Background: an optimization exercise with open tools, aiming at small area. Do not read the settings as production practice. RTL that was checked went through simulation tests only; none was proved equivalent to the original. The series may have gaps, and a smaller design here may also do less where the tests do not look. Only the layout flow was run in runs 2 to 5; the RTL was not checked for function there.

==> design/flow/design.v <==
module video_uut (
    input  wire         clk_i           , 
    input  wire         rst_i           , 
    input  wire         cen_i           , 
    input  wire		   vid_sel_i       , 
	input  wire [29:0]  probes_i,
	input  wire [7:0]   square_length_1_i ,
	input  wire [7:0]   square_length_2_i ,
	input  wire [1:0] speed_mult_1_i,
	input  wire [1:0] speed_mult_2_i,
    input  wire [19:0]  vdat_bars_i     , 
    input  wire [19:0]  vdat_colour_i   , 
    input  wire [3:0]   fvht_i          , 
    output wire [3:0]   fvht_o          , 
    output wire [19:0]  video_o           
); 
parameter line_count = 1124;
parameter column_count = 1919;
parameter default_sq_len = 50;
parameter default_speed_mult = 1;
parameter color_yellow = 10'h3FC << 20 + 10'h0B0 << 10 + 10'h21F;
parameter luma_sq_2_p = 10'h216;
parameter chroma_b_2_p = 10'h0fd;
parameter chroma_r_2_p = 10'h0cf;
reg [7:0] square_length_1;
reg [7:0] square_length_2;
reg [1:0] speed_mult_1;
reg [1:0] speed_mult_2;
reg [1:0] speed_mult_3;
reg [19:0]  vid_d1;
reg [19:0]  vdat_bars_d1;
reg [19:0]  vdat_bars_d2;
reg [3:0]   fvht_d1;
reg [3:0]   fvht_d2;
reg [3:0]   fvht_d3;
reg [11:0] column_counter;
reg [11:0] line_counter; 
reg [9:0] luma_1;
reg [9:0] chroma_b_1;
reg [9:0] chroma_r_1;
reg [9:0] luma_2;
reg [9:0] chroma_b_2;
reg [9:0] chroma_r_2;
reg [11:0] pos_x_1;
reg [11:0] pos_y_1;
reg [11:0] pos_x_2;
reg [11:0] pos_y_2;
reg [3:0] direction;  
wire h_in, h_d, h_neg;
wire v_in, v_d, new_frame;
wire [29:0] color_sq_1;
wire [29:0] color_sq_2;
wire h_pos;
wire ballmode;
wire bounce; 
wire[3:0] difference;
assign color_sq_1 = color_yellow;
assign h_in = fvht_i[1];
assign h_d = fvht_d1[1];
assign v_in = fvht_i[2];
assign v_d = fvht_d1[2];
assign h_neg = ~h_in & h_d;
assign h_pos = h_in & ~h_d;
assign new_frame = v_in & ~v_d;
always @(posedge clk_i) begin : probes_and_delay
	 if(rst_i) begin
		square_length_1 <= 0;
		square_length_2 <= 0;
		speed_mult_1 <= 0;
		speed_mult_2 <= 0;
		speed_mult_3 <= 0;
		fvht_d1 <= 0;
		vdat_bars_d1 <= 0;
		vdat_bars_d2 <= 0;
		luma_1 <= 0;
		chroma_b_1 <= 0;
		chroma_r_1 <= 0;
		luma_2 <= 0;
		chroma_b_2 <= 0;
		chroma_r_2 <= 0;
		fvht_d2 <= 0;
		fvht_d3 <= 0;
	 end else if(cen_i) begin
		square_length_1 <= (~|square_length_1_i) ? default_sq_len : square_length_1_i;
		square_length_2 <= (~|square_length_2_i) ? default_sq_len : square_length_2_i;
		speed_mult_1 <= (~|speed_mult_1_i) ? default_speed_mult : speed_mult_1_i;
		speed_mult_2 <= (~|speed_mult_2_i) ? default_speed_mult : speed_mult_2_i;
		speed_mult_3 <= speed_mult_2;		
		fvht_d1 <= fvht_i;  
		vdat_bars_d1 <= vdat_bars_i;  
		vdat_bars_d2 <= vdat_bars_d1;
		luma_1 <= probes_i[29:20]; 
		chroma_b_1 <= probes_i[19:10];
		chroma_r_1 <= probes_i[9:0];
	    luma_2 <= luma_sq_2_p;
	    chroma_b_2 <= chroma_b_2_p;
	    chroma_r_2 <= chroma_r_2_p;
		fvht_d2 <= fvht_d1;  
		fvht_d3 <= fvht_d2;
	 end
 end
always @(posedge clk_i) begin : counter_logic
    if(rst_i) begin
		line_counter <= 0;
		column_counter <= 0;
    end else if(cen_i) begin
		 if(h_pos) begin  
			if(new_frame) begin  
				line_counter <= 0;  
			end else begin
				line_counter <= line_counter + 1;  
			end
		 end
		 if(h_neg) begin  
			column_counter <= 0;  
		 end else begin
			column_counter <= column_counter + 1;  
		 end
	end
end
always @(posedge clk_i) begin : move_squares
	if(rst_i) begin
		pos_x_1 <= 0;
		pos_y_1 <= 0;
		pos_x_2 <= 0;
		pos_y_2 <= 0;
		direction <= 0;
	end else if(cen_i) begin
		 if(new_frame) begin	
			if (pos_x_1 > column_count+100 || pos_x_1 < 6) begin
				pos_x_1 <= 6;
				direction[0] <= 0;
			end else if ((pos_x_1 + square_length_1) > column_count) begin
				pos_x_1	<= column_count - square_length_1 - 1;  
				direction[0] <= 1;
			end else begin
				if(direction[0]) begin
					pos_x_1 <= (pos_x_1 - 2*speed_mult_1*speed_mult_3);
				end else begin
					pos_x_1 <= (pos_x_1 + 2*speed_mult_1*speed_mult_3);
				end 
			end
			if ((pos_y_1 +square_length_1) >= line_count) begin
				pos_y_1 <= line_count - square_length_1 - 5;  
				direction[1] <= 1;
			end else if (pos_y_1 <= 45) begin
				pos_y_1 <= 50;
				direction[1] <= 0;
			end else begin 
				if(direction[1]) begin
					pos_y_1 <= (pos_y_1 - 2*speed_mult_1*speed_mult_3);
				end else begin
					pos_y_1 <= (pos_y_1 + 2*speed_mult_1*speed_mult_3);
				end
			end
			if (pos_x_2 > column_count+100 || pos_x_2 < 6) begin
				pos_x_2 <= 6;
				direction[2] <= 0;
			end else if ((pos_x_2 + square_length_2) >= column_count) begin
				pos_x_2	<= column_count - square_length_2 - 4;  
				direction[2] <= 1;
			end else begin
				if(direction[2]) begin
					pos_x_2 <= (pos_x_2 - 2*speed_mult_2*speed_mult_3);
				end else begin
					pos_x_2 <= (pos_x_2 + 2*speed_mult_2*speed_mult_3);
				end 
			end
			if ((pos_y_2 +square_length_2) >= line_count) begin
				pos_y_2 <= line_count - square_length_2 - 1;  
				direction[3] <= 1;
			end else if (pos_y_2 <= 45) begin
				pos_y_2 <= 50;
				direction[3] <= 0;
			end else begin 
				if(direction[3]) begin
					pos_y_2 <= (pos_y_2 - 2*speed_mult_2*speed_mult_3);
				end else begin
					pos_y_2 <= (pos_y_2 + 2*speed_mult_2*speed_mult_3);
				end
			end
		end
  	end
end
reg [19:0] square_1_o;
reg [19:0] square_2_o;
reg [19:0] out_color;
always @(posedge clk_i) begin : draw_squares
	if(rst_i) begin
		square_1_o <= 0;
		square_2_o <= 0;
		out_color <= 0;
		vid_d1 <= 0;
	end else if(cen_i) begin
			 if( (pos_x_1 < column_counter && column_counter < pos_x_1+square_length_1) &&
					 (pos_y_1 < line_counter && line_counter < pos_y_1+square_length_1 )) begin  
				 if(column_counter % 2 == 0) begin
						square_1_o <= {luma_1, chroma_b_1};  
					 end else begin
						square_1_o <= {luma_1, chroma_r_1};  
				  end
			  end else begin
			  			 square_1_o <= 0;       
			  end
			 if( (pos_x_2 < column_counter && column_counter < pos_x_2+square_length_2) &&
					 (pos_y_2 < line_counter && line_counter < pos_y_2+square_length_2 )) begin  
				 if(column_counter % 2 == 0) begin
						square_2_o <= {luma_2, chroma_b_2};
					 end else begin
						square_2_o <= {luma_2, chroma_r_2};   
				  end
			 end else begin
					square_2_o <= 0;   
			 end
			 if(vid_sel_i) begin
				if(!square_1_o && !square_2_o) begin
					out_color <= vdat_bars_d1;
				end else if(!square_1_o) begin
					out_color <= { (vdat_bars_d1[19:10]+square_2_o[19:10]), (vdat_bars_d1[9:0]+square_2_o[9:0]) >>> 1};
				end else if (!square_2_o) begin
					out_color <= { (square_1_o[19:10]+vdat_bars_d1[19:10]), (square_1_o[9:0]+vdat_bars_d1[9:0]) >>> 1};
				end else begin
					out_color <= { (square_1_o[19:10]+square_2_o[19:10]), (square_1_o[9:0]+square_2_o[9:0]) >>> 1};
				end
			 end else begin
				if(!square_1_o && !square_2_o) begin
					out_color <= {10'h050,10'h200};
				end else if(!square_1_o) begin
					out_color <= square_2_o;
				end else if (!square_2_o) begin
					out_color <= square_1_o;
				end else begin
					out_color <= { (square_1_o[19:10]+square_2_o[19:10]), (square_1_o[9:0]+square_2_o[9:0]) >>> 1};
				end
			end
			 vid_d1 <= out_color;
	 end
end
assign fvht_o  = fvht_d3;
assign video_o = vid_d1;
endmodule
==> design/flow/run.sh <==
#!/bin/bash
# synth_recipe.tcl (not shown) runs the flow's synth.tcl, then flattens the netlist and writes it again
# the make line also repeats each setting of config.mk as NAME=value (left out here)
make -C /OpenROAD-flow-scripts/flow DESIGN_CONFIG=/design/flow/config.mk WORK_HOME=/design/flow/orfs CLKGATE_MAP_FILE= SYNTH_SCRIPT=/design/flow/synth_recipe.tcl finish
==> design/flow/config.mk <==
export PLATFORM = sky130hd
export DESIGN_NAME = video_uut
export DESIGN_NICKNAME = video_uut
export VERILOG_FILES = /design/flow/design.v
export SDC_FILE = /design/flow/constraint.sdc
export NUM_CORES = 4
export LEC_CHECK = 0
export CAP_MARGIN = 20
export CORE_MARGIN = 2
export CORE_UTILIZATION = 45
export SLEW_MARGIN = 20
==> design/flow/constraint.sdc <==
create_clock -name core_clock -period 6.7 [get_ports {clk_i}]
set_input_delay 1.3400 -clock core_clock [delete_from_list [all_inputs] [get_ports {clk_i}]]
set_output_delay 1.3400 -clock core_clock [all_outputs]
set_load 0.01 [all_outputs]
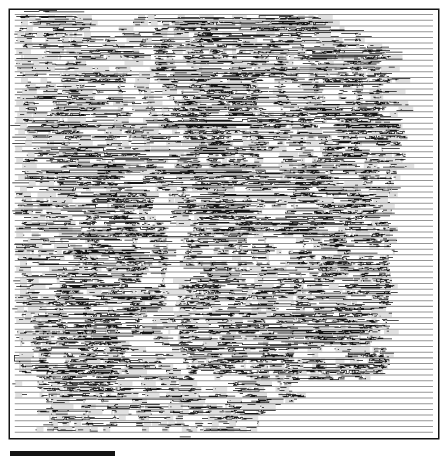
Fig. 1. Met1 routing (run 1).
Bar = 50 um. Supply wires on this layer in gray. Cells faint in the background.
- share of all routed wire: 46%
- longest straight run: 51.5 um
- nets with wire on the layer: 2446
- wire length on this layer: 24.1 mm
- main direction: horizontal

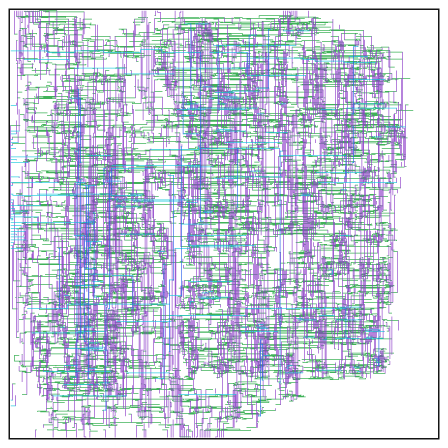
Fig. 2. Routed metal, one color a layer (run 1).
- cyan: M3 (wire length 2190 um)
- purple: M2 (wire length 25.1 mm)
- blue: M4 (wire length 1390 um)
- green: M1 (wire length 24.1 mm)

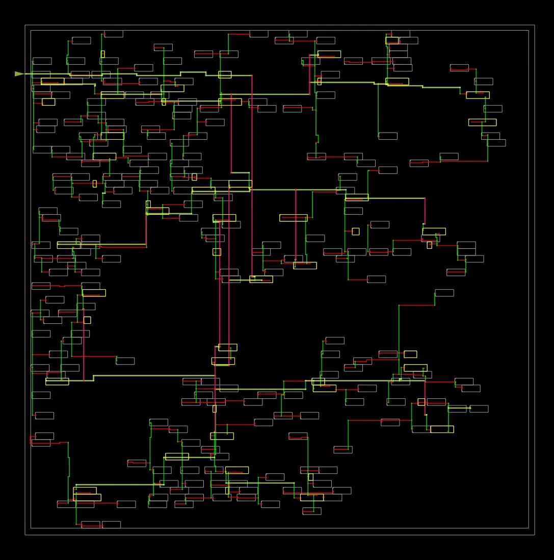
Fig. 3. Clock nets (run 1).
flip-flop and latch count: 224
worst skew pair latency: 580 ps
number of buffers created by CTS: 29

run 1: logic make-up (layout without fill, tap and decap cells):
family / count (synthesis) / after routing / share of synthesized area
compound gates: 525 / 525 / 0.201
simple gates: 747 / 747 / 0.199
mux: 132 / 132 / 0.0745
fa+ha+maj: 227 / 227 / 0.164
xor+xnor: 135 / 135 / 0.0671
flops: 224 / 224 / 0.251
buf+inv: 201 / 275 / 0.0431
run 1: sequential cells by signal, indices dropped and copies added, names as in the netlist, 4 cells and up:
name and cells:
pos_y_2 12, direction 4, pos_x_2 12, chroma_b_1 10, vid_d1 20, square_1_o 20, pos_x_1 12, fvht_d3 4
square_length_1 8, chroma_r_1 10, fvht_d1 4, line_counter 12, column_counter 12, luma_1 10, out_color 20, vdat_bars_d1 20
square_length_2 8, pos_y_1 12, fvht_d2 4
run 1: routing by layer:
layer / routed length, um / global-route usage / vias up
met5: 0 / 0 / -
met4: 1390 / 0.0785 / 0
met3: 2190 / 0.0284 / 76
met2: 25100 / 0.436 / 364
met1: 24100 / 0.332 / 7664
li1: - / - / 8091
run 1: layout make-up:
cell class                      instances  area, um^2
Fill cell                            3809       19100
Timing Repair Buffer                  119        1140
Tap cell                              525         657
Sequential cell                       224        4480
Clock buffer                           40         817
Inverter                              104         390
Clock inverter                         12         161
Multi-Input combinational cell       1766       12700
run 1: metrics by stage:
stage / setup slack, ps / cell area [um^2] / util
floorplan: 3080 / 17900 / -
global route: 1740 / 20300 / 0.516
CTS: 2180 / 20300 / 0.516
finish: 2180 / 20300 / 0.516
detailed placement: 2210 / 19400 / 0.491
global placement: 2220 / 19400 / 0.491
run 1: critical path, stage by stage, from the launching register on:
cell,delay [ps]
dfxtp_1,530
ha_1,230
inv_1,60
fa_1,430
nor2b_1,140
o21a_1,140
o21ai_0,140
a22oi_1,590
nand3_1,180
xor2_1,190
ha_1,200
a222oi_1,230
nand4_1,190
nor3_2,720
nand2_1,120
nand4b_1,190
o21ai_0,170
run 1: worst paths after layout:
path,slack (ps),end
max,2180,square_1_o[15]
min,470,out_color[6]
max reg2reg,2180,square_1_o[15]
min reg2reg,470,out_color[6]
==> run notes, run 1 <==
period utilization=0.675; Die H=203 um; wire per inst=18.9 um; hold path cells=2; critical path arrival=5030 ps; Synth top area share=0.251; most frequent cell after synthesis=nor2_1; Root Driver=clkbuf_16; Setup Buffers After CTS=0; worst reg-to-reg path cell count=16; commonest cells after routing, fill and taps aside=256 x nor2_1, 224 x dfxtp_1, 212 x ha_1; Final nets=2568; Worst setup EP type=flop; Sink Count=224; gr usage total=0.253; FP Rows=73; DR vias/cell=5.80; most common cell after layout, fill and taps aside=nor2_1; largest area contributor in the netlist=dfxtp_1; initial antenna violation count=0; Vias=16200; f_max=221 MHz; Yosys Warn Count=1; status=complete, no violations; drc violations=0; post-route ant nets=0; dpl hpwl=39600 um; IO buf count=101; synthesized net count=2515; EDFF count, synth=0; Avg Cell Area, Syn=8.17 um^2; CP Launch Type=flop; H-tree depth=1; first-pass GRT wire length=85200 um; Mapped Cells=2191; layout cells sized above 1=0.0517; sequential fraction of the synthesis area=0.251; CTS tree=built; top post-synthesis cells by area=dfxtp_1 25%, ha_1 15%, mux2i_1 7.2%; CTS Buffer Depth=3; number of max-cap violations=0; Cell variety after synth=92; final setup fails=0; Post-synth top cells=259 x nor2_1, 224 x dfxtp_1, 212 x ha_1; Slew Viols, Final=0; Die W=203 um; share of flip-flops with an asynchronous set or reset=0; TNS Setup=0 ps; Max-slew headroom=0.216; Area growth syn-to-layout=13.7%; placed cells=2738
--- run 2 (changed files replaced; the others as in run 1) ---
==> design/flow/design.v <==
module video_uut (
    input  wire         clk_i           , 
    input  wire         rst_i           , 
    input  wire         cen_i           , 
    input  wire         vid_sel_i       , 
    input  wire [29:0]  probes_i,
    input  wire [7:0]   square_length_1_i ,
    input  wire [7:0]   square_length_2_i ,
    input  wire [1:0]   speed_mult_1_i,
    input  wire [1:0]   speed_mult_2_i,
    input  wire [19:0]  vdat_bars_i     , 
    input  wire [19:0]  vdat_colour_i   , 
    input  wire [3:0]   fvht_i          , 
    output wire [3:0]   fvht_o          ,
    output wire [19:0]  video_o
);
reg [7:0]  square_length_1;
reg [7:0]  square_length_2;
reg [1:0]  speed_mult_1;
reg [1:0]  speed_mult_2;
reg [1:0]  speed_mult_3;
reg [3:0]  fvht_d1;
reg [3:0]  fvht_d2;
reg [3:0]  fvht_d3;
reg [11:0] column_counter;
reg [11:0] line_counter;
reg [19:0] probe_px;
reg [11:0] pos_x_1;
reg [10:0] pos_y_1;
reg [11:0] pos_x_2;
reg [10:0] pos_y_2;
reg [3:0]  direction;
reg [19:0] mix_bars;
reg [19:0] mix_flat_x;
reg [19:0] out_color;
reg [19:0] vid_d1;
function automatic [12:0] add12;    
    input [11:0] a;
    input [11:0] b;
    input        ci;
    integer i;
    reg c;
    begin
        c = ci;
        for (i = 0; i < 12; i = i + 1) begin
            add12[i] = a[i] ^ b[i] ^ c;
            c = (a[i] & b[i]) | (c & (a[i] ^ b[i]));
        end
        add12[12] = c;
    end
endfunction
function automatic lt12;            
    input [11:0] a;
    input [11:0] b;
    integer i;
    reg l;
    begin
        l = 1'b0;
        for (i = 0; i < 12; i = i + 1)
            l = (~a[i] & b[i]) | (~a[i] & l) | (b[i] & l);
        lt12 = l;
    end
endfunction
localparam [19:0] FLAT = {10'h050, 10'h200};
wire h_in = fvht_i[1];
wire h_d  = fvht_d1[1];
wire h_neg = ~h_in & h_d;
wire h_pos = h_in & ~h_d;
wire new_frame = fvht_i[2] & ~fvht_d1[2];
wire [12:0] col_inc = add12(column_counter, 12'd0, 1'b1);
wire [12:0] line_inc = add12(line_counter, 12'd0, 1'b1);
wire [11:0] column_next = h_neg ? 12'd0 : col_inc[11:0];
wire [12:0] sx1 = add12(pos_x_1, {4'b0, square_length_1}, 1'b0);
wire [12:0] sy1f = add12({1'b0, pos_y_1}, {4'b0, square_length_1}, 1'b0);
wire [10:0] sy1 = sy1f[10:0];
wire [12:0] sx2 = add12(pos_x_2, {4'b0, square_length_2}, 1'b0);
wire [12:0] sy2f = add12({1'b0, pos_y_2}, {4'b0, square_length_2}, 1'b0);
wire [10:0] sy2 = sy2f[10:0];
wire hit1 = lt12(pos_x_1, column_counter) && lt12(column_counter, sx1[11:0]) &&
            lt12({1'b0, pos_y_1}, line_counter) && lt12(line_counter, {1'b0, sy1});
wire hit2 = lt12(pos_x_2, column_counter) && lt12(column_counter, sx2[11:0]) &&
            lt12({1'b0, pos_y_2}, line_counter) && lt12(line_counter, {1'b0, sy2});
wire [3:0] p1 = speed_mult_1 * speed_mult_3;
wire [3:0] p2 = speed_mult_2 * speed_mult_3;
wire [12:0] mx1_s = add12(pos_x_1, {{7{direction[0]}}, {p1, 1'b0} ^ {5{direction[0]}}}, direction[0]);
wire [12:0] mx1 = {mx1_s[11:0], 1'b0};
wire [12:0] my1_s = add12({1'b0, pos_y_1}, {{7{direction[1]}}, {p1, 1'b0} ^ {5{direction[1]}}}, direction[1]);
wire [11:0] my1 = {my1_s[10:0], 1'b0};
wire [12:0] mx2_s = add12(pos_x_2, {{7{direction[2]}}, {p2, 1'b0} ^ {5{direction[2]}}}, direction[2]);
wire [12:0] mx2 = {mx2_s[11:0], 1'b0};
wire [12:0] my2_s = add12({1'b0, pos_y_2}, {{7{direction[3]}}, {p2, 1'b0} ^ {5{direction[3]}}}, direction[3]);
wire [11:0] my2 = {my2_s[10:0], 1'b0};
wire x1_oob = (pos_x_1 > 12'd2019) || (pos_x_1 < 12'd6);
wire x1_hi  = sx1 > 13'd1919;
wire y1_hi  = sy1 >= 11'd1124;
wire y1_lo  = pos_y_1 <= 11'd45;
wire x2_oob = (pos_x_2 > 12'd2019) || (pos_x_2 < 12'd6);
wire x2_hi  = sx2 >= 13'd1919;
wire y2_hi  = sy2 >= 11'd1124;
wire y2_lo  = pos_y_2 <= 11'd45;
wire [19:0] probe_sel = {probes_i[29:20], column_next[0] ? probes_i[9:0] : probes_i[19:10]};
wire n1 = hit1 && (|probe_px);
wire n2 = hit2;
wire [19:0] sq2 = {10'h216, column_counter[0] ? 10'h0cf : 10'h0fd};
wire [19:0] op_a = n1 ? probe_px : vdat_bars_i;
wire [19:0] op_b = n2 ? sq2 : vdat_bars_i;
wire [12:0] sum_lf = add12({2'b0, op_a[19:10]}, {2'b0, op_b[19:10]}, 1'b0);
wire [9:0]  sum_l = sum_lf[9:0];
wire [12:0] sum_cf = add12({2'b0, op_a[9:0]}, {2'b0, op_b[9:0]}, 1'b0);
wire [9:0]  sum_c = sum_cf[9:0];
wire [19:0] mixed = {sum_l, 1'b0, sum_c[9:1]};
wire [19:0] v1 = (n1 || n2) ? mixed : vdat_bars_i;
wire [19:0] v0 = (n1 && n2) ? mixed : n1 ? probe_px : n2 ? sq2 : FLAT;
always @(posedge clk_i) begin
    if (rst_i) begin
        square_length_1 <= 0;
        square_length_2 <= 0;
        speed_mult_1 <= 0;
        speed_mult_2 <= 0;
        speed_mult_3 <= 0;
        fvht_d1 <= 0;
        fvht_d2 <= 0;
        fvht_d3 <= 0;
        column_counter <= 0;
        line_counter <= 0;
        probe_px <= 0;
        pos_x_1 <= 0;
        pos_y_1 <= 0;
        pos_x_2 <= 0;
        pos_y_2 <= 0;
        direction <= 0;
        mix_bars <= 0;
        mix_flat_x <= 0;
        out_color <= 0;
        vid_d1 <= 0;
    end else if (cen_i) begin
        square_length_1 <= (~|square_length_1_i) ? 8'd50 : square_length_1_i;
        square_length_2 <= (~|square_length_2_i) ? 8'd50 : square_length_2_i;
        speed_mult_1 <= (~|speed_mult_1_i) ? 2'd1 : speed_mult_1_i;
        speed_mult_2 <= (~|speed_mult_2_i) ? 2'd1 : speed_mult_2_i;
        speed_mult_3 <= speed_mult_2;
        fvht_d1 <= fvht_i;
        fvht_d2 <= fvht_d1;
        fvht_d3 <= fvht_d2;
        column_counter <= column_next;
        if (h_pos)
            line_counter <= new_frame ? 12'd0 : line_inc[11:0];
        probe_px <= probe_sel;
        if (new_frame) begin
            if (x1_oob) begin
                pos_x_1 <= 12'd6;
                direction[0] <= 1'b0;
            end else if (x1_hi) begin
                pos_x_1 <= 12'd1918 - {4'b0, square_length_1};
                direction[0] <= 1'b1;
            end else
                pos_x_1 <= mx1[12:1];
            if (y1_hi) begin
                pos_y_1 <= 11'd1119 - {3'b0, square_length_1};
                direction[1] <= 1'b1;
            end else if (y1_lo) begin
                pos_y_1 <= 11'd50;
                direction[1] <= 1'b0;
            end else
                pos_y_1 <= my1[11:1];
            if (x2_oob) begin
                pos_x_2 <= 12'd6;
                direction[2] <= 1'b0;
            end else if (x2_hi) begin
                pos_x_2 <= 12'd1915 - {4'b0, square_length_2};
                direction[2] <= 1'b1;
            end else
                pos_x_2 <= mx2[12:1];
            if (y2_hi) begin
                pos_y_2 <= 11'd1123 - {3'b0, square_length_2};
                direction[3] <= 1'b1;
            end else if (y2_lo) begin
                pos_y_2 <= 11'd50;
                direction[3] <= 1'b0;
            end else
                pos_y_2 <= my2[11:1];
        end
        mix_bars <= v1;
        mix_flat_x <= v0 ^ FLAT;
        out_color <= vid_sel_i ? mix_bars : (mix_flat_x ^ FLAT);
        vid_d1 <= out_color;
    end
end
assign fvht_o  = fvht_d3;
assign video_o = vid_d1;
endmodule
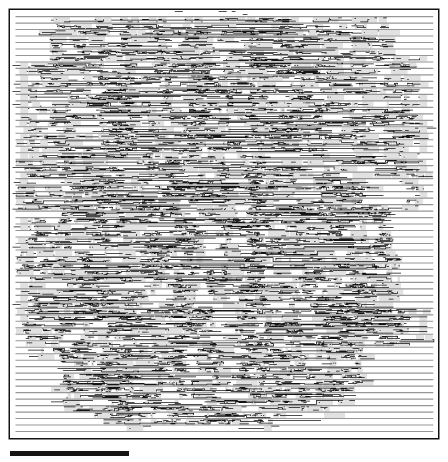
Fig. 4. Met1 routing (run 2).
Bar = 50 um. Supply wires on this layer in gray. Cells faint in the background.
- wire length on this layer: 19000 um
- share of all routed wire: 48%
- main direction: horizontal
- nets with wire on the layer: 1849

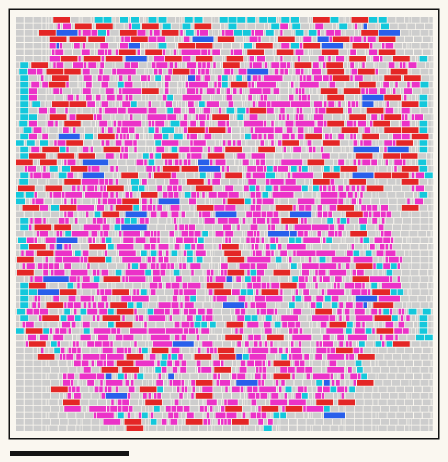
Fig. 5. Placement by cell class (run 2).
Bar = 50 um. Fill, decap, tap and diode cells in gray.
- magenta: remaining logic cells (cells 1296; share of their area 57%)
- cyan: remaining buffers and delay cells (cells 249; share of their area 13%)
- red: sequential cells (cells 208; share of their area 25%)
- blue: clock drivers and dummy loads (cells 45; share of their area 5.3%)

==> run 2 against run 1 <==
The layout now fails its checks (setup timing). Area after synthesis is 22% lower. Fmax decreased by 49%. Sequential share of layout area increased by 2.1 points. First-iteration DRC count is 21% lower. Sequential cell count is 16 lower. Die area is 22% lower. Largest cell class unchanged. Synthesized cell count shrank 26%. Core utilization increased by 5.1 points. Via count is 25% lower.
==> run notes, run 2 <==
status=failed layout checks; Layout Check Fails=setup timing; final setup fails=30; most common cell after layout, fill and taps aside=nor2_1; CP Launch Type=flop; fin util=0.566; met2 global-route usage=0.385; Mapped Cells=1611; number of max-cap violations=0; first-pass GRT wire length=64300 um; critical path arrival=9390 ps; synthesized net count=1849; wire per inst=18.0 um; Avg Cell Area, Syn=8.61 um^2; Slew Viols, Final=0; period utilization=1.34; post-route ant nets=0; post-route cell area=0.0173 mm^2; sequential fraction of the synthesis area=0.300; final setup margin=-2250 ps; worst skew pair latency=530 ps; layout cells sized above 1=0.162; Final nets=2018
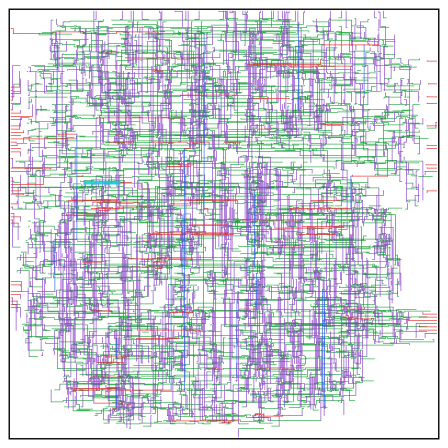
Fig. 6. Routed metal, one color a layer (run 2).
- cyan: M5 (wire length 13.8 um)
- blue: M4 (wire length 801 um)
- purple: M2 (wire length 17700 um)
- red: M3 (wire length 1840 um)
- green: M1 (wire length 19000 um)

-- run 2: changes by cell type in the layout (fill, tap and decap cells not counted), sizes merged, moves of 25 or more --
cell    before  now
buf         20  150
nand4       35   10
fa          14   82
nor2       259  214
a21oi      123   73
ha         212   58
nand3       56   30
nand2      160  125
xnor2       82   28
a21o        39    7
o21ai      120   49
nor3        53   25
a211oi      24   62
xor2        53   16
-- run 2: stage by stage --
step	std cells	setup WS (ps)	hold WS [ps]
5_1_grt	2194	-2520	488
4_1_cts	2193	-2260	463
3_5_place_dp	2147	-2370	452
2_1_floorplan	1611	-2160	425
6_report	2194	-2250	460
3_3_place_gp	2147	-2190	447
-- run 2: how the worst max path moves through the flow --
stage                       startpoint          end  cells after the start
global placement    square_length_1[0]  mix_bars[8]                     39
detailed placement  square_length_1[0]  mix_bars[8]                     39
global route        square_length_1[0]  mix_bars[8]                     39
CTS                 square_length_1[0]  mix_bars[8]                     39
floorplan           square_length_1[0]  mix_bars[8]                     40
finish              square_length_1[0]  mix_bars[8]                     39
-- run 2: cell type report --
class / count / area, um^2
Inverter: 112 / 420
Multi-Input combinational cell: 1184 / 9170
Clock buffer: 30 / 684
Clock inverter: 15 / 198
Sequential cell: 208 / 4170
Fill cell: 2832 / 13200
Timing Repair Buffer: 249 / 2140
Tap cell: 396 / 495
-- run 2: logic make-up (layout without fill, tap and decap cells) --
logic type / count (synthesis) / in the layout / share of synthesized area
buffers and inverters: 219 / 406 / 0.0621
muxes: 119 / 119 / 0.0864
AOI/OAI and AO/OA: 336 / 336 / 0.168
and+or+nand+nor: 534 / 534 / 0.177
xor gates and xnor gates: 44 / 44 / 0.0278
adders and majority gates: 151 / 151 / 0.179
DFF: 208 / 208 / 0.300
-- run 2: routing by layer --
layer	vias to the layer above	wire [um]
li1	5968	-
met1	5889	19000
met2	291	17700
met3	52	1840
met4	2	801
met5	-	13
-- run 2: worst min-delay path: stages, from the launching register on --
cell     delay [ps]
dfxtp_1         310
nand2_1          60
a21oi_1          50
-- run 2: what timing repair did --
action                                  4_1_cts  5_1_grt
setup buffers                                 1        2
hold buffers                                  0        0
resized for setup                            13       33
pin swaps                                     9       12
endpoints found under the setup margin       32       34
--- run 3 (diff from run 2) ---
--- a/design/flow/design.v
+++ b/design/flow/design.v
@@ -30,8 +30,11 @@
 reg [11:0] pos_x_2;
 reg [10:0] pos_y_2;
 reg [3:0]  direction;
-reg [19:0] mix_bars;
-reg [19:0] mix_flat_x;
+reg [19:0] sq1_px;
+reg        sq1_on;
+reg        sq2_on;
+reg        sq2_odd;
+reg [19:0] vdat_bars_d1;
 reg [19:0] out_color;
 reg [19:0] vid_d1;
 function automatic [12:0] add12;    
@@ -99,53 +102,43 @@
 wire y2_hi  = sy2 >= 11'd1124;
 wire y2_lo  = pos_y_2 <= 11'd45;
 wire [19:0] probe_sel = {probes_i[29:20], column_next[0] ? probes_i[9:0] : probes_i[19:10]};
-wire n1 = hit1 && (|probe_px);
-wire n2 = hit2;
-wire [19:0] sq2 = {10'h216, column_counter[0] ? 10'h0cf : 10'h0fd};
-wire [19:0] op_a = n1 ? probe_px : vdat_bars_i;
-wire [19:0] op_b = n2 ? sq2 : vdat_bars_i;
+wire [19:0] sq2 = {10'h216, sq2_odd ? 10'h0cf : 10'h0fd};
+wire [19:0] op_a = sq1_on ? sq1_px : vdat_bars_d1;
+wire [19:0] op_b = sq2_on ? sq2 : vdat_bars_d1;
 wire [12:0] sum_lf = add12({2'b0, op_a[19:10]}, {2'b0, op_b[19:10]}, 1'b0);
-wire [9:0]  sum_l = sum_lf[9:0];
 wire [12:0] sum_cf = add12({2'b0, op_a[9:0]}, {2'b0, op_b[9:0]}, 1'b0);
-wire [9:0]  sum_c = sum_cf[9:0];
-wire [19:0] mixed = {sum_l, 1'b0, sum_c[9:1]};
-wire [19:0] v1 = (n1 || n2) ? mixed : vdat_bars_i;
-wire [19:0] v0 = (n1 && n2) ? mixed : n1 ? probe_px : n2 ? sq2 : FLAT;
+wire [19:0] mixed = {sum_lf[9:0], 1'b0, sum_cf[9:1]};
+wire both = sq1_on & sq2_on;
+wire any  = sq1_on | sq2_on;
+wire [19:0] out_next = (vid_sel_i ? any : both) ? mixed :
+                       sq1_on ? sq1_px : sq2_on ? sq2 :
+                       vid_sel_i ? vdat_bars_d1 : FLAT;
 always @(posedge clk_i) begin
     if (rst_i) begin
-        square_length_1 <= 0;
-        square_length_2 <= 0;
-        speed_mult_1 <= 0;
         speed_mult_2 <= 0;
-        speed_mult_3 <= 0;
         fvht_d1 <= 0;
         fvht_d2 <= 0;
         fvht_d3 <= 0;
         column_counter <= 0;
         line_counter <= 0;
-        probe_px <= 0;
         pos_x_1 <= 0;
         pos_y_1 <= 0;
         pos_x_2 <= 0;
         pos_y_2 <= 0;
         direction <= 0;
-        mix_bars <= 0;
-        mix_flat_x <= 0;
+        sq1_on <= 0;
+        sq2_on <= 0;
+        vdat_bars_d1 <= 0;
         out_color <= 0;
         vid_d1 <= 0;
     end else if (cen_i) begin
-        square_length_1 <= (~|square_length_1_i) ? 8'd50 : square_length_1_i;
-        square_length_2 <= (~|square_length_2_i) ? 8'd50 : square_length_2_i;
-        speed_mult_1 <= (~|speed_mult_1_i) ? 2'd1 : speed_mult_1_i;
         speed_mult_2 <= (~|speed_mult_2_i) ? 2'd1 : speed_mult_2_i;
-        speed_mult_3 <= speed_mult_2;
         fvht_d1 <= fvht_i;
         fvht_d2 <= fvht_d1;
         fvht_d3 <= fvht_d2;
         column_counter <= column_next;
         if (h_pos)
             line_counter <= new_frame ? 12'd0 : line_inc[11:0];
-        probe_px <= probe_sel;
         if (new_frame) begin
             if (x1_oob) begin
                 pos_x_1 <= 12'd6;
@@ -180,10 +173,22 @@
             end else
                 pos_y_2 <= my2[11:1];
         end
-        mix_bars <= v1;
-        mix_flat_x <= v0 ^ FLAT;
-        out_color <= vid_sel_i ? mix_bars : (mix_flat_x ^ FLAT);
+        sq1_on <= hit1 && (|probe_px);
+        sq2_on <= hit2;
+        vdat_bars_d1 <= vdat_bars_i;
+        out_color <= out_next;
         vid_d1 <= out_color;
+    end
+end
+always @(posedge clk_i) begin
+    if (cen_i) begin
+        square_length_1 <= (~|square_length_1_i) ? 8'd50 : square_length_1_i;
+        square_length_2 <= (~|square_length_2_i) ? 8'd50 : square_length_2_i;
+        speed_mult_1 <= (~|speed_mult_1_i) ? 2'd1 : speed_mult_1_i;
+        speed_mult_3 <= speed_mult_2;
+        probe_px <= probe_sel;
+        sq1_px <= probe_px;
+        sq2_odd <= column_counter[0];
     end
 end
 assign fvht_o  = fvht_d3;
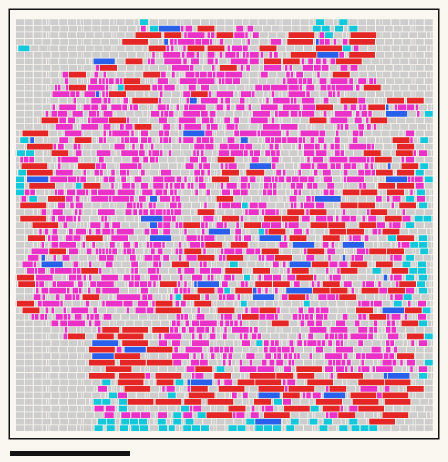
Fig. 7. Placement by cell class (run 3).
Bar = 50 um. Fill, decap, tap and diode cells in gray.
- blue: clock drivers and dummy loads (cells 46; share of their area 5.5%)
- magenta: remaining logic cells (cells 1127; share of their area 55%)
- red: sequential cells (cells 211; share of their area 32%)
- cyan: remaining buffers and delay cells (cells 111; share of their area 7.2%)

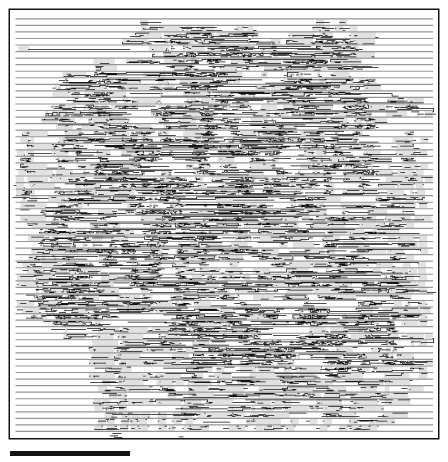
Fig. 8. Met1 routing (run 3).
Bar = 50 um. Supply wires on this layer in gray. Cells faint in the background.
- nets with wire on the layer: 1572
- wire length on this layer: 16300 um

==> run 3 against run 2 <==
Now clean on timing, DRC and antenna. Via count shrank 12%. Setup slack better by 3200 ps. Sequential share of layout area grew 6.7 points. Synthesized cell count shrank 12%. Core utilization decreased by 3.9 points. Area after synthesis shrank 2.0%. Non-clock buffer count is 138 lower. Register-to-register slack improved by 3200 ps. Largest cell class unchanged.
==> run notes, run 3 <==
largest area contributor in the netlist=dfxtp_1; CTS Hold Bufs=0; Synth top area share=0.221; Area growth syn-to-layout=15.4%; crit-path cells=ha_1 > inv_1 > fa_1 > fa_1 > fa_1 > fa_1 > fa_1 > fa_1 > inv_1 > fa_1 > ha_1 > ha_1 > ha_1 > inv_1 > ha_1 > nor3_1 > o2111ai_1 > o21ai_2 > mux2_1 > a221oi_1; wire per inst=19.0 um; Worst setup EP type=flop; final setup margin=943 ps; Slew Viols, Final=0; final std cells w/o fill=1885; most frequent CP cell=fa_1; top post-synthesis cells by area=dfxtp_1 22%, edfxtp_1 13%, fa_1 12%; crit path from=square_length_2[0]; post-route ant nets=0; Setup Buffers After CTS=0; gr usage total=0.231; Worst Setup EP=pos_x_2[1]; period utilization=0.859; slowest stage delay, CP=540 ps; Die W=178 um; placed cells=1839; Mapped Cells=1421; Final nets=1714; Cell Area, Placed=0.0148 mm^2; commonest cells after routing, fill and taps aside=153 x nor2_1, 149 x dfxtp_1, 112 x inv_1; status=complete, no violations; most frequent cell after synthesis=nor2_1; drc violations=0; post-route cell area=0.0157 mm^2; Die H=178 um; IO buf count=101; final setup fails=0; CTS Buffer Depth=3
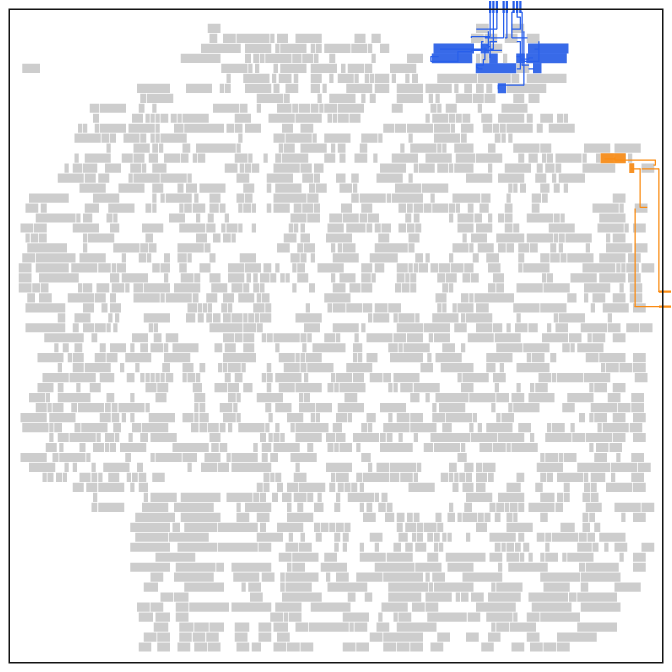
Fig. 9. I/O nets highlighted (run 3).
- blue: square_length_1_i (direction input; end cells 10; buffers 8; wire 203 um)
- orange: speed_mult_2_i (direction input; end cells 3; buffers 2; wire 103 um)

==> run 3: changes by cell type after synthesis, moves of 28 or more <==
cell      previous run  this run
dfxtp_1            208       150
nor2_1             213       153
edfxtp_1             0        61
mux2i_1            113        85
nand2_1            125        90
a211oi_1            62        19
==> run 3: cell families after synthesis <==
family | share of synthesized area
compound gates | 0.157
xor+xnor | 0.0303
fa+ha+maj | 0.182
buf+inv | 0.0568
flops | 0.356
mux | 0.0795
simple gates | 0.139
==> run 3: layout make-up <==
| cell class | count | area, um^2 | share of cell area |
|---|---|---|---|
| inverters | 117 | 439 | 0.0280 |
| well taps | 390 | 488 | 0.0311 |
| clock buffers | 28 | 637 | 0.0406 |
| flip-flops and latches | 211 | 4840 | 0.309 |
| clock inverters | 18 | 201 | 0.0129 |
| multi-input cells | 1010 | 7980 | 0.509 |
| repair buffers | 111 | 1090 | 0.0694 |
==> run 3: per-stage QoR <==
step            util
2_1_floorplan      -
3_3_place_gp   0.499
3_5_place_dp   0.499
4_1_cts        0.527
5_1_grt        0.527
6_report       0.527
==> run 3: per-layer routing <==
metal	GRT usage	part of all wire
met5	0	0
met4	0.0591	0.024
met3	0.0236	0.062
met2	0.375	0.46
met1	0.331	0.45
==> run 3: worst max-delay path: cells and delay by family (launching register included) <==
| family | cells | cell delay, ps |
|---|---|---|
| fa+ha+maj | 12 | 3510 |
| simple gates | 1 | 140 |
| mux | 1 | 380 |
| compound gates | 3 | 950 |
| buf+inv | 3 | 200 |
| flops | 1 | 490 |
==> run 3: worst min path at each step <==
stage,from,end,slack (ps),cells after the start
6_report,probe_px[8],sq1_px[8],450,0
5_1_grt,probe_px[8],sq1_px[8],460,0
4_1_cts,probe_px[8],sq1_px[8],450,0
3_5_place_dp,probe_px[8],sq1_px[8],440,0
3_3_place_gp,probe_px[13],sq1_px[13],440,0
2_1_floorplan,probe_px[10],sq1_px[10],430,0
--- run 4 (diff from run 3) ---
--- a/design/flow/config.mk
+++ b/design/flow/config.mk
@@ -8,4 +8,5 @@
 export CAP_MARGIN = 20
 export CORE_MARGIN = 2
 export CORE_UTILIZATION = 45
+export CTS_BUF_LIST = sky130_fd_sc_hd__clkbuf_4
 export SLEW_MARGIN = 20
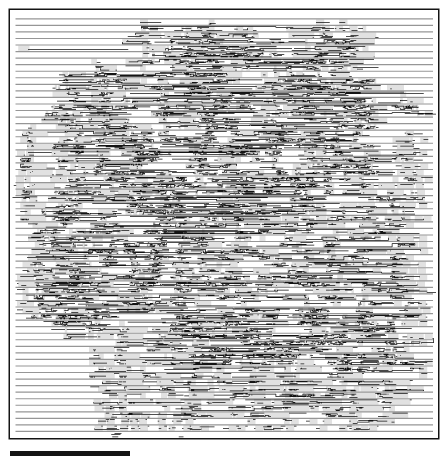
Fig. 10. Met1 routing (run 4).
Bar = 50 um. Supply wires on this layer in gray. Cells faint in the background.
- share of all routed wire: 46%
- nets with wire on the layer: 1605
- longest straight run: 55.9 um
- main direction: horizontal
- wire length on this layer: 16700 um

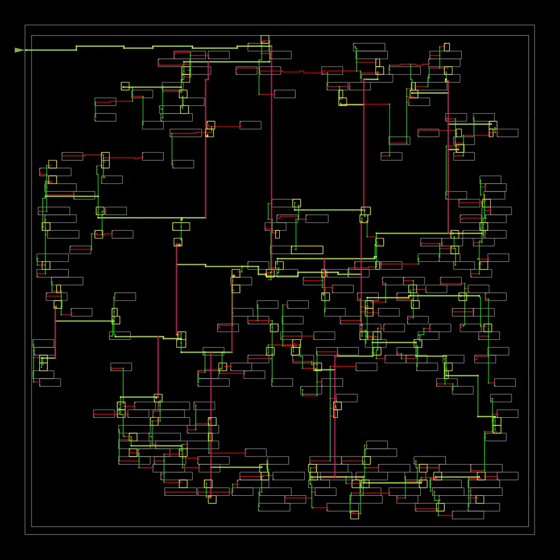
Fig. 11. Clock nets (run 4).
worst skew pair latency: 740 ps
number of buffers created by CTS: 57
CLK BUF: 86

==> run 4 against run 3 <==
Still clean on timing, DRC and antenna. Final cell count increased by 3.2%. Final area decreased by 0.43%. Via count increased by 1.9%. First-iteration DRC count increased by 3.1%.
==> run notes, run 4 <==
Synth Area in XOR/XNOR=0.0303; first-pass GRT wire length=57700 um; Reg-to-Reg End=pos_x_2[1]; placed cells=1839; synthesized net count=1659; wire per inst=18.5 um; post-synthesis simple-gate area fraction=0.139; Area growth syn-to-layout=14.9%; largest family of logic cells by synthesized area=adder cells; Die W=178 um; post-synthesis mux area share=0.0795; Avg Cell Area, Syn=9.56 um^2; FP Rows=63; status=complete, no violations; number of max-cap violations=0; Mapped Cells=1421; dpl hpwl=26700 um; final setup margin=913 ps; drc violations=0; Worst setup EP type=flop; share of flip-flops with an asynchronous set or reset=0; Hold EP=sq1_px[2]; Hold Startpoint=probe_px[2]; Cell variety after synth=82; post_cts resized=0; fin util=0.525; reg2reg setup slack=910 ps; worst reg-to-reg path cell count=20; final std cells w/o fill=1945
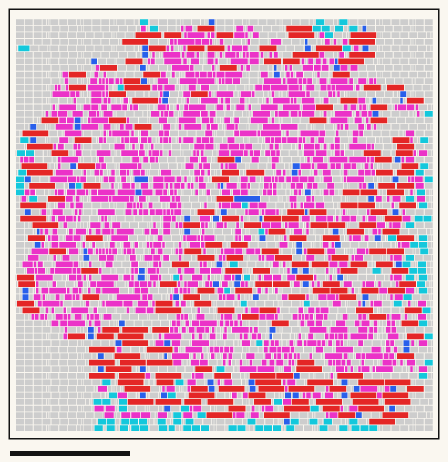
Fig. 12. Placement by cell class (run 4).
Bar = 50 um. Fill, decap, tap and diode cells in gray.
- blue: clock drivers and dummy loads (cells 104; share of their area 5.1%)
- magenta: remaining logic cells (cells 1127; share of their area 56%)
- cyan: remaining buffers and delay cells (cells 111; share of their area 7.2%)
- red: sequential cells (cells 211; share of their area 32%)

run 4: cell counts after synthesis:
Identical to the previous run, type by type.
run 4: how the worst max path moves through the flow:
stage,startpoint,end,cells past startpoint
after floorplan,sq1_on,out_color[8],19
after global placement,square_length_2[0],pos_x_2[4],21
after detailed placement,square_length_2[0],pos_x_2[1],20
after CTS,square_length_2[0],pos_x_2[1],20
after global routing,square_length_2[0],pos_x_2[1],20
final,square_length_2[0],pos_x_2[1],20
run 4: kinds of logic after synthesis:
| kind of cell | Yosys count |
|---|---|
| xor+xnor | 47 |
| compound gates | 312 |
| buf+inv | 200 |
| fa+ha+maj | 150 |
| mux | 105 |
| flops | 211 |
| simple gates | 396 |
run 4: cell type report:
cell class	count	share of cell area
Multi-Input combinational cell	1010	0.512
Sequential cell	211	0.310
Timing Repair Buffer	111	0.0697
Clock buffer	86	0.0414
Tap cell	390	0.0313
Inverter	117	0.0281
Clock inverter	18	0.00770
Antenna cell	2	0.000321
run 4: critical path, cell delays in order, from the launching register on:
cell and delay [ps]:
edfxtp_1 500, ha_1 190, inv_1 50, fa_1 390, fa_1 400, fa_1 400, fa_1 390, fa_1 390
fa_1 370, inv_1 80, fa_1 180, ha_1 160, ha_1 140, ha_1 170, inv_1 70, ha_1 330
nor3_1 150, o2111ai_1 160, o21ai_2 540, mux2_1 380, a221oi_1 260
run 4: routing by layer:
metal	vias to the layer above	global-route usage	routed length (um)
met2	320	0.370	16300
met1	5298	0.325	16700
met5	-	0	0
met3	58	0.0383	2060
li1	5240	-	-
met4	0	0.0758	926
run 4: metrics by stage:
| step | instance area [um^2] |
|---|---|
| after floorplan | 13600 |
| after global placement | 14800 |
| after detailed placement | 14800 |
| after CTS | 15600 |
| after global routing | 15600 |
| final | 15600 |
--- run 5 (diff from run 4) ---
--- a/design/flow/config.mk
+++ b/design/flow/config.mk
@@ -8,5 +8,7 @@
 export CAP_MARGIN = 20
 export CORE_MARGIN = 2
 export CORE_UTILIZATION = 45
-export CTS_BUF_LIST = sky130_fd_sc_hd__clkbuf_4
+export CTS_BUF_LIST = sky130_fd_sc_hd__clkbuf_8
+export CTS_CLUSTER_DIAMETER = 80
+export CTS_CLUSTER_SIZE = 14
 export SLEW_MARGIN = 20
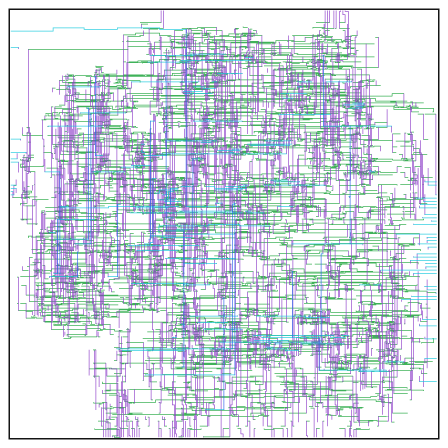
Fig. 13. Routed metal, one color a layer (run 5).
- blue: M4 (wire length 893 um)
- green: M1 (wire length 16600 um)
- purple: M2 (wire length 16100 um)
- cyan: M3 (wire length 1900 um)

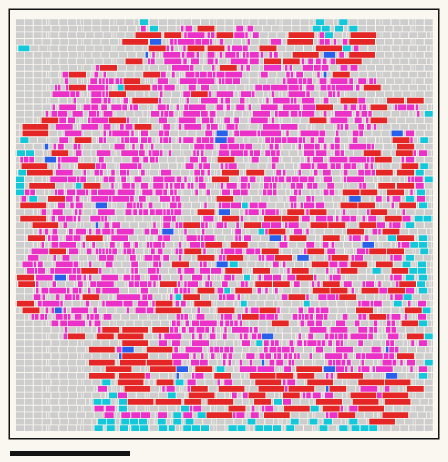
Fig. 14. Placement by cell class (run 5).
Bar = 50 um. Fill, decap, tap and diode cells in gray.
- red: sequential cells (cells 211; share of their area 33%)
- blue: clock drivers and dummy loads (cells 30; share of their area 2.2%)
- magenta: remaining logic cells (cells 1127; share of their area 57%)
- cyan: remaining buffers and delay cells (cells 111; share of their area 7.4%)

==> run 5 against run 4 <==
Via count shrank 2.7%. Sequential cell count unchanged. Setup slack improved by 8.6 ps. Register-to-register slack hardly changed. Sequential share of layout area grew 0.92 points. Final area decreased by 2.9%. Die area unchanged. First-iteration DRC count shrank 6.9%.
==> run notes, run 5 <==
TNS Setup=0 ps; Max-slew headroom=0.304; wire per inst=19.0 um; Synth top area share=0.221; final setup fails=0; post-route ant nets=0; Post-synth top cells=153 x nor2_1, 150 x dfxtp_1, 112 x inv_1; Sink Count=211; critical path arrival=6230 ps; Mapped Cells=1421; fillers=2756; status=complete, no violations; CTS Buffer Depth=3; dpl hpwl=26700 um; synthesized net count=1659; Die H=178 um; gr usage total=0.229; Worst setup EP type=flop; top post-synthesis cells by area=dfxtp_1 22%, edfxtp_1 13%, fa_1 12%; worst skew pair latency=560 ps; Slew Viols, Final=0; Final nets=1708; Hold Startpoint=probe_px[8]; drc violations=0; Root Driver=clkbuf_8; layout cells sized above 1=0.0534; commonest cells after routing, fill and taps aside=153 x nor2_1, 149 x dfxtp_1, 120 x inv_1; Area growth syn-to-layout=11.5%; placed cells=1839; Yosys Warn Count=1; post_cts resized=0; CTS Hold Bufs=0; largest area contributor in the netlist=dfxtp_1; sequential fraction of the synthesis area=0.356; most common cell after layout, fill and taps aside=nor2_1; Cell variety after synth=82; FP Rows=63; register area=0.00484 mm^2; IO buf count=101; area occupied by multi-input gates=0.00798 mm^2; Die W=178 um; H-tree depth=1; Avg Cell Area, Syn=9.56 um^2; DR vias/cell=5.69; most frequent cell after synthesis=nor2_1; CTS tree=built; period utilization=0.863; first-pass GRT wire length=56800 um; crit path from=square_length_2[0]; Vias=10600; final std cells w/o fill=1869; f_max=173 MHz
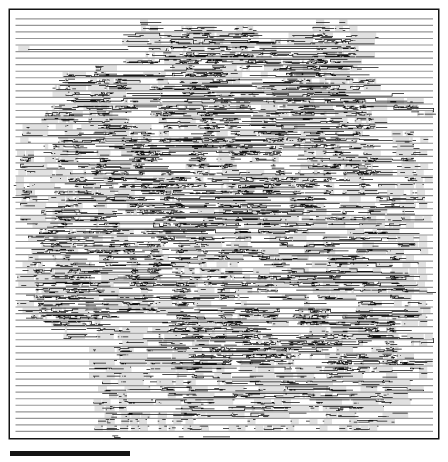
Fig. 15. Met1 routing (run 5).
Bar = 50 um. Supply wires on this layer in gray. Cells faint in the background.
- nets with wire on the layer: 1559
- longest straight run: 52.0 um
- share of all routed wire: 47%
- wire length on this layer: 16600 um

==> run 5: cell counts after synthesis <==
No cell type changed its count.
==> run 5: per-layer routing <==
metal	up-vias	share of wire	GRT usage
li1	5103	-	-
met1	5178	0.47	0.329
met2	295	0.45	0.366
met3	50	0.053	0.0263
met4	0	0.025	0.0605
met5	-	0	0
==> run 5: per-stage QoR <==
step	cell area (um^2)	hold slack [ps]	setup WS [ps]	utilization
after CTS	15200	456	931	0.510
after floorplan	13600	427	1390	-
after global placement	14800	436	1050	0.499
after detailed placement	14800	439	956	0.499
final	15200	460	921	0.510
after global routing	15200	470	598	0.510
==> run 5: cell families (layout without fill, tap and decap cells) <==
family | Yosys count | count (layout) | synth area share
AND/OR/NAND/NOR | 396 | 396 | 0.139
AO/OA/AOI/OAI | 312 | 312 | 0.157
flip-flops | 211 | 211 | 0.356
buffers and inverters | 200 | 258 | 0.0568
adder cells (fa/ha/maj) | 150 | 150 | 0.182
multiplexers | 105 | 105 | 0.0795
XOR/XNOR | 47 | 47 | 0.0303
==> run 5: final cells by class <==
type | instances | area share
clock buffer | 20 | 0.0182
sequential | 211 | 0.319
inverter | 117 | 0.0290
tap | 390 | 0.0322
clock inverter | 10 | 0.00289
multi-input combinational | 1010 | 0.527
timing repair buffer | 111 | 0.0718
==> run 5: worst paths after layout <==
path,endpoint,slack [ps],cells after the start
worst max-delay path,pos_x_2[1],920,20
worst min-delay path,sq1_px[8],460,0
worst max register to register,pos_x_2[1],920,20
worst min register to register,sq1_px[8],460,0
==> run 5: worst max-delay path: stages (launching register included) <==
cell and delay, ps:
edfxtp_1 510, ha_1 190, inv_1 50, fa_1 390, fa_1 400, fa_1 400
fa_1 390, fa_1 390, fa_1 370, inv_1 80, fa_1 180, ha_1 160
ha_1 140, ha_1 170, inv_1 70, ha_1 330, nor3_1 140, o2111ai_1 150
o21ai_2 550, mux2_1 380, a221oi_1 260
--- run 6 (changed files replaced; the others as in run 5) ---
removed: design/flow/run.sh
==> design/flow/design.v <==
module video_uut (
    input  wire         clk_i           , 
    input  wire         rst_i           , 
    input  wire         cen_i           , 
    input  wire         vid_sel_i       , 
    input  wire [29:0]  probes_i,
    input  wire [7:0]   square_length_1_i ,
    input  wire [7:0]   square_length_2_i ,
    input  wire [1:0]   speed_mult_1_i,
    input  wire [1:0]   speed_mult_2_i,
    input  wire [19:0]  vdat_bars_i     , 
    input  wire [19:0]  vdat_colour_i   , 
    input  wire [3:0]   fvht_i          , 
    output wire [3:0]   fvht_o          ,
    output wire [19:0]  video_o
);
reg [7:0]  square_length_1;
reg [7:0]  square_length_2;
reg [1:0]  speed_mult_1;
reg [1:0]  speed_mult_2;
reg [1:0]  speed_mult_3;
reg [3:0]  fvht_d1;
reg [3:0]  fvht_d2;
reg [3:0]  fvht_d3;
reg [11:0] column_counter;
reg [11:0] line_counter;
reg [19:0] probe_px;
reg [11:0] pos_x_1;
reg [10:0] pos_y_1;
reg [11:0] pos_x_2;
reg [10:0] pos_y_2;
reg [3:0]  direction;  
reg [19:0] sq1_px;
reg        sq1_on;
reg        sq2_on;
reg        sq2_odd;
reg [19:0] vdat_bars_d1;
reg [19:0] out_color;
reg [19:0] vid_d1;
function automatic [12:0] add12;    
    input [11:0] a;
    input [11:0] b;
    input        ci;
    integer i;
    reg c;
    begin
        c = ci;
        for (i = 0; i < 12; i = i + 1) begin
            add12[i] = a[i] ^ b[i] ^ c;
            c = (a[i] & b[i]) | (c & (a[i] ^ b[i]));
        end
        add12[12] = c;
    end
endfunction
function automatic lt12;            
    input [11:0] a;
    input [11:0] b;
    integer i;
    reg l;
    begin
        l = 1'b0;
        for (i = 0; i < 12; i = i + 1)
            l = (~a[i] & b[i]) | (~a[i] & l) | (b[i] & l);
        lt12 = l;
    end
endfunction
localparam [19:0] FLAT = {10'h050, 10'h200};
wire h_in = fvht_i[1];
wire h_d  = fvht_d1[1];
wire h_neg = ~h_in & h_d;
wire h_pos = h_in & ~h_d;
wire new_frame = fvht_i[2] & ~fvht_d1[2];
wire col_clr  = rst_i | (cen_i & h_neg);
wire line_clr = rst_i | (cen_i & h_pos & new_frame);
wire line_en  = cen_i & h_pos;
wire nf       = cen_i & new_frame;
wire [12:0] col_inc  = add12(column_counter, 12'd0, cen_i);
wire [12:0] line_inc = add12(line_counter, 12'd0, line_en);
wire [11:0] column_next = col_clr ? 12'd0 : col_inc[11:0];
wire [11:0] line_next   = line_clr ? 12'd0 : line_inc[11:0];
wire [12:0] sx1  = add12(pos_x_1, {4'b0, square_length_1}, 1'b0);
wire [12:0] sy1f = add12({1'b0, pos_y_1}, {4'b0, square_length_1}, 1'b0);
wire [12:0] sx2  = add12(pos_x_2, {4'b0, square_length_2}, 1'b0);
wire [12:0] sy2f = add12({1'b0, pos_y_2}, {4'b0, square_length_2}, 1'b0);
wire [10:0] sy1 = sy1f[10:0];
wire [10:0] sy2 = sy2f[10:0];
wire hit1 = lt12(pos_x_1, column_counter) && lt12(column_counter, sx1[11:0]) &&
            lt12({1'b0, pos_y_1}, line_counter) && lt12(line_counter, {1'b0, sy1});
wire hit2 = lt12(pos_x_2, column_counter) && lt12(column_counter, sx2[11:0]) &&
            lt12({1'b0, pos_y_2}, line_counter) && lt12(line_counter, {1'b0, sy2});
wire [3:0] p1 = (speed_mult_1 * speed_mult_3) & {4{nf}};
wire [3:0] p2 = (speed_mult_2 * speed_mult_3) & {4{nf}};
wire [12:0] mx1 = add12(pos_x_1, {{7{direction[0]}}, {p1, 1'b0} ^ {5{direction[0]}}}, direction[0]);
wire [12:0] my1 = add12({1'b0, pos_y_1}, {{7{direction[1]}}, {p1, 1'b0} ^ {5{direction[1]}}}, direction[1]);
wire [12:0] mx2 = add12(pos_x_2, {{7{direction[2]}}, {p2, 1'b0} ^ {5{direction[2]}}}, direction[2]);
wire [12:0] my2 = add12({1'b0, pos_y_2}, {{7{direction[3]}}, {p2, 1'b0} ^ {5{direction[3]}}}, direction[3]);
wire x1_oob = pos_x_1[11] | (pos_x_1[10:3] == 8'd0 && pos_x_1[2:0] < 3'd6);
wire x1_hi  = sx1 > 13'd1919;
wire y1_hi  = sy1 >= 11'd1124;
wire y1_lo  = pos_y_1 <= 11'd45;
wire x2_oob = pos_x_2[11] | (pos_x_2[10:3] == 8'd0 && pos_x_2[2:0] < 3'd6);
wire x2_hi  = sx2 >= 13'd1919;
wire y2_hi  = sy2 >= 11'd1124;
wire y2_lo  = pos_y_2 <= 11'd45;
wire [11:0] pos_x_1_next = (nf & x1_oob) ? 12'd6 :
                           (nf & x1_hi)  ? 12'd1918 - {4'b0, square_length_1} : mx1[11:0];
wire [10:0] pos_y_1_next = (nf & y1_hi)  ? 11'd1119 - {3'b0, square_length_1} :
                           (nf & y1_lo)  ? 11'd50 : my1[10:0];
wire [11:0] pos_x_2_next = (nf & x2_oob) ? 12'd6 :
                           (nf & x2_hi)  ? 12'd1915 - {4'b0, square_length_2} : mx2[11:0];
wire [10:0] pos_y_2_next = (nf & y2_hi)  ? 11'd1123 - {3'b0, square_length_2} :
                           (nf & y2_lo)  ? 11'd50 : my2[10:0];
wire [3:0] direction_next = {
    (nf & y2_hi) ? 1'b1 : (nf & y2_lo) ? 1'b0 : direction[3],
    (nf & x2_oob) ? 1'b0 : (nf & x2_hi) ? 1'b1 : direction[2],
    (nf & y1_hi) ? 1'b1 : (nf & y1_lo) ? 1'b0 : direction[1],
    (nf & x1_oob) ? 1'b0 : (nf & x1_hi) ? 1'b1 : direction[0]};
wire [19:0] probe_sel = {probes_i[29:20], column_next[0] ? probes_i[9:0] : probes_i[19:10]};
wire [19:0] sq2 = {10'h216, sq2_odd ? 10'h0cf : 10'h0fd};
wire both  = sq1_on & sq2_on;
wire any   = sq1_on | sq2_on;
wire mixed = vid_sel_i ? any : both;
wire [19:0] opx = sq1_on ? sq1_px : sq2_on ? sq2 : vid_sel_i ? vdat_bars_d1 : FLAT;
wire [19:0] opy = mixed ? (both ? sq2 : vdat_bars_d1) : 20'd0;
wire [12:0] sum_lf = add12({2'b0, opx[19:10]}, {2'b0, opy[19:10]}, 1'b0);
wire [12:0] sum_cf = add12({2'b0, opx[9:0]}, {2'b0, opy[9:0]}, 1'b0);
wire [19:0] out_next = {sum_lf[9:0], mixed ? {1'b0, sum_cf[9:1]} : sum_cf[9:0]};
always @(posedge clk_i) begin
    column_counter <= column_next;
    line_counter   <= line_next;
    if (rst_i) begin
        pos_x_1 <= 0;
        pos_y_1 <= 0;
        pos_x_2 <= 0;
        pos_y_2 <= 0;
        direction <= 0;
    end else begin
        pos_x_1 <= pos_x_1_next;
        pos_y_1 <= pos_y_1_next;
        pos_x_2 <= pos_x_2_next;
        pos_y_2 <= pos_y_2_next;
        direction <= direction_next;
    end
end
always @(posedge clk_i) begin
    if (rst_i) begin
        speed_mult_2 <= 0;
        fvht_d1 <= 0;
        fvht_d2 <= 0;
        fvht_d3 <= 0;
        sq1_on <= 0;
        sq2_on <= 0;
        vdat_bars_d1 <= 0;
        out_color <= 0;
        vid_d1 <= 0;
    end else if (cen_i) begin
        speed_mult_2 <= (~|speed_mult_2_i) ? 2'd1 : speed_mult_2_i;
        fvht_d1 <= fvht_i;
        fvht_d2 <= fvht_d1;
        fvht_d3 <= fvht_d2;
        sq1_on <= hit1 && (|probe_px);
        sq2_on <= hit2;
        vdat_bars_d1 <= vdat_bars_i;
        out_color <= out_next;
        vid_d1 <= out_color;
    end
end
always @(posedge clk_i) begin
    if (cen_i) begin
        square_length_1 <= (~|square_length_1_i) ? 8'd50 : square_length_1_i;
        square_length_2 <= (~|square_length_2_i) ? 8'd50 : square_length_2_i;
        speed_mult_1 <= (~|speed_mult_1_i) ? 2'd1 : speed_mult_1_i;
        speed_mult_3 <= speed_mult_2;
        probe_px <= probe_sel;
        sq1_px <= probe_px;
        sq2_odd <= column_counter[0];
    end
end
assign fvht_o  = fvht_d3;
assign video_o = vid_d1;
endmodule
==> design/flow/flow/run.sh <==
#!/bin/bash
# Standard ORFS flow (unchanged synthesis), with the port buffers made from
# the smallest buffer cell instead of the default pick.
set -euo pipefail
bash standard.sh "BUFFER_PORTS_ARGS=-buffer_cell sky130_fd_sc_hd__buf_1" finish > standard.log 2>&1
==> design/flow/standard.sh <==
#!/bin/bash
# synth_recipe.tcl (not shown) runs the flow's synth.tcl, then flattens the netlist and writes it again
# the make line also repeats each setting of config.mk as NAME=value (left out here)
make -C /OpenROAD-flow-scripts/flow DESIGN_CONFIG=/design/flow/config.mk WORK_HOME=/design/flow/orfs CLKGATE_MAP_FILE= SYNTH_SCRIPT=/design/flow/synth_recipe.tcl "${@:-finish}"
==> design/flow/config.mk <==
export PLATFORM = sky130hd
export DESIGN_NAME = video_uut
export DESIGN_NICKNAME = video_uut
export VERILOG_FILES = /design/flow/design.v
export SDC_FILE = /design/flow/constraint.sdc
export NUM_CORES = 4
export LEC_CHECK = 0
export CAP_MARGIN = 20
export CORE_MARGIN = 2
export CORE_UTILIZATION = 45
export SLEW_MARGIN = 20
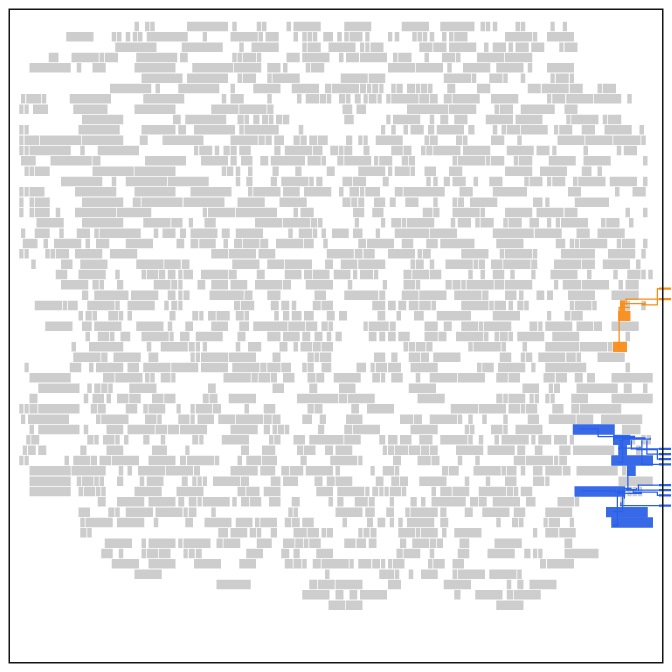
Fig. 16. I/O nets highlighted (run 6).
- orange: speed_mult_2_i (direction input; end cells 3; buffers 2; wire 40.3 um)
- blue: square_length_1_i (direction input; end cells 10; buffers 8; wire 175 um)

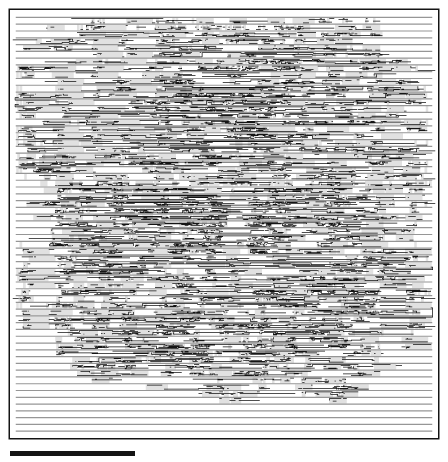
Fig. 17. Met1 routing (run 6).
Bar = 50 um. Supply wires on this layer in gray. Cells faint in the background.
- main direction: horizontal
- longest straight run: 62.8 um

==> run 6 against run 5 <==
Area after synthesis decreased by 6.9%. Still clean on timing, DRC and antenna. Global-route usage decreased by 2.3 points. Clock-buffer cell count increased by 13. Routed wire length decreased by 16%.
==> run notes, run 6 <==
share of flip-flops with an asynchronous set or reset=0; Final nets=1583; Mapped Cells=1274; Max-slew headroom=0.399; sequential fraction of the synthesis area=0.382; Root Driver=clkbuf_16; layout cells sized above 1=0.0588; most common cell after layout, fill and taps aside=nor2_1; TNS Setup=0 ps; status=complete, no violations; Avg Cell Area, Syn=9.92 um^2; dpl hpwl=22300 um; final setup fails=0; Die H=172 um; DR vias/cell=5.30; post_cts resized=0; Synth top area share=0.238; fillers=2542; worst skew pair latency=520 ps; most frequent cell after synthesis=nor2_1; post-route ant nets=0; commonest cells after routing, fill and taps aside=158 x nor2_1, 150 x dfxtp_1, 102 x inv_1; Inserted Diodes=0; fin util=0.511; CTS tree=built; synthesized net count=1514; number of max-cap violations=0; Yosys Warn Count=1; critical path arrival=6090 ps; drc violations=0; f_max=176 MHz; Worst setup EP type=flop
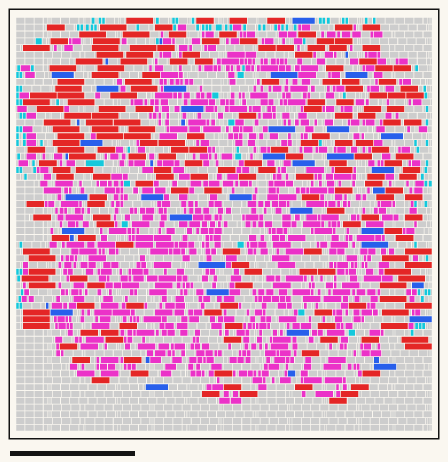
Fig. 18. Placement by cell class (run 6).
Bar = 50 um. Fill, decap, tap and diode cells in gray.
- magenta: remaining logic cells (cells 995; share of their area 55%)
- red: sequential cells (cells 211; share of their area 35%)
- blue: clock drivers and dummy loads (cells 44; share of their area 6.3%)
- cyan: remaining buffers and delay cells (cells 111; share of their area 3.5%)

-- run 6: cell count changes in the layout (fill, tap and decap cells not counted), sizes merged, moves of 21 or more --
cell	before	now
a21oi	93	71
and2	7	33
buf	11	109
clkdlybuf4s50	99	0
inv	125	104
nand2	91	66
-- run 6: cell type report --
type                            instances  area share
Multi-Input combinational cell        891       0.503
Sequential cell                       211       0.342
Timing Repair Buffer                  111      0.0335
Clock inverter                         11      0.0130
Inverter                              104      0.0276
Clock buffer                           33      0.0477
Tap cell                              378      0.0334
-- run 6: logic make-up after synthesis --
group,synth area share
adders and majority gates,0.205
DFF,0.382
buffers and inverters,0.0541
AOI/OAI and AO/OA,0.114
and+or+nand+nor,0.139
xor gates and xnor gates,0.0353
muxes,0.0702
-- run 6: worst paths after layout --
check	slack (ps)	startpoint	end	cells past startpoint
min	450	probe_px[4]	sq1_px[4]	0
min reg2reg	450	probe_px[4]	sq1_px[4]	0
max reg2reg	1000	pos_x_1[0]	sq1_on	21
max	1000	pos_x_1[0]	sq1_on	21
-- run 6: per-stage QoR --
step	instance area, um^2	std cells	setup WS (ps)	hold slack, ps
after global routing	14200	1739	712	461
after floorplan	12600	1274	924	427
after global placement	13300	1695	664	438
after CTS	14200	1739	976	449
final	14200	1739	1000	450
after detailed placement	13300	1695	608	436
-- run 6: critical path: stages, from the launching register on --
cell and delay (ps):
dfxtp_1 420, ha_1 180, inv_1 50, fa_1 370, fa_1 390, fa_1 380, fa_1 410, fa_1 400
fa_1 360, inv_1 70, fa_1 160, ha_1 140, ha_1 140, ha_1 160, inv_1 50, ha_1 320
nand2_1 60, o21ai_0 190, nand4b_1 250, a311oi_1 570, a31oi_1 180, a2111oi_2 320
-- run 6: routing by layer --
layer	track usage	vias up	share of wire
met3	0.0288	37	0.050
met1	0.320	4416	0.51
met4	0.0453	0	0.019
met5	0	-	0
li1	-	4534	-
met2	0.304	232	0.42
--- run 7 (diff from run 6) ---
--- a/design/flow/config.mk
+++ b/design/flow/config.mk
@@ -8,4 +8,7 @@
 export CAP_MARGIN = 20
 export CORE_MARGIN = 2
 export CORE_UTILIZATION = 45
+export CTS_BUF_LIST = sky130_fd_sc_hd__clkbuf_8
+export CTS_CLUSTER_DIAMETER = 80
+export CTS_CLUSTER_SIZE = 14
 export SLEW_MARGIN = 20
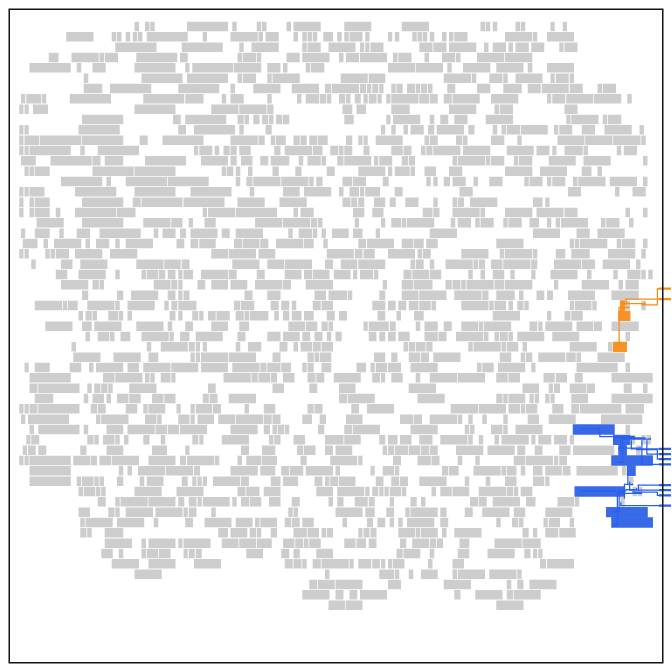
Fig. 19. I/O nets highlighted (run 7).
- orange: speed_mult_2_i (direction input; end cells 3; buffers 2; wire 40.3 um)
- blue: square_length_1_i (direction input; end cells 10; buffers 8; wire 176 um)

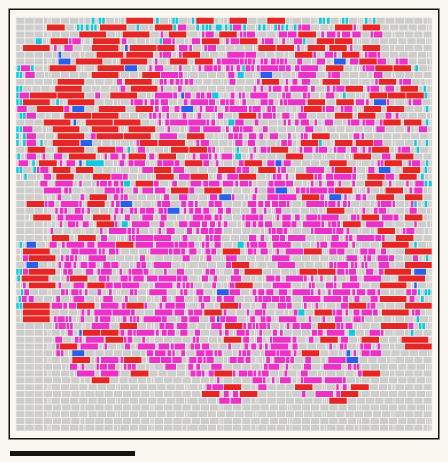
Fig. 20. Placement by cell class (run 7).
Bar = 50 um. Fill, decap, tap and diode cells in gray.
- cyan: remaining buffers and delay cells (cells 111; share of their area 3.6%)
- blue: clock drivers and dummy loads (cells 30; share of their area 2.4%)
- magenta: remaining logic cells (cells 995; share of their area 57%)
- red: sequential cells (cells 211; share of their area 37%)

==> run 7 against run 6 <==
Largest cell class unchanged. Clock skew grew 17 ps. Setup slack gained 6.7 ps. Sequential share of layout area grew 1.4 points. Synthesized cell count is the same. Die area is the same. Clock-buffer cell count shrank 14. Non-clock buffer count is the same. Routed wire length shrank 0.27%.
==> run notes, run 7 <==
initial antenna violation count=1; most common cell after layout, fill and taps aside=nor2_1; Yosys Warn Count=1; largest area contributor in the netlist=dfxtp_1; DR vias/cell=5.33; Final nets=1578; worst reg-to-reg path cell count=21; number of max-cap violations=0; sequential fraction of the synthesis area=0.382; FP Rows=61; Cell Area, Placed=0.0133 mm^2; pre-CTS WS=608 ps; Root Driver=clkbuf_8; critical path depth=21; Inserted Diodes=0; EDFF count, synth=61; post-synthesis mux area share=0.0702; post-route ant nets=0; share of flip-flops with an asynchronous set or reset=0; f_max=176 MHz; Post-synth top cells=158 x nor2_1, 150 x dfxtp_1, 102 x inv_1; Synth top area share=0.238; Sink Count=211; most frequent cell after synthesis=nor2_1; Avg Cell Area, Syn=9.92 um^2; slowest stage delay, CP=570 ps; CP Launch Type=flop; Setup Buffers After CTS=0; Area growth syn-to-layout=7.66%; period utilization=0.849; post_cts resized=0; largest family of logic cells by synthesized area=adder cells; status=complete, no violations; CTS tree=built; most frequent CP cell=fa_1; Max-slew headroom=0.423; layout cells sized above 1=0.0483; crit-path cells=ha_1 > inv_1 > fa_1 > fa_1 > fa_1 > fa_1 > fa_1 > fa_1 > inv_1 > fa_1 > ha_1 > ha_1 > ha_1 > inv_1 > ha_1 > nand2_1 > o21ai_0 > nand4b_1 > a311oi_1 > a31oi_1 > a2111oi_2; TNS Setup=0 ps; H-tree depth=1; critical path arrival=6110 ps; gr usage total=0.205; fillers=2605; hold path cells=1; final setup margin=1010 ps; synthesized-area fraction occupied by adder cells=0.205; Cell variety after synth=73; first-pass GRT wire length=47100 um; drc violations=0; CTS Hold Bufs=0
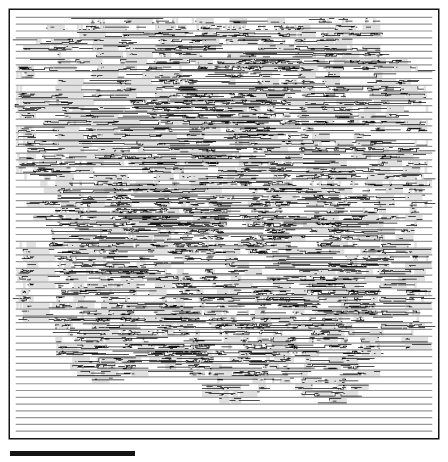
Fig. 21. Met1 routing (run 7).
Bar = 50 um. Supply wires on this layer in gray. Cells faint in the background.
- share of all routed wire: 50%
- wire length on this layer: 15000 um

## run 7: cell counts after synthesis
Identical to the previous run, type by type.
## run 7: layer usage
| layer | part of all wire | global-route usage |
|---|---|---|
| met5 | 0 | 0 |
| met4 | 0.019 | 0.0427 |
| met3 | 0.056 | 0.0299 |
| met2 | 0.42 | 0.303 |
| met1 | 0.50 | 0.316 |
## run 7: kinds of logic after synthesis
kind of cell    after synthesis
compound gates              222
flops                       211
buf+inv                     172
xor+xnor                     51
fa+ha+maj                   161
mux                          87
simple gates                370
## run 7: stage by stage
step | std cells | util | hold WS [ps]
5_1_grt | 1725 | 0.491 | 472
4_1_cts | 1725 | 0.491 | 441
3_5_place_dp | 1695 | 0.480 | 436
6_report | 1725 | 0.491 | 441
2_1_floorplan | 1274 | - | 427
3_3_place_gp | 1695 | 0.480 | 438
## run 7: worst reg2reg max path, stage by stage (launching register included)
cell and delay (ps):
dfxtp_1 430, ha_1 180, inv_1 50, fa_1 370, fa_1 390, fa_1 380
fa_1 410, fa_1 400, fa_1 360, inv_1 70, fa_1 160, ha_1 140
ha_1 140, ha_1 160, inv_1 50, ha_1 320, nand2_1 60, o21ai_0 180
nand4b_1 250, a311oi_1 570, a31oi_1 190, a2111oi_2 340
## run 7: path summary, 6_finish.rpt
kind	slack, ps	to	from
setup reg to reg	1010	sq1_on	pos_x_1[0]
hold / removal	440	pos_y_2[1]	square_length_2[1]
setup / recovery	1010	sq1_on	pos_x_1[0]
hold reg to reg	440	pos_y_2[1]	square_length_2[1]
## run 7: layout make-up
type / count / area (um^2) / share of cell area
Clock inverter: 11 / 53.8 / 0.00395
Tap cell: 378 / 473 / 0.0347
Clock buffer: 19 / 262 / 0.0192
Timing Repair Buffer: 111 / 474 / 0.0348
Multi-Input combinational cell: 891 / 7120 / 0.523
Inverter: 104 / 390 / 0.0287
Sequential cell: 211 / 4830 / 0.355
--- run 8 (diff from run 7) ---
==> design/flow/flow/run.sh (replaced) <==
#!/bin/bash
# Standard ORFS flow (unchanged synthesis). Port buffers use the smallest
# buffer cell; gates off the critical paths are downsized after routing.
set -euo pipefail
bash standard.sh "BUFFER_PORTS_ARGS=-buffer_cell sky130_fd_sc_hd__buf_1" RECOVER_POWER=100 finish > standard.log 2>&1
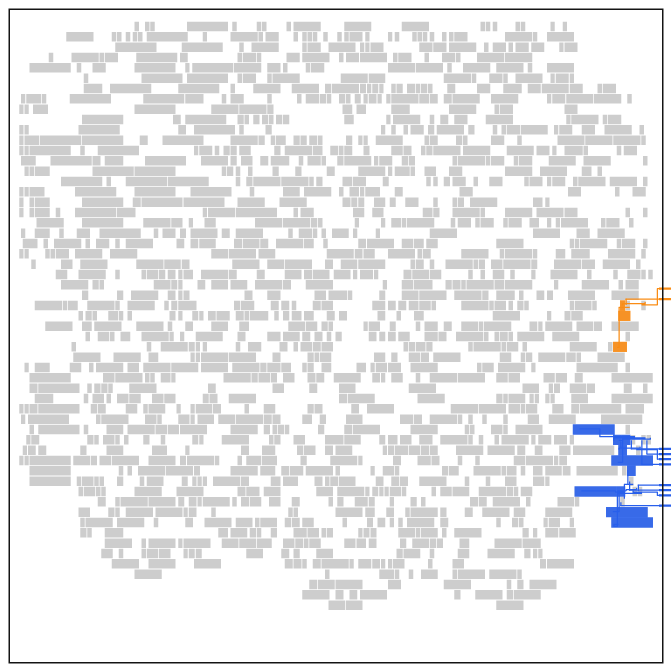
Fig. 22. I/O nets highlighted (run 8).
- blue: square_length_1_i (direction input; end cells 10; buffers 8; wire 176 um)
- orange: speed_mult_2_i (direction input; end cells 3; buffers 2; wire 40.3 um)

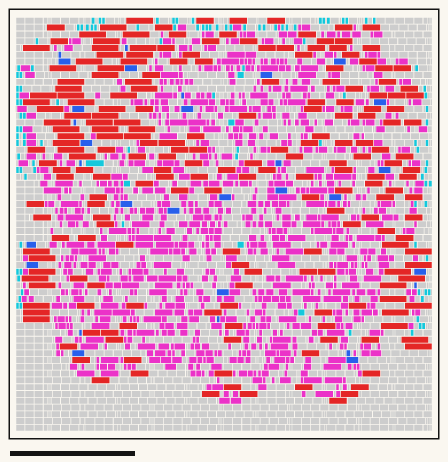
Fig. 23. Placement by cell class (run 8).
Bar = 50 um. Fill, decap, tap and diode cells in gray.
- blue: clock drivers and dummy loads (cells 30; share of their area 2.4%)
- red: sequential cells (cells 211; share of their area 37%)
- cyan: remaining buffers and delay cells (cells 111; share of their area 3.4%)
- magenta: remaining logic cells (cells 995; share of their area 57%)

==> run 8 against run 7 <==
Now fails the layout checks on capacitance limit, slew limit. Largest cell class unchanged. First-iteration DRC count is 0.27% higher. Routed wire length down 0.27%. Clock-buffer cell count did not move. Via count decreased by 0.11%. Global-route usage unchanged. Clock skew shrank 4.2 ps. Area after synthesis stayed put. Fmax is 4.0% lower.
==> run notes, run 8 <==
status=failed layout checks; Layout Check Fails=capacitance limit, slew limit; number of max-cap violations=2; Slew Viols, Final=111; TNS Setup=0 ps; share of flip-flops with an asynchronous set or reset=0; Mapped Cells=1274; Vias=9179; layout cells sized above 1=0.0423; CTS Buffer Depth=3; Post-synth top cells=158 x nor2_1, 150 x dfxtp_1, 102 x inv_1; most frequent cell after synthesis=nor2_1; drc violations=0; first-pass GRT wire length=47100 um; Yosys Warn Count=1; gr usage total=0.205; top post-synthesis cells by area=dfxtp_1 24%, edfxtp_1 14%, fa_1 13%; FP Rows=61; largest area contributor in the netlist=dfxtp_1; IO buf count=101; synthesized net count=1514; Worst setup EP type=flop; worst hold slack=443 ps; CTS Hold Bufs=0; Cell variety after synth=73; fillers=2609; EDFF count, synth=61; post-route ant nets=0; Inserted Diodes=0; Avg Cell Area, Syn=9.92 um^2; period utilization=0.884; sequential fraction of the synthesis area=0.382; Die H=172 um; final std cells w/o fill=1725; Final nets=1578; CP Launch Type=primary input; H-tree depth=1; f_max=169 MHz; placed cells=1695; DR vias/cell=5.32; Synth top area share=0.238; wire per inst=17.3 um
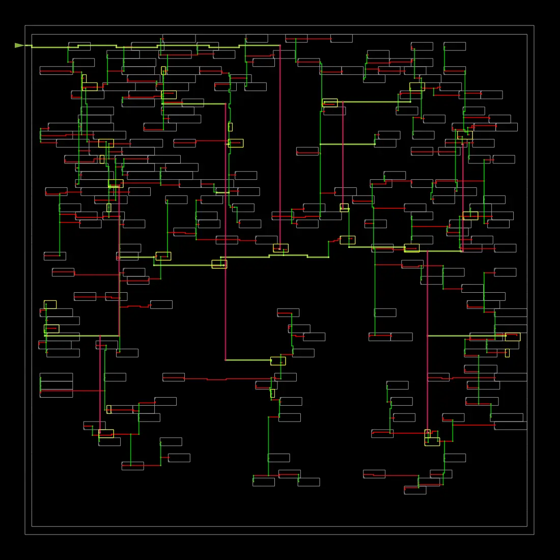
Fig. 24. Clock nets (run 8).
number of buffers created by CTS: 19
flip-flop and latch count: 211
Sink Count: 211
worst skew pair latency: 540 ps

[run 8: critical path, cell delays in order]
cell and delay (ps):
clkbuf_1 550, and2_0 220, buf_4 210, nand3_1 160
xnor2_1 230, fa_1 230, fa_1 180, fa_1 180
fa_1 160, inv_1 50, fa_1 380, fa_1 390
fa_1 390, fa_1 420, fa_1 400, fa_1 390
xnor2_1 200, xnor2_1 140, nand2_1 70, nor2_1 100
[run 8: routing by layer]
metal,global-route usage,vias up,share of wire
li1,-,4502,-
met5,0,-,0
met1,0.316,4393,0.50
met3,0.0299,34,0.057
met2,0.303,250,0.42
met4,0.0427,0,0.018
[run 8: kinds of logic (layout without fill, tap and decap cells)]
logic type	after synthesis	in the layout	share of synthesized area
compound gates	222	222	0.114
xor+xnor	51	51	0.0353
fa+ha+maj	161	161	0.205
buf+inv	172	245	0.0541
flops	211	211	0.382
mux	87	87	0.0702
simple gates	370	370	0.139
[run 8: final cells by class]
cell class	count	share of cell area
Inverter	104	0.0287
Tap cell	378	0.0348
Timing Repair Buffer	111	0.0333
Sequential cell	211	0.356
Clock buffer	19	0.0193
Multi-Input combinational cell	891	0.524
Clock inverter	11	0.00396
[run 8: through the flow]
| step | cell area (um^2) | util |
|---|---|---|
| finish | 13600 | 0.490 |
| global route | 13600 | 0.490 |
| detailed placement | 13300 | 0.480 |
| floorplan | 12600 | - |
| global placement | 13300 | 0.480 |
| CTS | 13600 | 0.491 |
[run 8: path summary, 6_finish.rpt]
path	start	end	slack (ps)	cells after the start
worst min register to register	square_length_2[1]	pos_y_2[1]	440	1
worst max-delay path	cen_i	pos_x_2[11]	780	20
worst min-delay path	square_length_2[1]	pos_y_2[1]	440	1
worst max register to register	pos_x_1[0]	sq1_on	830	21
--- run 9 (diff from run 8) ---
==> design/flow/run.sh (new file) <==
#!/bin/bash
# synth_recipe.tcl (not shown) runs the flow's synth.tcl, then flattens the netlist and writes it again
# the make line also repeats each setting of config.mk as NAME=value (left out here)
make -C /OpenROAD-flow-scripts/flow DESIGN_CONFIG=/design/flow/config.mk WORK_HOME=/design/flow/orfs CLKGATE_MAP_FILE= SYNTH_SCRIPT=/design/flow/synth_recipe.tcl finish
--- a/design/flow/config.mk
+++ b/design/flow/config.mk
@@ -8,7 +8,7 @@
 export CAP_MARGIN = 20
 export CORE_MARGIN = 2
 export CORE_UTILIZATION = 45
-export CTS_BUF_LIST = sky130_fd_sc_hd__clkbuf_8
+export CTS_BUF_LIST = sky130_fd_sc_hd__clkbuf_16
 export CTS_CLUSTER_DIAMETER = 80
-export CTS_CLUSTER_SIZE = 14
+export CTS_CLUSTER_SIZE = 24
 export SLEW_MARGIN = 20
removed: design/flow/flow/run.sh
removed: design/flow/standard.sh
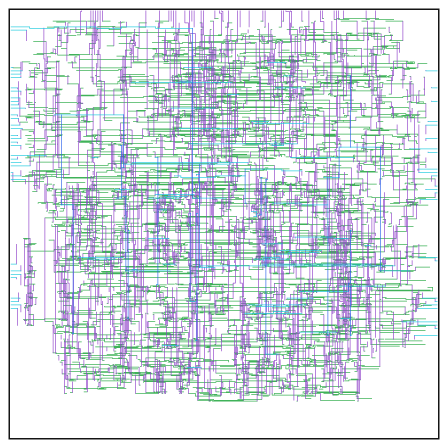
Fig. 25. Routed metal, one color a layer (run 9).
- purple: M2 (wire length 13100 um)
- blue: M4 (wire length 739 um)
- green: M1 (wire length 15000 um)
- cyan: M3 (wire length 1300 um)

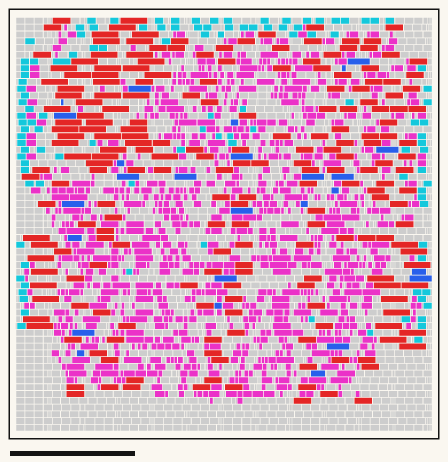
Fig. 26. Placement by cell class (run 9).
Bar = 50 um. Fill, decap, tap and diode cells in gray.
- red: sequential cells (cells 211; share of their area 35%)
- magenta: remaining logic cells (cells 995; share of their area 54%)
- cyan: remaining buffers and delay cells (cells 114; share of their area 8.0%)
- blue: clock drivers and dummy loads (cells 26; share of their area 3.5%)

==> run 9 against run 8 <==
Register-to-register slack improved by 170 ps. First-iteration DRC count decreased by 17%. Now clean on timing, DRC and antenna. Core utilization increased by 3.0 points. Final cell count about the same. Non-clock buffer count increased by 3. Synthesized cell count unchanged. Fmax decreased by 2.2%. Final area increased by 6.2%.
==> run notes, run 9 <==
slowest stage delay, CP=480 ps; FP Rows=61; area occupied by multi-input gates=0.00712 mm^2; f_max=165 MHz; EDFF count, synth=61; layout cells sized above 1=0.0527; share of flip-flops with an asynchronous set or reset=0; drc violations=0; CP Launch Type=primary input; Crit-path slowest cell=clkdlybuf4s50_1; dpl hpwl=22600 um; status=complete, no violations; Mapped Cells=1274; CTS Buffer Depth=3; most common cell after layout, fill and taps aside=nor2_1; critical path arrival=6470 ps; top post-synthesis cells by area=dfxtp_1 24%, edfxtp_1 14%, fa_1 13%; final setup fails=0; gr usage total=0.209; register area=0.00483 mm^2; Die W=172 um; most frequent CP cell=fa_1; Post-synth top cells=158 x nor2_1, 150 x dfxtp_1, 102 x inv_1; post-route ant nets=0; period utilization=0.904; fillers=2537; Area growth syn-to-layout=14.1%; TNS Setup=0 ps; commonest cells after routing, fill and taps aside=158 x nor2_1, 150 x dfxtp_1, 102 x inv_1; delay-heaviest family, CP=adder cells; Max-slew headroom=0.383; largest area contributor in the netlist=dfxtp_1; IO buf count=101; crit-path cells=clkdlybuf4s50_1 > and2b_2 > and2_1 > buf_4 > nand3_1 > xnor2_1 > fa_1 > fa_1 > fa_1 > fa_1 > inv_1 > fa_1 > fa_1 > fa_1 > fa_1 > fa_1 > fa_1 > xnor2_1 > xnor2_1 > nor3b_1; Inserted Diodes=0; H-tree depth=1; initial antenna violation count=0; DR vias/cell=5.32; Synth top area share=0.238; worst reg-to-reg path cell count=21; first-pass GRT wire length=48000 um; Sink Count=211; wire per inst=17.5 um; CTS Hold Bufs=0; post_cts resized=0; Cell variety after synth=73; synthesized net count=1514; sequential fraction of the synthesis area=0.382; Vias=9173; Die H=172 um; Setup Buffers After CTS=0; CTS tree=built; Worst setup EP type=flop; hold path cells=0; worst skew pair latency=500 ps; critical path depth=20
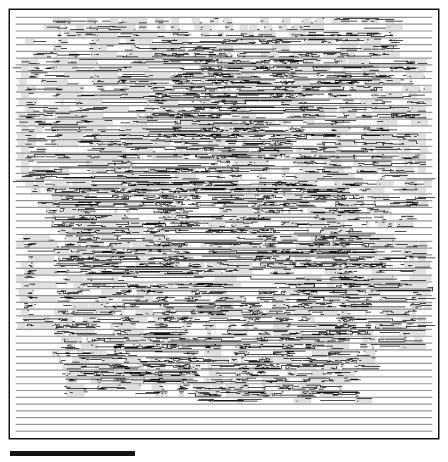
Fig. 27. Met1 routing (run 9).
Bar = 50 um. Supply wires on this layer in gray. Cells faint in the background.
- longest straight run: 45.1 um
- share of all routed wire: 50%
- main direction: horizontal

## run 9: cell counts after synthesis
Identical to the previous run, type by type.
## run 9: area by class of cell
type	instances	share of cell area
Inverter	104	0.0271
Timing Repair Buffer	114	0.0776
Multi-Input combinational cell	891	0.494
Sequential cell	211	0.335
Clock buffer	15	0.0260
Tap cell	378	0.0328
Clock inverter	11	0.00763
## run 9: metal layers
layer  vias up  global-route usage  wire [um]
met5         -                   0          0
met4         0              0.0542        739
met3        44              0.0230       1300
met2       211               0.310      13100
met1      4400               0.322      15000
li1       4518                   -          -
## run 9: metrics by stage
stage / utilization / cell area (um^2) / hold slack [ps] / instances / setup WS [ps]
4_1_cts: 0.521 / 14400 / 459 / 1724 / 682
3_5_place_dp: 0.503 / 13900 / 437 / 1698 / 166
2_1_floorplan: - / 12600 / 427 / 1274 / 924
3_3_place_gp: 0.503 / 13900 / 434 / 1698 / 214
6_report: 0.521 / 14400 / 459 / 1724 / 646
5_1_grt: 0.521 / 14400 / 471 / 1724 / 390
## run 9: final timing paths
path          startpoint           to  slack [ps]
max            fvht_i[2]  pos_x_1[11]         650
min          probe_px[0]    sq1_px[0]         460
max reg2reg   pos_x_1[0]       sq1_on        1000
min reg2reg  probe_px[0]    sq1_px[0]         460
## run 9: worst register-to-register path: stages, from the launching register on
cell       delay (ps)
dfxtp_1           420
ha_1              180
inv_1              50
fa_1              370
fa_1              390
fa_1              390
fa_1              400
fa_1              390
fa_1              370
inv_1              70
fa_1              170
ha_1              150
ha_1              140
ha_1              160
inv_1              50
ha_1              320
nand2_1            60
o21ai_0           200
nand4b_1          250
a311oi_1          560
a31oi_1           200
a2111oi_2         330
## run 9: cells by family after synthesis
kind of cell / count (synthesis) / share of synthesized area
simple gates: 370 / 0.139
compound gates: 222 / 0.114
flops: 211 / 0.382
buf+inv: 172 / 0.0541
fa+ha+maj: 161 / 0.205
mux: 87 / 0.0702
xor+xnor: 51 / 0.0353
--- run 10 (diff from run 9) ---
--- a/design/flow/config.mk
+++ b/design/flow/config.mk
@@ -8,7 +8,7 @@
 export CAP_MARGIN = 20
 export CORE_MARGIN = 2
 export CORE_UTILIZATION = 45
-export CTS_BUF_LIST = sky130_fd_sc_hd__clkbuf_16
-export CTS_CLUSTER_DIAMETER = 80
-export CTS_CLUSTER_SIZE = 24
+export CTS_BUF_LIST = sky130_fd_sc_hd__clkbuf_8
+export CTS_CLUSTER_DIAMETER = 60
+export CTS_CLUSTER_SIZE = 18
 export SLEW_MARGIN = 20
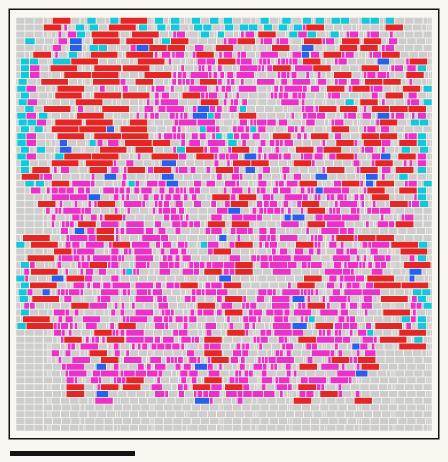
Fig. 28. Placement by cell class (run 10).
Bar = 50 um. Fill, decap, tap and diode cells in gray.
- red: sequential cells (cells 211; share of their area 35%)
- cyan: remaining buffers and delay cells (cells 114; share of their area 8.0%)
- blue: clock drivers and dummy loads (cells 42; share of their area 3.7%)
- magenta: remaining logic cells (cells 995; share of their area 54%)

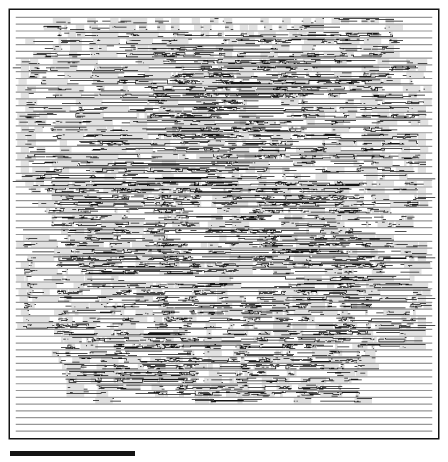
Fig. 29. Met1 routing (run 10).
Bar = 50 um. Supply wires on this layer in gray. Cells faint in the background.
- longest straight run: 50.6 um
- wire length on this layer: 15100 um
- share of all routed wire: 50%
- nets with wire on the layer: 1449

==> run 10 against run 9 <==
Synthesized cell count stayed put. Hold slack hardly changed. Via count is 0.66% higher. Sequential cell count stayed put. Sequential share of layout area is 0.090 points lower. Clock skew is 5.1 ps higher. Register-to-register slack worse by 80 ps. Routed wire length hardly changed. Critical endpoint unchanged. Largest cell class unchanged.
==> run notes, run 10 <==
layout cells sized above 1=0.0646; CTS Buffer Depth=3; EDFF count, synth=61; fillers=2555; Final nets=1585; Root Driver=clkbuf_8; Reg-to-Reg End=sq1_on; initial antenna violation count=0; critical path arrival=6440 ps; Yosys Warn Count=1; most common cell after layout, fill and taps aside=nor2_1; Area growth syn-to-layout=14.4%; most frequent CP cell=fa_1; hold path cells=0; Mapped Cells=1274; DR vias/cell=5.31; Die W=172 um; Worst R2R Start=square_length_1[1]; Die H=172 um; Vias=9234; Cell variety after synth=73; CTS tree=built; H-tree depth=1; Crit-path slowest cell=clkdlybuf4s50_1; FP Rows=61; Sink Count=211; worst reg-to-reg path cell count=20; commonest cells after routing, fill and taps aside=158 x nor2_1, 150 x dfxtp_1, 102 x inv_1; final setup fails=0; post-route ant nets=0; CTS Hold Bufs=0; Setup Buffers After CTS=0; Hold Startpoint=probe_px[0]; slowest stage delay, CP=470 ps; Avg Cell Area, Syn=9.92 um^2; drc violations=0; pre-CTS WS=166 ps; dpl hpwl=22600 um; Max-slew headroom=0.391; Worst setup EP type=flop; IO buf count=101; post_cts resized=0; status=complete, no violations; synthesized net count=1514; f_max=168 MHz; wire per inst=17.3 um; sequential fraction of the synthesis area=0.382; Inserted Diodes=0; final setup margin=745 ps; first-pass GRT wire length=48000 um; share of flip-flops with an asynchronous set or reset=0
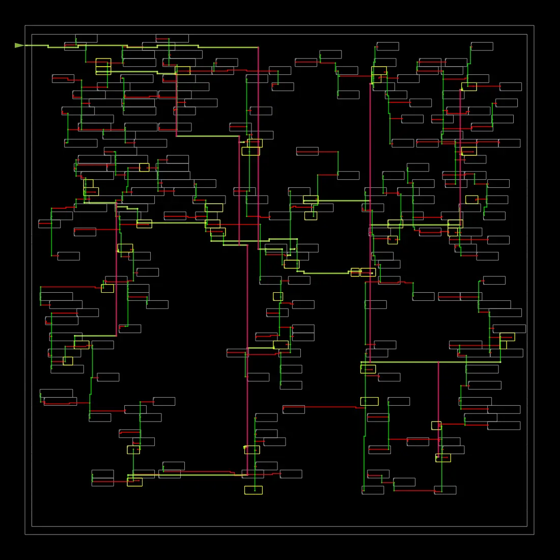
Fig. 30. Clock nets (run 10).
CLK BUF: 24
number of buffers created by CTS: 23
worst skew pair latency: 580 ps

-- run 10: through the flow --
stage,hold WS (ps),area (um^2)
CTS,460,14500
finish,458,14500
floorplan,427,12600
global placement,434,13900
global route,469,14500
detailed placement,437,13900
-- run 10: worst max path at each step --
| stage | to | slack [ps] | start | cells after the start |
|---|---|---|---|---|
| final | pos_x_1[11] | 750 | fvht_i[2] | 20 |
| after global placement | pos_x_1[11] | 210 | fvht_i[2] | 20 |
| after CTS | pos_x_1[11] | 780 | fvht_i[2] | 20 |
| after floorplan | pos_x_1[11] | 920 | cen_i | 19 |
| after detailed placement | pos_x_1[11] | 170 | fvht_i[2] | 20 |
| after global routing | pos_x_1[11] | 460 | fvht_i[2] | 20 |
-- run 10: metal layers --
metal / GRT usage / vias to the layer above / share of wire
li1: - / 4540 / -
met4: 0.0516 / 0 / 0.023
met3: 0.0274 / 41 / 0.045
met2: 0.312 / 221 / 0.43
met1: 0.318 / 4432 / 0.50
met5: 0 / - / 0
-- run 10: area by class of cell --
class / count / area (um^2) / area share
well taps: 378 / 473 / 0.0327
inverters: 104 / 390 / 0.0270
clock buffers: 24 / 330 / 0.0228
multi-input cells: 891 / 7120 / 0.492
repair buffers: 114 / 1120 / 0.0774
flip-flops and latches: 211 / 4830 / 0.334
clock inverters: 18 / 194 / 0.0134
-- run 10: kinds of logic (layout without fill, tap and decap cells) --
kind of cell,count (synthesis),after routing,share of synthesized area
buf+inv,172,260,0.0541
mux,87,87,0.0702
xor+xnor,51,51,0.0353
fa+ha+maj,161,161,0.205
flops,211,211,0.382
simple gates,370,370,0.139
compound gates,222,222,0.114
-- run 10: worst max-delay path: cells and delay by family --
| family | cells | cell delay [ps] |
|---|---|---|
| buffers and inverters | 3 | 730 |
| xor gates and xnor gates | 3 | 510 |
| adders and majority gates | 10 | 3090 |
| and+or+nand+nor | 4 | 770 |
--- run 11 (diff from run 10) ---
==> design/flow/flow/run.sh (new file) <==
#!/bin/bash
# Standard ORFS flow (unchanged synthesis). Port buffers use the smallest
# buffer cell; the clock tree uses clkbuf_8 sink clusters of up to 14 flops
# and no dummy loads.
set -euo pipefail
bash standard.sh \
  "BUFFER_PORTS_ARGS=-buffer_cell sky130_fd_sc_hd__buf_1" \
  "CTS_ARGS=-sink_clustering_enable -repair_clock_nets -buf_list sky130_fd_sc_hd__clkbuf_8 -sink_clustering_size 14 -sink_clustering_max_diameter 80 -dont_use_dummy_load" \
  finish > standard.log 2>&1
==> design/flow/standard.sh (new file) <==
#!/bin/bash
# synth_recipe.tcl (not shown) runs the flow's synth.tcl, then flattens the netlist and writes it again
# the make line also repeats each setting of config.mk as NAME=value (left out here)
make -C /OpenROAD-flow-scripts/flow DESIGN_CONFIG=/design/flow/config.mk WORK_HOME=/design/flow/orfs CLKGATE_MAP_FILE= SYNTH_SCRIPT=/design/flow/synth_recipe.tcl "${@:-finish}"
--- a/design/flow/config.mk
+++ b/design/flow/config.mk
@@ -8,7 +8,4 @@
 export CAP_MARGIN = 20
 export CORE_MARGIN = 2
 export CORE_UTILIZATION = 45
-export CTS_BUF_LIST = sky130_fd_sc_hd__clkbuf_8
-export CTS_CLUSTER_DIAMETER = 60
-export CTS_CLUSTER_SIZE = 18
 export SLEW_MARGIN = 20
removed: design/flow/run.sh
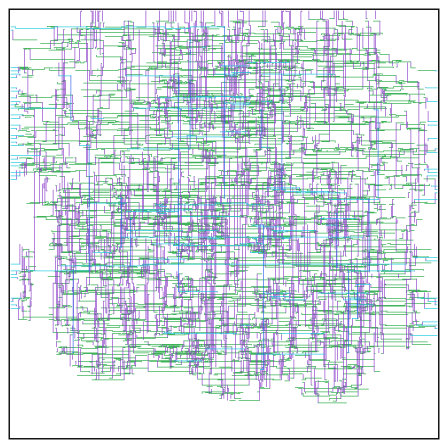
Fig. 31. Routed metal, one color a layer (run 11).
- blue: M4 (wire length 590 um)
- purple: M2 (wire length 12600 um)
- green: M1 (wire length 15100 um)
- cyan: M3 (wire length 1500 um)

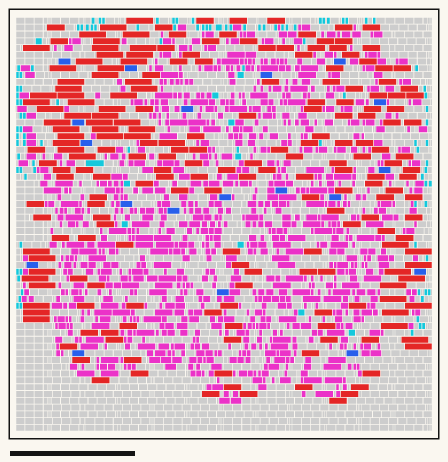
Fig. 32. Placement by cell class (run 11).
Bar = 50 um. Fill, decap, tap and diode cells in gray.
- red: sequential cells (cells 211; share of their area 37%)
- blue: clock-net drivers (cells 19; share of their area 2.0%)
- cyan: remaining buffers and delay cells (cells 111; share of their area 3.6%)
- magenta: remaining logic cells (cells 995; share of their area 57%)

==> run 11 against run 10 <==
Global-route usage decreased by 0.36 points. Fmax is 4.4% higher. Final area shrank 6.3%. Hold slack got worse by 52 ps. Setup slack gained 250 ps. Sequential cell count did not move. Critical path depth up 1. Critical endpoint is now sq1_on.
==> run notes, run 11 <==
status=complete, no violations; worst hold slack=406 ps; dpl hpwl=22300 um; Setup Buffers After CTS=0; area occupied by multi-input gates=0.00712 mm^2; Vias=9131; Worst R2R Start=pos_x_1[0]; final setup margin=997 ps; most common cell after layout, fill and taps aside=nor2_1; Inserted Diodes=0; Sink Count=211; number of buffers created by CTS=19; Hold Startpoint=square_length_2[1]; critical path arrival=6110 ps; Slew Viols, Final=0; top post-synthesis cells by area=dfxtp_1 24%, edfxtp_1 14%, fa_1 13%; Area growth syn-to-layout=7.23%; Synth Area in XOR/XNOR=0.0353; Max-slew headroom=0.411; share of flip-flops with an asynchronous set or reset=0; CP Launch Type=flop; Die W=172 um; H-tree depth=1; post-route ant nets=0; CTS Hold Bufs=0; Worst setup EP type=flop; EDFF count, synth=61; wire per inst=17.4 um; commonest cells after routing, fill and taps aside=158 x nor2_1, 150 x dfxtp_1, 102 x inv_1; largest family of logic cells by synthesized area=adder cells; number of max-cap violations=0; worst skew pair latency=540 ps; initial antenna violation count=1; Root Driver=clkbuf_8; CTS Buffer Depth=3; crit path from=pos_x_1[0]; largest area contributor in the netlist=dfxtp_1; first-pass GRT wire length=47100 um; DR vias/cell=5.33; FP Rows=61; Post-synth top cells=158 x nor2_1, 150 x dfxtp_1, 102 x inv_1; pre-CTS WS=608 ps; f_max=175 MHz; synthesized net count=1514; synthesized-area fraction occupied by adder cells=0.205; Yosys Warn Count=1; final setup fails=0; Cell variety after synth=73; Mapped Cells=1274; IO buf count=101
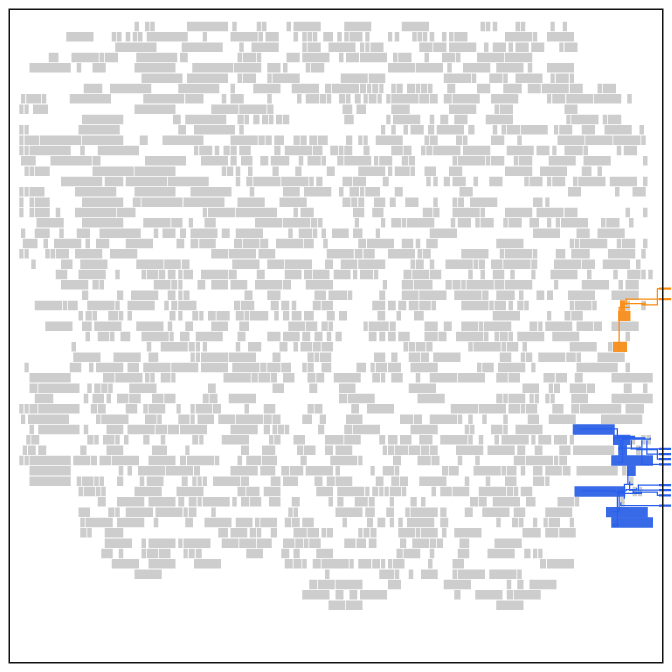
Fig. 33. I/O nets highlighted (run 11).
- blue: square_length_1_i (direction input; end cells 10; buffers 8; wire 176 um)
- orange: speed_mult_2_i (direction input; end cells 3; buffers 2; wire 40.3 um)

run 11: cell counts after synthesis:
No cell type changed its count.
run 11: layer usage:
| layer | wire length [um] | vias up | global-route usage |
|---|---|---|---|
| li1 | - | 4494 | - |
| met1 | 15100 | 4366 | 0.316 |
| met2 | 12600 | 234 | 0.303 |
| met3 | 1500 | 37 | 0.0299 |
| met4 | 589 | 0 | 0.0427 |
| met5 | 0 | - | 0 |
run 11: cell families after synthesis:
family          after synthesis
compound gates              222
buf+inv                     172
simple gates                370
flops                       211
mux                          87
xor+xnor                     51
fa+ha+maj                   161
run 11: path summary, 6_finish.rpt:
path	to	depth (start not counted)
worst max-delay path	sq1_on	21
worst min-delay path	pos_y_2[1]	1
worst max register to register	sq1_on	21
worst min register to register	pos_y_2[1]	1
run 11: worst max-delay path: stages, from the launching register on:
cell	delay, ps
dfxtp_1	430
ha_1	180
inv_1	50
fa_1	370
fa_1	390
fa_1	380
fa_1	410
fa_1	400
fa_1	360
inv_1	70
fa_1	160
ha_1	140
ha_1	140
ha_1	160
inv_1	50
ha_1	320
nand2_1	60
o21ai_0	180
nand4b_1	250
a311oi_1	570
a31oi_1	180
a2111oi_2	340
run 11: area by class of cell:
cell class,count,area share
Clock buffer,19,0.0193
Inverter,104,0.0288
Multi-Input combinational cell,891,0.525
Sequential cell,211,0.357
Tap cell,378,0.0349
Timing Repair Buffer,111,0.0350
run 11: stage by stage:
step,util,instances
floorplan,-,1274
global placement,0.480,1695
detailed placement,0.480,1695
CTS,0.489,1714
global route,0.489,1714
finish,0.489,1714
--- run 12 (diff from run 11) ---
--- a/design/flow/config.mk
+++ b/design/flow/config.mk
@@ -7,5 +7,5 @@
 export LEC_CHECK = 0
 export CAP_MARGIN = 20
 export CORE_MARGIN = 2
-export CORE_UTILIZATION = 45
+export CORE_UTILIZATION = 65
 export SLEW_MARGIN = 20
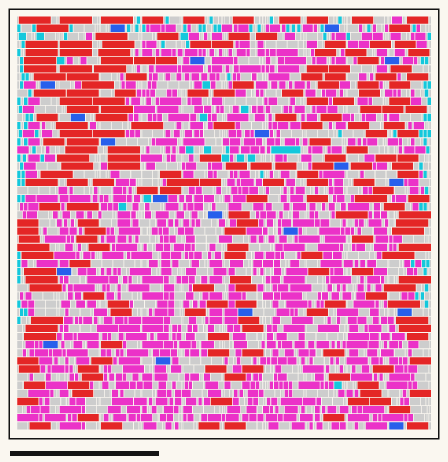
Fig. 34. Placement by cell class (run 12).
Bar = 50 um. Fill, decap, tap and diode cells in gray.
- red: sequential cells (cells 211; share of their area 37%)
- magenta: remaining logic cells (cells 995; share of their area 57%)
- blue: clock-net drivers (cells 19; share of their area 2.0%)
- cyan: remaining buffers and delay cells (cells 115; share of their area 3.9%)

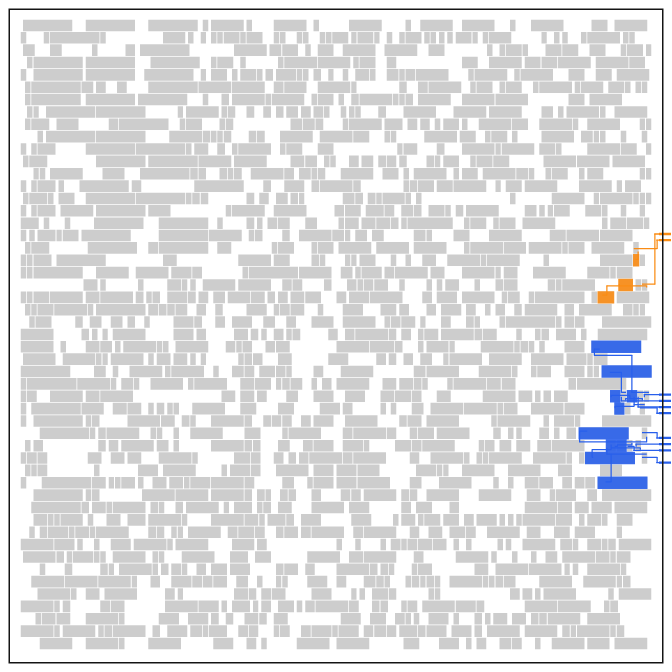
Fig. 35. I/O nets highlighted (run 12).
- blue: square_length_1_i (direction input; end cells 10; buffers 8; wire 154 um)
- orange: speed_mult_2_i (direction input; end cells 3; buffers 2; wire 37.2 um)

==> run 12 against run 11 <==
Largest cell class unchanged. Final cell count is 6.4% lower. Critical path depth unchanged. Non-clock buffer count is 4 higher. Final area decreased by 0.77%.
==> run notes, run 12 <==
final std cells w/o fill=1605; FP Rows=51; Slew Viols, Final=0; Setup Buffers After CTS=0; initial antenna violation count=0; status=complete, no violations; number of max-cap violations=0; critical path depth=21; H-tree depth=1; DR vias/cell=5.76; IO buf count=101; Synth top area share=0.238; sequential fraction of the synthesis area=0.382; CTS tree=built; final setup fails=0; EDFF count, synth=61; TNS Setup=0 ps; first-pass GRT wire length=44500 um; Sink Count=211; commonest cells after routing, fill and taps aside=158 x nor2_1, 150 x dfxtp_1, 102 x inv_1; fin util=0.698; crit path from=square_length_1[0]; Inserted Diodes=0; Avg Cell Area, Syn=9.92 um^2; synthesized net count=1514; Final nets=1582; top post-synthesis cells by area=dfxtp_1 24%, edfxtp_1 14%, fa_1 13%; Vias=9240; share of flip-flops with an asynchronous set or reset=0; Worst setup EP type=flop; Worst Setup EP=sq1_on; worst reg-to-reg path cell count=21; Die W=143 um; CP Launch Type=flop; period utilization=0.871; wire per inst=17.4 um; Post-synth top cells=158 x nor2_1, 150 x dfxtp_1, 102 x inv_1
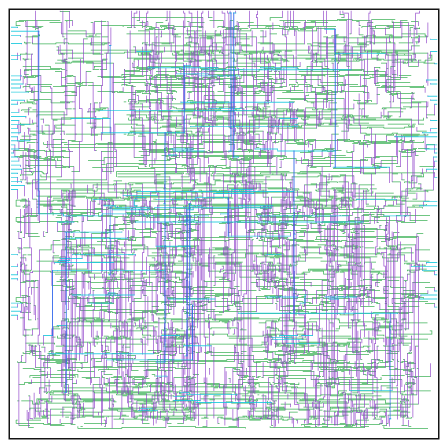
Fig. 36. Routed metal, one color a layer (run 12).
- purple: M2 (wire length 12200 um)
- cyan: M3 (wire length 1520 um)
- blue: M4 (wire length 636 um)
- green: M1 (wire length 13600 um)

-- run 12: cell count changes in the layout (fill, tap and decap cells not counted), sizes merged --
cell | previous run | this run
buf | 109 | 113
-- run 12: cell type report --
type / count / area (um^2)
clock buffer: 19 / 262
inverter: 104 / 390
sequential: 211 / 4830
timing repair buffer: 115 / 512
tap: 265 / 332
multi-input combinational: 891 / 7120
fill: 1584 / 5820
-- run 12: worst min path at each step --
stage	from	to	slack, ps	cells past startpoint
after global placement	probe_px[17]	sq1_px[17]	430	0
after floorplan	probe_px[10]	sq1_px[10]	430	0
after global routing	probe_px[16]	sq1_px[16]	470	0
after detailed placement	probe_px[4]	sq1_px[4]	440	0
after CTS	probe_px[8]	sq1_px[8]	450	0
final	probe_px[8]	sq1_px[8]	450	0
-- run 12: per-stage QoR --
| stage | worst slack, ps | cell area (um^2) |
|---|---|---|
| 6_report | 868 | 13500 |
| 5_1_grt | 681 | 13500 |
| 4_1_cts | 847 | 13400 |
| 3_5_place_dp | 531 | 13200 |
| 3_3_place_gp | 593 | 13200 |
| 2_1_floorplan | 924 | 12600 |
-- run 12: cell families (layout without fill, tap and decap cells) --
group | after synthesis | after routing | synth area share
flops | 211 | 211 | 0.382
fa+ha+maj | 161 | 161 | 0.205
xor+xnor | 51 | 51 | 0.0353
buf+inv | 172 | 238 | 0.0541
compound gates | 222 | 222 | 0.114
mux | 87 | 87 | 0.0702
simple gates | 370 | 370 | 0.139
-- run 12: routing by layer --
metal,GRT usage,up-vias,wire length (um)
met3,0.0367,40,1520
met5,0,-,0
met1,0.425,4438,13600
met4,0.0645,0,635
met2,0.419,243,12200
li1,-,4519,-
--- run 13 (diff from run 12) ---
--- a/design/flow/design.v
+++ b/design/flow/design.v
@@ -133,15 +133,15 @@
         pos_y_1 <= 0;
         pos_x_2 <= 0;
         pos_y_2 <= 0;
-        direction <= 0;
     end else begin
         pos_x_1 <= pos_x_1_next;
         pos_y_1 <= pos_y_1_next;
         pos_x_2 <= pos_x_2_next;
         pos_y_2 <= pos_y_2_next;
-        direction <= direction_next;
     end
 end
+always @(posedge clk_i)
+    direction <= direction_next;
 always @(posedge clk_i) begin
     if (rst_i) begin
         speed_mult_2 <= 0;
--- a/design/flow/config.mk
+++ b/design/flow/config.mk
@@ -7,5 +7,5 @@
 export LEC_CHECK = 0
 export CAP_MARGIN = 20
 export CORE_MARGIN = 2
-export CORE_UTILIZATION = 65
+export CORE_UTILIZATION = 45
 export SLEW_MARGIN = 20
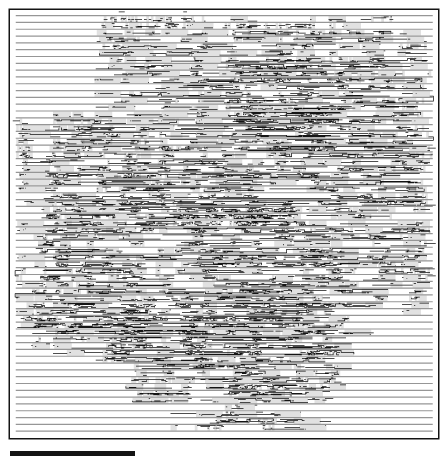
Fig. 37. Met1 routing (run 13).
Bar = 50 um. Supply wires on this layer in gray. Cells faint in the background.
- nets with wire on the layer: 1421
- wire length on this layer: 14000 um
- main direction: horizontal

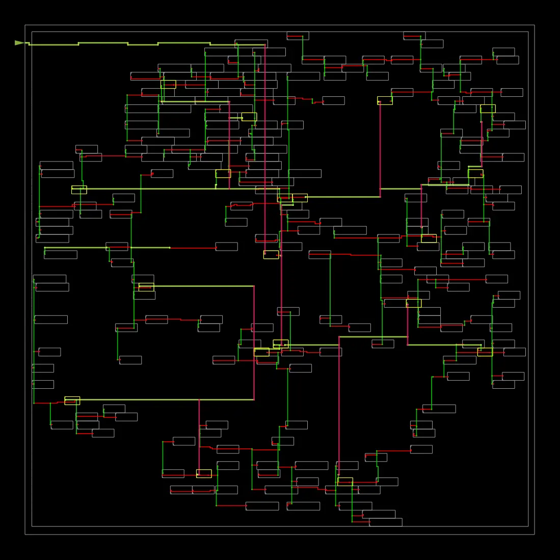
Fig. 38. Clock nets (run 13).
clock skew: 38.5 ps
CLK BUF: 19
worst skew pair latency: 540 ps

==> run 13 against run 12 <==
Global-route usage fell by 7.2 points. Still clean on timing, DRC and antenna. Core utilization down 21 points. Critical path type is now primary input to flop. Setup slack gained 140 ps. Largest cell class unchanged. Fmax up 2.4%. Clock skew increased by 14 ps. Critical path depth decreased by 2.
==> run notes, run 13 <==
Die W=171 um; register area=0.00483 mm^2; Die H=171 um; Worst R2R Start=square_length_2[0]; reg2reg setup slack=1150 ps; CP Launch Type=primary input; FP Rows=61; Vias=9119; commonest cells after routing, fill and taps aside=158 x nor2_1, 150 x dfxtp_1, 99 x buf_1; DR vias/cell=5.35; Setup Buffers After CTS=0; Mapped Cells=1257; CTS Hold Bufs=0; Root Driver=clkbuf_8; met2 global-route usage=0.327; post_cts resized=0; Final nets=1569; Max-slew headroom=0.377; met3 Use GR=0.0331; Post-synth top cells=158 x nor2_1, 150 x dfxtp_1, 94 x inv_1; period utilization=0.850; Avg Cell Area, Syn=9.97 um^2; worst reg-to-reg path cell count=21; largest area contributor in the netlist=dfxtp_1; number of buffers created by CTS=19; H-tree depth=1; first-pass GRT wire length=47100 um; TNS Setup=0 ps; top post-synthesis cells by area=dfxtp_1 24%, edfxtp_1 15%, fa_1 13%; most frequent cell after synthesis=nor2_1; status=complete, no violations; sequential fraction of the synthesis area=0.386; wire per inst=17.4 um; fillers=2657; Reg-to-Reg End=sq2_on; final setup fails=0; post-route ant nets=0; EDFF count, synth=61; Worst setup EP type=flop
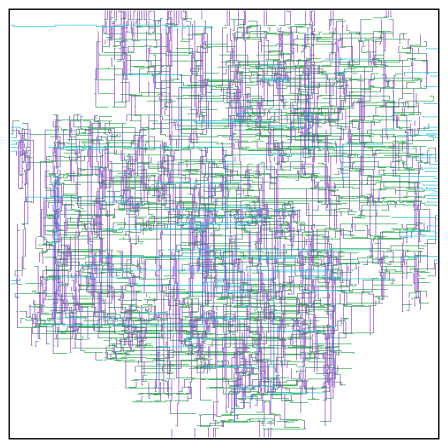
Fig. 39. Routed metal, one color a layer (run 13).
- green: M1 (wire length 14000 um)
- blue: M4 (wire length 451 um)
- cyan: M3 (wire length 1730 um)
- purple: M2 (wire length 13600 um)

run 13: cell types whose count changed after synthesis, moves of 6 or more:
| cell | change |
|---|---|
| buf_2 | -9 |
| inv_1 | -8 |
| nand2b_1 | +6 |
| maj3_1 | +9 |
| clkbuf_1 | +13 |
| o21ai_1 | +17 |
| o22ai_1 | -8 |
| nand3_1 | +6 |
| o21ai_0 | -30 |
run 13: layout make-up:
type / count / area share
multi-input cells: 885 / 0.525
flip-flops and latches: 211 / 0.358
repair buffers: 113 / 0.0353
well taps: 378 / 0.0350
inverters: 99 / 0.0275
clock buffers: 19 / 0.0194
run 13: critical path, stage by stage:
cell     delay, ps
buf_1          100
nor2b_1        260
and2_1         320
buf_4          310
nand2_1        140
xor2_1         200
fa_1           220
fa_1           190
fa_1           160
inv_1           50
fa_1           390
fa_1           390
fa_1           400
fa_1           410
fa_1           390
fa_1           380
xor2_1         180
xnor2_1        130
nor3b_1        190
run 13: how the worst max path moves through the flow:
stage	cells past startpoint	to	slack (ps)	start
final	19	pos_x_2[11]	1000	fvht_i[2]
after global routing	19	pos_x_2[11]	690	fvht_i[2]
after CTS	19	pos_x_2[11]	1000	fvht_i[2]
after detailed placement	19	pos_x_2[11]	450	fvht_i[2]
after global placement	19	pos_x_1[11]	550	fvht_i[2]
after floorplan	19	pos_x_1[11]	820	fvht_i[2]
run 13: routing by layer:
| metal | up-vias | part of all wire |
|---|---|---|
| met2 | 218 | 0.46 |
| met4 | 0 | 0.015 |
| met5 | - | 0 |
| met3 | 35 | 0.058 |
| li1 | 4456 | - |
| met1 | 4410 | 0.47 |
run 13: cell families after synthesis:
family | Yosys count | synth area share
simple gates | 376 | 0.140
mux | 87 | 0.0707
flops | 211 | 0.386
buf+inv | 161 | 0.0482
compound gates | 201 | 0.106
xor+xnor | 50 | 0.0349
fa+ha+maj | 171 | 0.214
run 13: stage by stage:
step	hold slack, ps	setup slack, ps	area [um^2]	cells
after detailed placement	434	449	13300	1686
final	453	1000	13500	1705
after floorplan	427	820	12500	1257
after CTS	455	998	13500	1705
after global placement	432	549	13300	1686
after global routing	459	695	13500	1705
--- run 14 (diff from run 13) ---
==> design/flow/flow/run.sh (replaced) <==
#!/bin/bash
# Standard ORFS flow with the standard synthesis, plus:
#  - area-driven restructuring of the combinational logic after floorplan
#  - port buffers from the smallest buffer cell
#  - clock tree of clkbuf_8 sink clusters (up to 14 flops), no dummy loads
set -euo pipefail
ARGS=("BUFFER_PORTS_ARGS=-buffer_cell sky130_fd_sc_hd__buf_1"
      "CTS_ARGS=-sink_clustering_enable -repair_clock_nets -buf_list sky130_fd_sc_hd__clkbuf_8 -sink_clustering_size 20 -sink_clustering_max_diameter 50 -dont_use_dummy_load")
bash standard.sh "${ARGS[@]}" floorplan > standard_floorplan.log 2>&1
export RES_DIR=$PWD/orfs/results/$FLOW_PLATFORM/video_uut/base
export RMP_DIR=$PWD/rmp
export DONT_USE="sky130_fd_sc_hd__probe_p_8 sky130_fd_sc_hd__probec_p_8 sky130_fd_sc_hd__lpflow_*"
# the mapping library for the restructuring leaves out the don't-use cells
mkdir -p "$RMP_DIR"
export RMP_LIB=$RMP_DIR/mapping.lib
python3 flow/filter_lib.py "$FLOW_HOME/platforms/sky130hd/lib/sky130_fd_sc_hd__tt_025C_1v80.lib" "$RMP_LIB" "$DONT_USE" > filter_lib.log 2>&1
openroad -no_init -exit flow/restructure.tcl > restructure.log 2>&1
bash standard.sh "${ARGS[@]}" finish > standard_finish.log 2>&1
==> design/flow/flow/filter_lib.py (new file) <==
"""Copy a liberty file without the cells whose names match the given patterns."""
import fnmatch
import re
import sys

src, dst, patterns = sys.argv[1], sys.argv[2], sys.argv[3].split()
text = open(src).read()
head = re.compile(r'cell\s*\(\s*"?([A-Za-z0-9_]+)"?\s*\)\s*\{')
out = []
pos = 0
dropped = 0
for m in head.finditer(text):
    if m.start() < pos:
        continue
    if not any(fnmatch.fnmatch(m.group(1), p) for p in patterns):
        continue
    depth = 0
    j = m.end() - 1
    while True:
        c = text[j]
        if c == '{':
            depth += 1
        elif c == '}':
            depth -= 1
            if depth == 0:
                break
        j += 1
    out.append(text[pos:m.start()])
    pos = j + 1
    dropped += 1
out.append(text[pos:])
open(dst, 'w').write(''.join(out))
print("dropped %d cells" % dropped)
==> design/flow/flow/restructure.tcl (new file) <==
# Area-driven logic restructuring of the synthesized netlist (registers are
# left as they are), run on the floorplan before placement.
set lib $::env(FLOW_HOME)/platforms/sky130hd/lib/sky130_fd_sc_hd__tt_025C_1v80.lib
set res $::env(RES_DIR)
read_liberty $lib
read_db $res/2_floorplan.odb
read_sdc $res/2_floorplan.sdc
source $::env(FLOW_HOME)/platforms/sky130hd/setRC.tcl
set_dont_use $::env(DONT_USE)
report_design_area
file mkdir $::env(RMP_DIR)
restructure -target area -abc_logfile $::env(RMP_DIR)/abc.log -liberty_file $::env(RMP_LIB) \
  -tielo_port sky130_fd_sc_hd__conb_1/LO -tiehi_port sky130_fd_sc_hd__conb_1/HI \
  -work_dir $::env(RMP_DIR)
report_design_area
report_checks
write_db $res/2_floorplan.odb
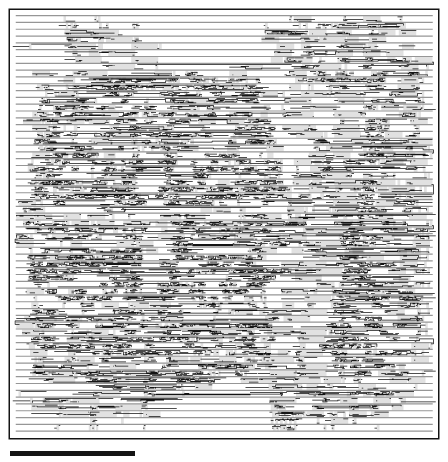
Fig. 40. Met1 routing (run 14).
Bar = 50 um. Supply wires on this layer in gray. Cells faint in the background.
- nets with wire on the layer: 1594
- share of all routed wire: 45%
- longest straight run: 74.5 um

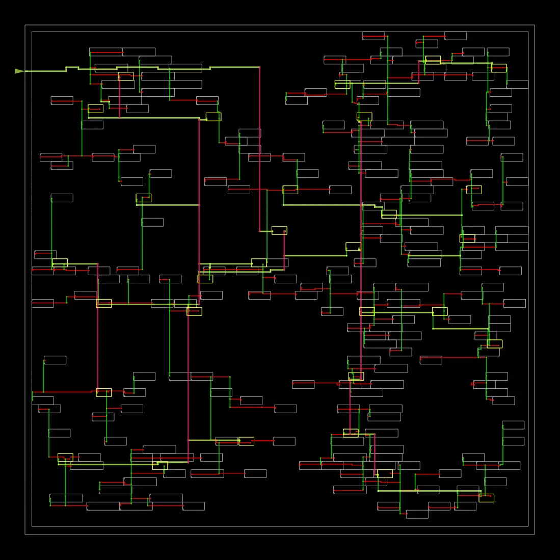
Fig. 41. Clock nets (run 14).
CLK BUF: 30
number of buffers created by CTS: 30

==> run 14 against run 13 <==
Highest routed layer unchanged. Core utilization decreased by 0.81 points. Final cell count is 17% higher. Still clean. Setup slack got worse by 1.3 ps. Routed wire length grew 14%. Critical endpoint is now pos_y_1[1].
==> run notes, run 14 <==
Die W=171 um; most frequent cell after synthesis=nor2_1; Worst R2R Start=square_length_1[0]; TNS Setup=0 ps; worst skew pair latency=590 ps; CTS Buffer Depth=3; critical path arrival=6120 ps; EDFF count, synth=61; H-tree depth=1; hold path cells=0; post_cts resized=0; Synth top area share=0.240; status=complete, no violations; Avg Cell Area, Syn=9.97 um^2; sequential fraction of the synthesis area=0.386; Die H=171 um; clock skew=55.9 ps; Hold EP=sq1_px[3]; Crit-path slowest cell=nor3_1; reg2reg setup slack=1000 ps; crit path buf inv count=4; crit-path cells=clkinv_1 > nor2_1 > clkinv_1 > o21ai_0 > o21ai_0 > nor2_1 > o21ai_0 > nor2_1 > o21ai_0 > nor2_1 > o21ai_0 > nor2_1 > o21ai_0 > nor2_1 > o21ai_0 > nor2_1 > o21ai_0 > or2_0 > o32ai_1 > clkinv_1 > nor3_1 > clkinv_1 > o221a_1; Vias=11500; Worst setup EP type=flop; gr usage total=0.228; post-route cell area=0.0133 mm^2; FP Rows=61; first-pass GRT wire length=53400 um; CP Launch Type=flop
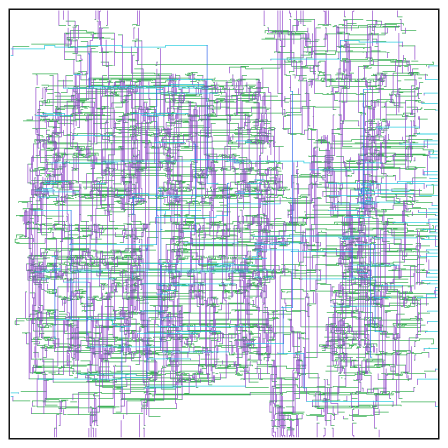
Fig. 42. Routed metal, one color a layer (run 14).
- purple: M2 (wire length 15600 um)
- blue: M4 (wire length 688 um)
- cyan: M3 (wire length 2160 um)
- green: M1 (wire length 15300 um)

-- run 14: cell counts after synthesis --
No cell type changed its count.
-- run 14: how the worst max path moves through the flow --
stage,start,cells after the start,slack [ps],end
global placement,vid_sel_i,24,920,out_color[19]
finish,square_length_1[0],23,1000,pos_y_1[1]
global route,square_length_1[0],24,600,pos_y_1[6]
floorplan,fvht_i[2],19,820,pos_x_1[11]
CTS,square_length_1[0],23,1100,pos_y_1[1]
detailed placement,vid_sel_i,24,760,out_color[19]
-- run 14: logic make-up (layout without fill, tap and decap cells) --
kind of cell / count (synthesis) / after routing / synth area share
buffers and inverters: 161 / 346 / 0.0482
multiplexers: 87 / 0 / 0.0707
XOR/XNOR: 50 / 9 / 0.0349
flip-flops: 211 / 211 / 0.386
adder cells (fa/ha/maj): 171 / 0 / 0.214
AND/OR/NAND/NOR: 376 / 393 / 0.140
AO/OA/AOI/OAI: 201 / 658 / 0.106
-- run 14: cell type report --
type                       count  area, um^2
sequential                   211        4830
fill                        2779       14300
timing repair buffer         120         526
tap                          378         473
clock buffer                  30         413
multi-input combinational   1060        6310
inverter                     196         736
-- run 14: layer usage --
metal / vias up / track usage / wire length [um]
li1: 5885 / - / -
met1: 5228 / 0.308 / 15300
met2: 343 / 0.387 / 15600
met3: 51 / 0.0294 / 2160
met4: 0 / 0.0556 / 687
met5: - / 0 / 0
-- run 14: through the flow --
| step | utilization | worst slack [ps] |
|---|---|---|
| 2_1_floorplan | - | 820 |
| 6_report | 0.481 | 1000 |
| 4_1_cts | 0.481 | 1100 |
| 5_1_grt | 0.481 | 597 |
| 3_5_place_dp | 0.466 | 763 |
| 3_3_place_gp | 0.466 | 917 |

-- port drivers added, routing unchanged --
Ports are ideal in the flow. The routed layouts listed here were re-timed in OpenROAD.
Step 1: set_driving_cell puts a clkbuf_16 on clk_i and a buf_2 on each other input, an assumption about the parent block.
Step 2 times the ports against the registers' clock, not the clock port: input delays grow and output delays shrink by t, the midpoint of the rising clock arrivals with the driver on.
Slacks: ideal / step 1 / step 2; pairs: ideal / step 1.
run | t (ns) | setup WS [ns] | worst slew at a driven data input, ns
run 1 | 0.629 | 2.175 / 2.175 / 2.175 | 0.09
run 2 | 0.575 | -2.251 / -2.251 / -2.251 | 0.06
run 3 | 0.577 | 0.943 / 0.943 / 0.943 | 0.08
run 4 | 0.755 | 0.913 / 0.913 / 0.913 | 0.07
run 5 | 0.584 | 0.921 / 0.921 / 0.921 | 0.07
run 6 | 0.559 | 1.005 / 1.005 / 0.541 | 0.08
run 7 | 0.576 | 1.011 / 1.011 / 0.563 | 0.08
run 8 | 0.575 | 0.777 / 0.793 / 0.218 | 0.08
run 9 | 0.543 | 0.646 / 0.630 / 0.087 | 0.07
run 10 | 0.613 | 0.745 / 0.730 / 0.118 | 0.07
run 11 | 0.565 | 0.997 / 0.997 / 0.574 | 0.08
run 12 | 0.554 | 0.868 / 0.868 / 0.468 | 0.07
run 13 | 0.557 | 1.003 / 1.015 / 0.458 | 0.07
run 14 | 0.609 | 1.002 / 1.002 / 0.723 | 0.08
The setup slack of run 10, which loses most, moves by -0.015 ns with the drivers and by -0.627 ns with both steps.
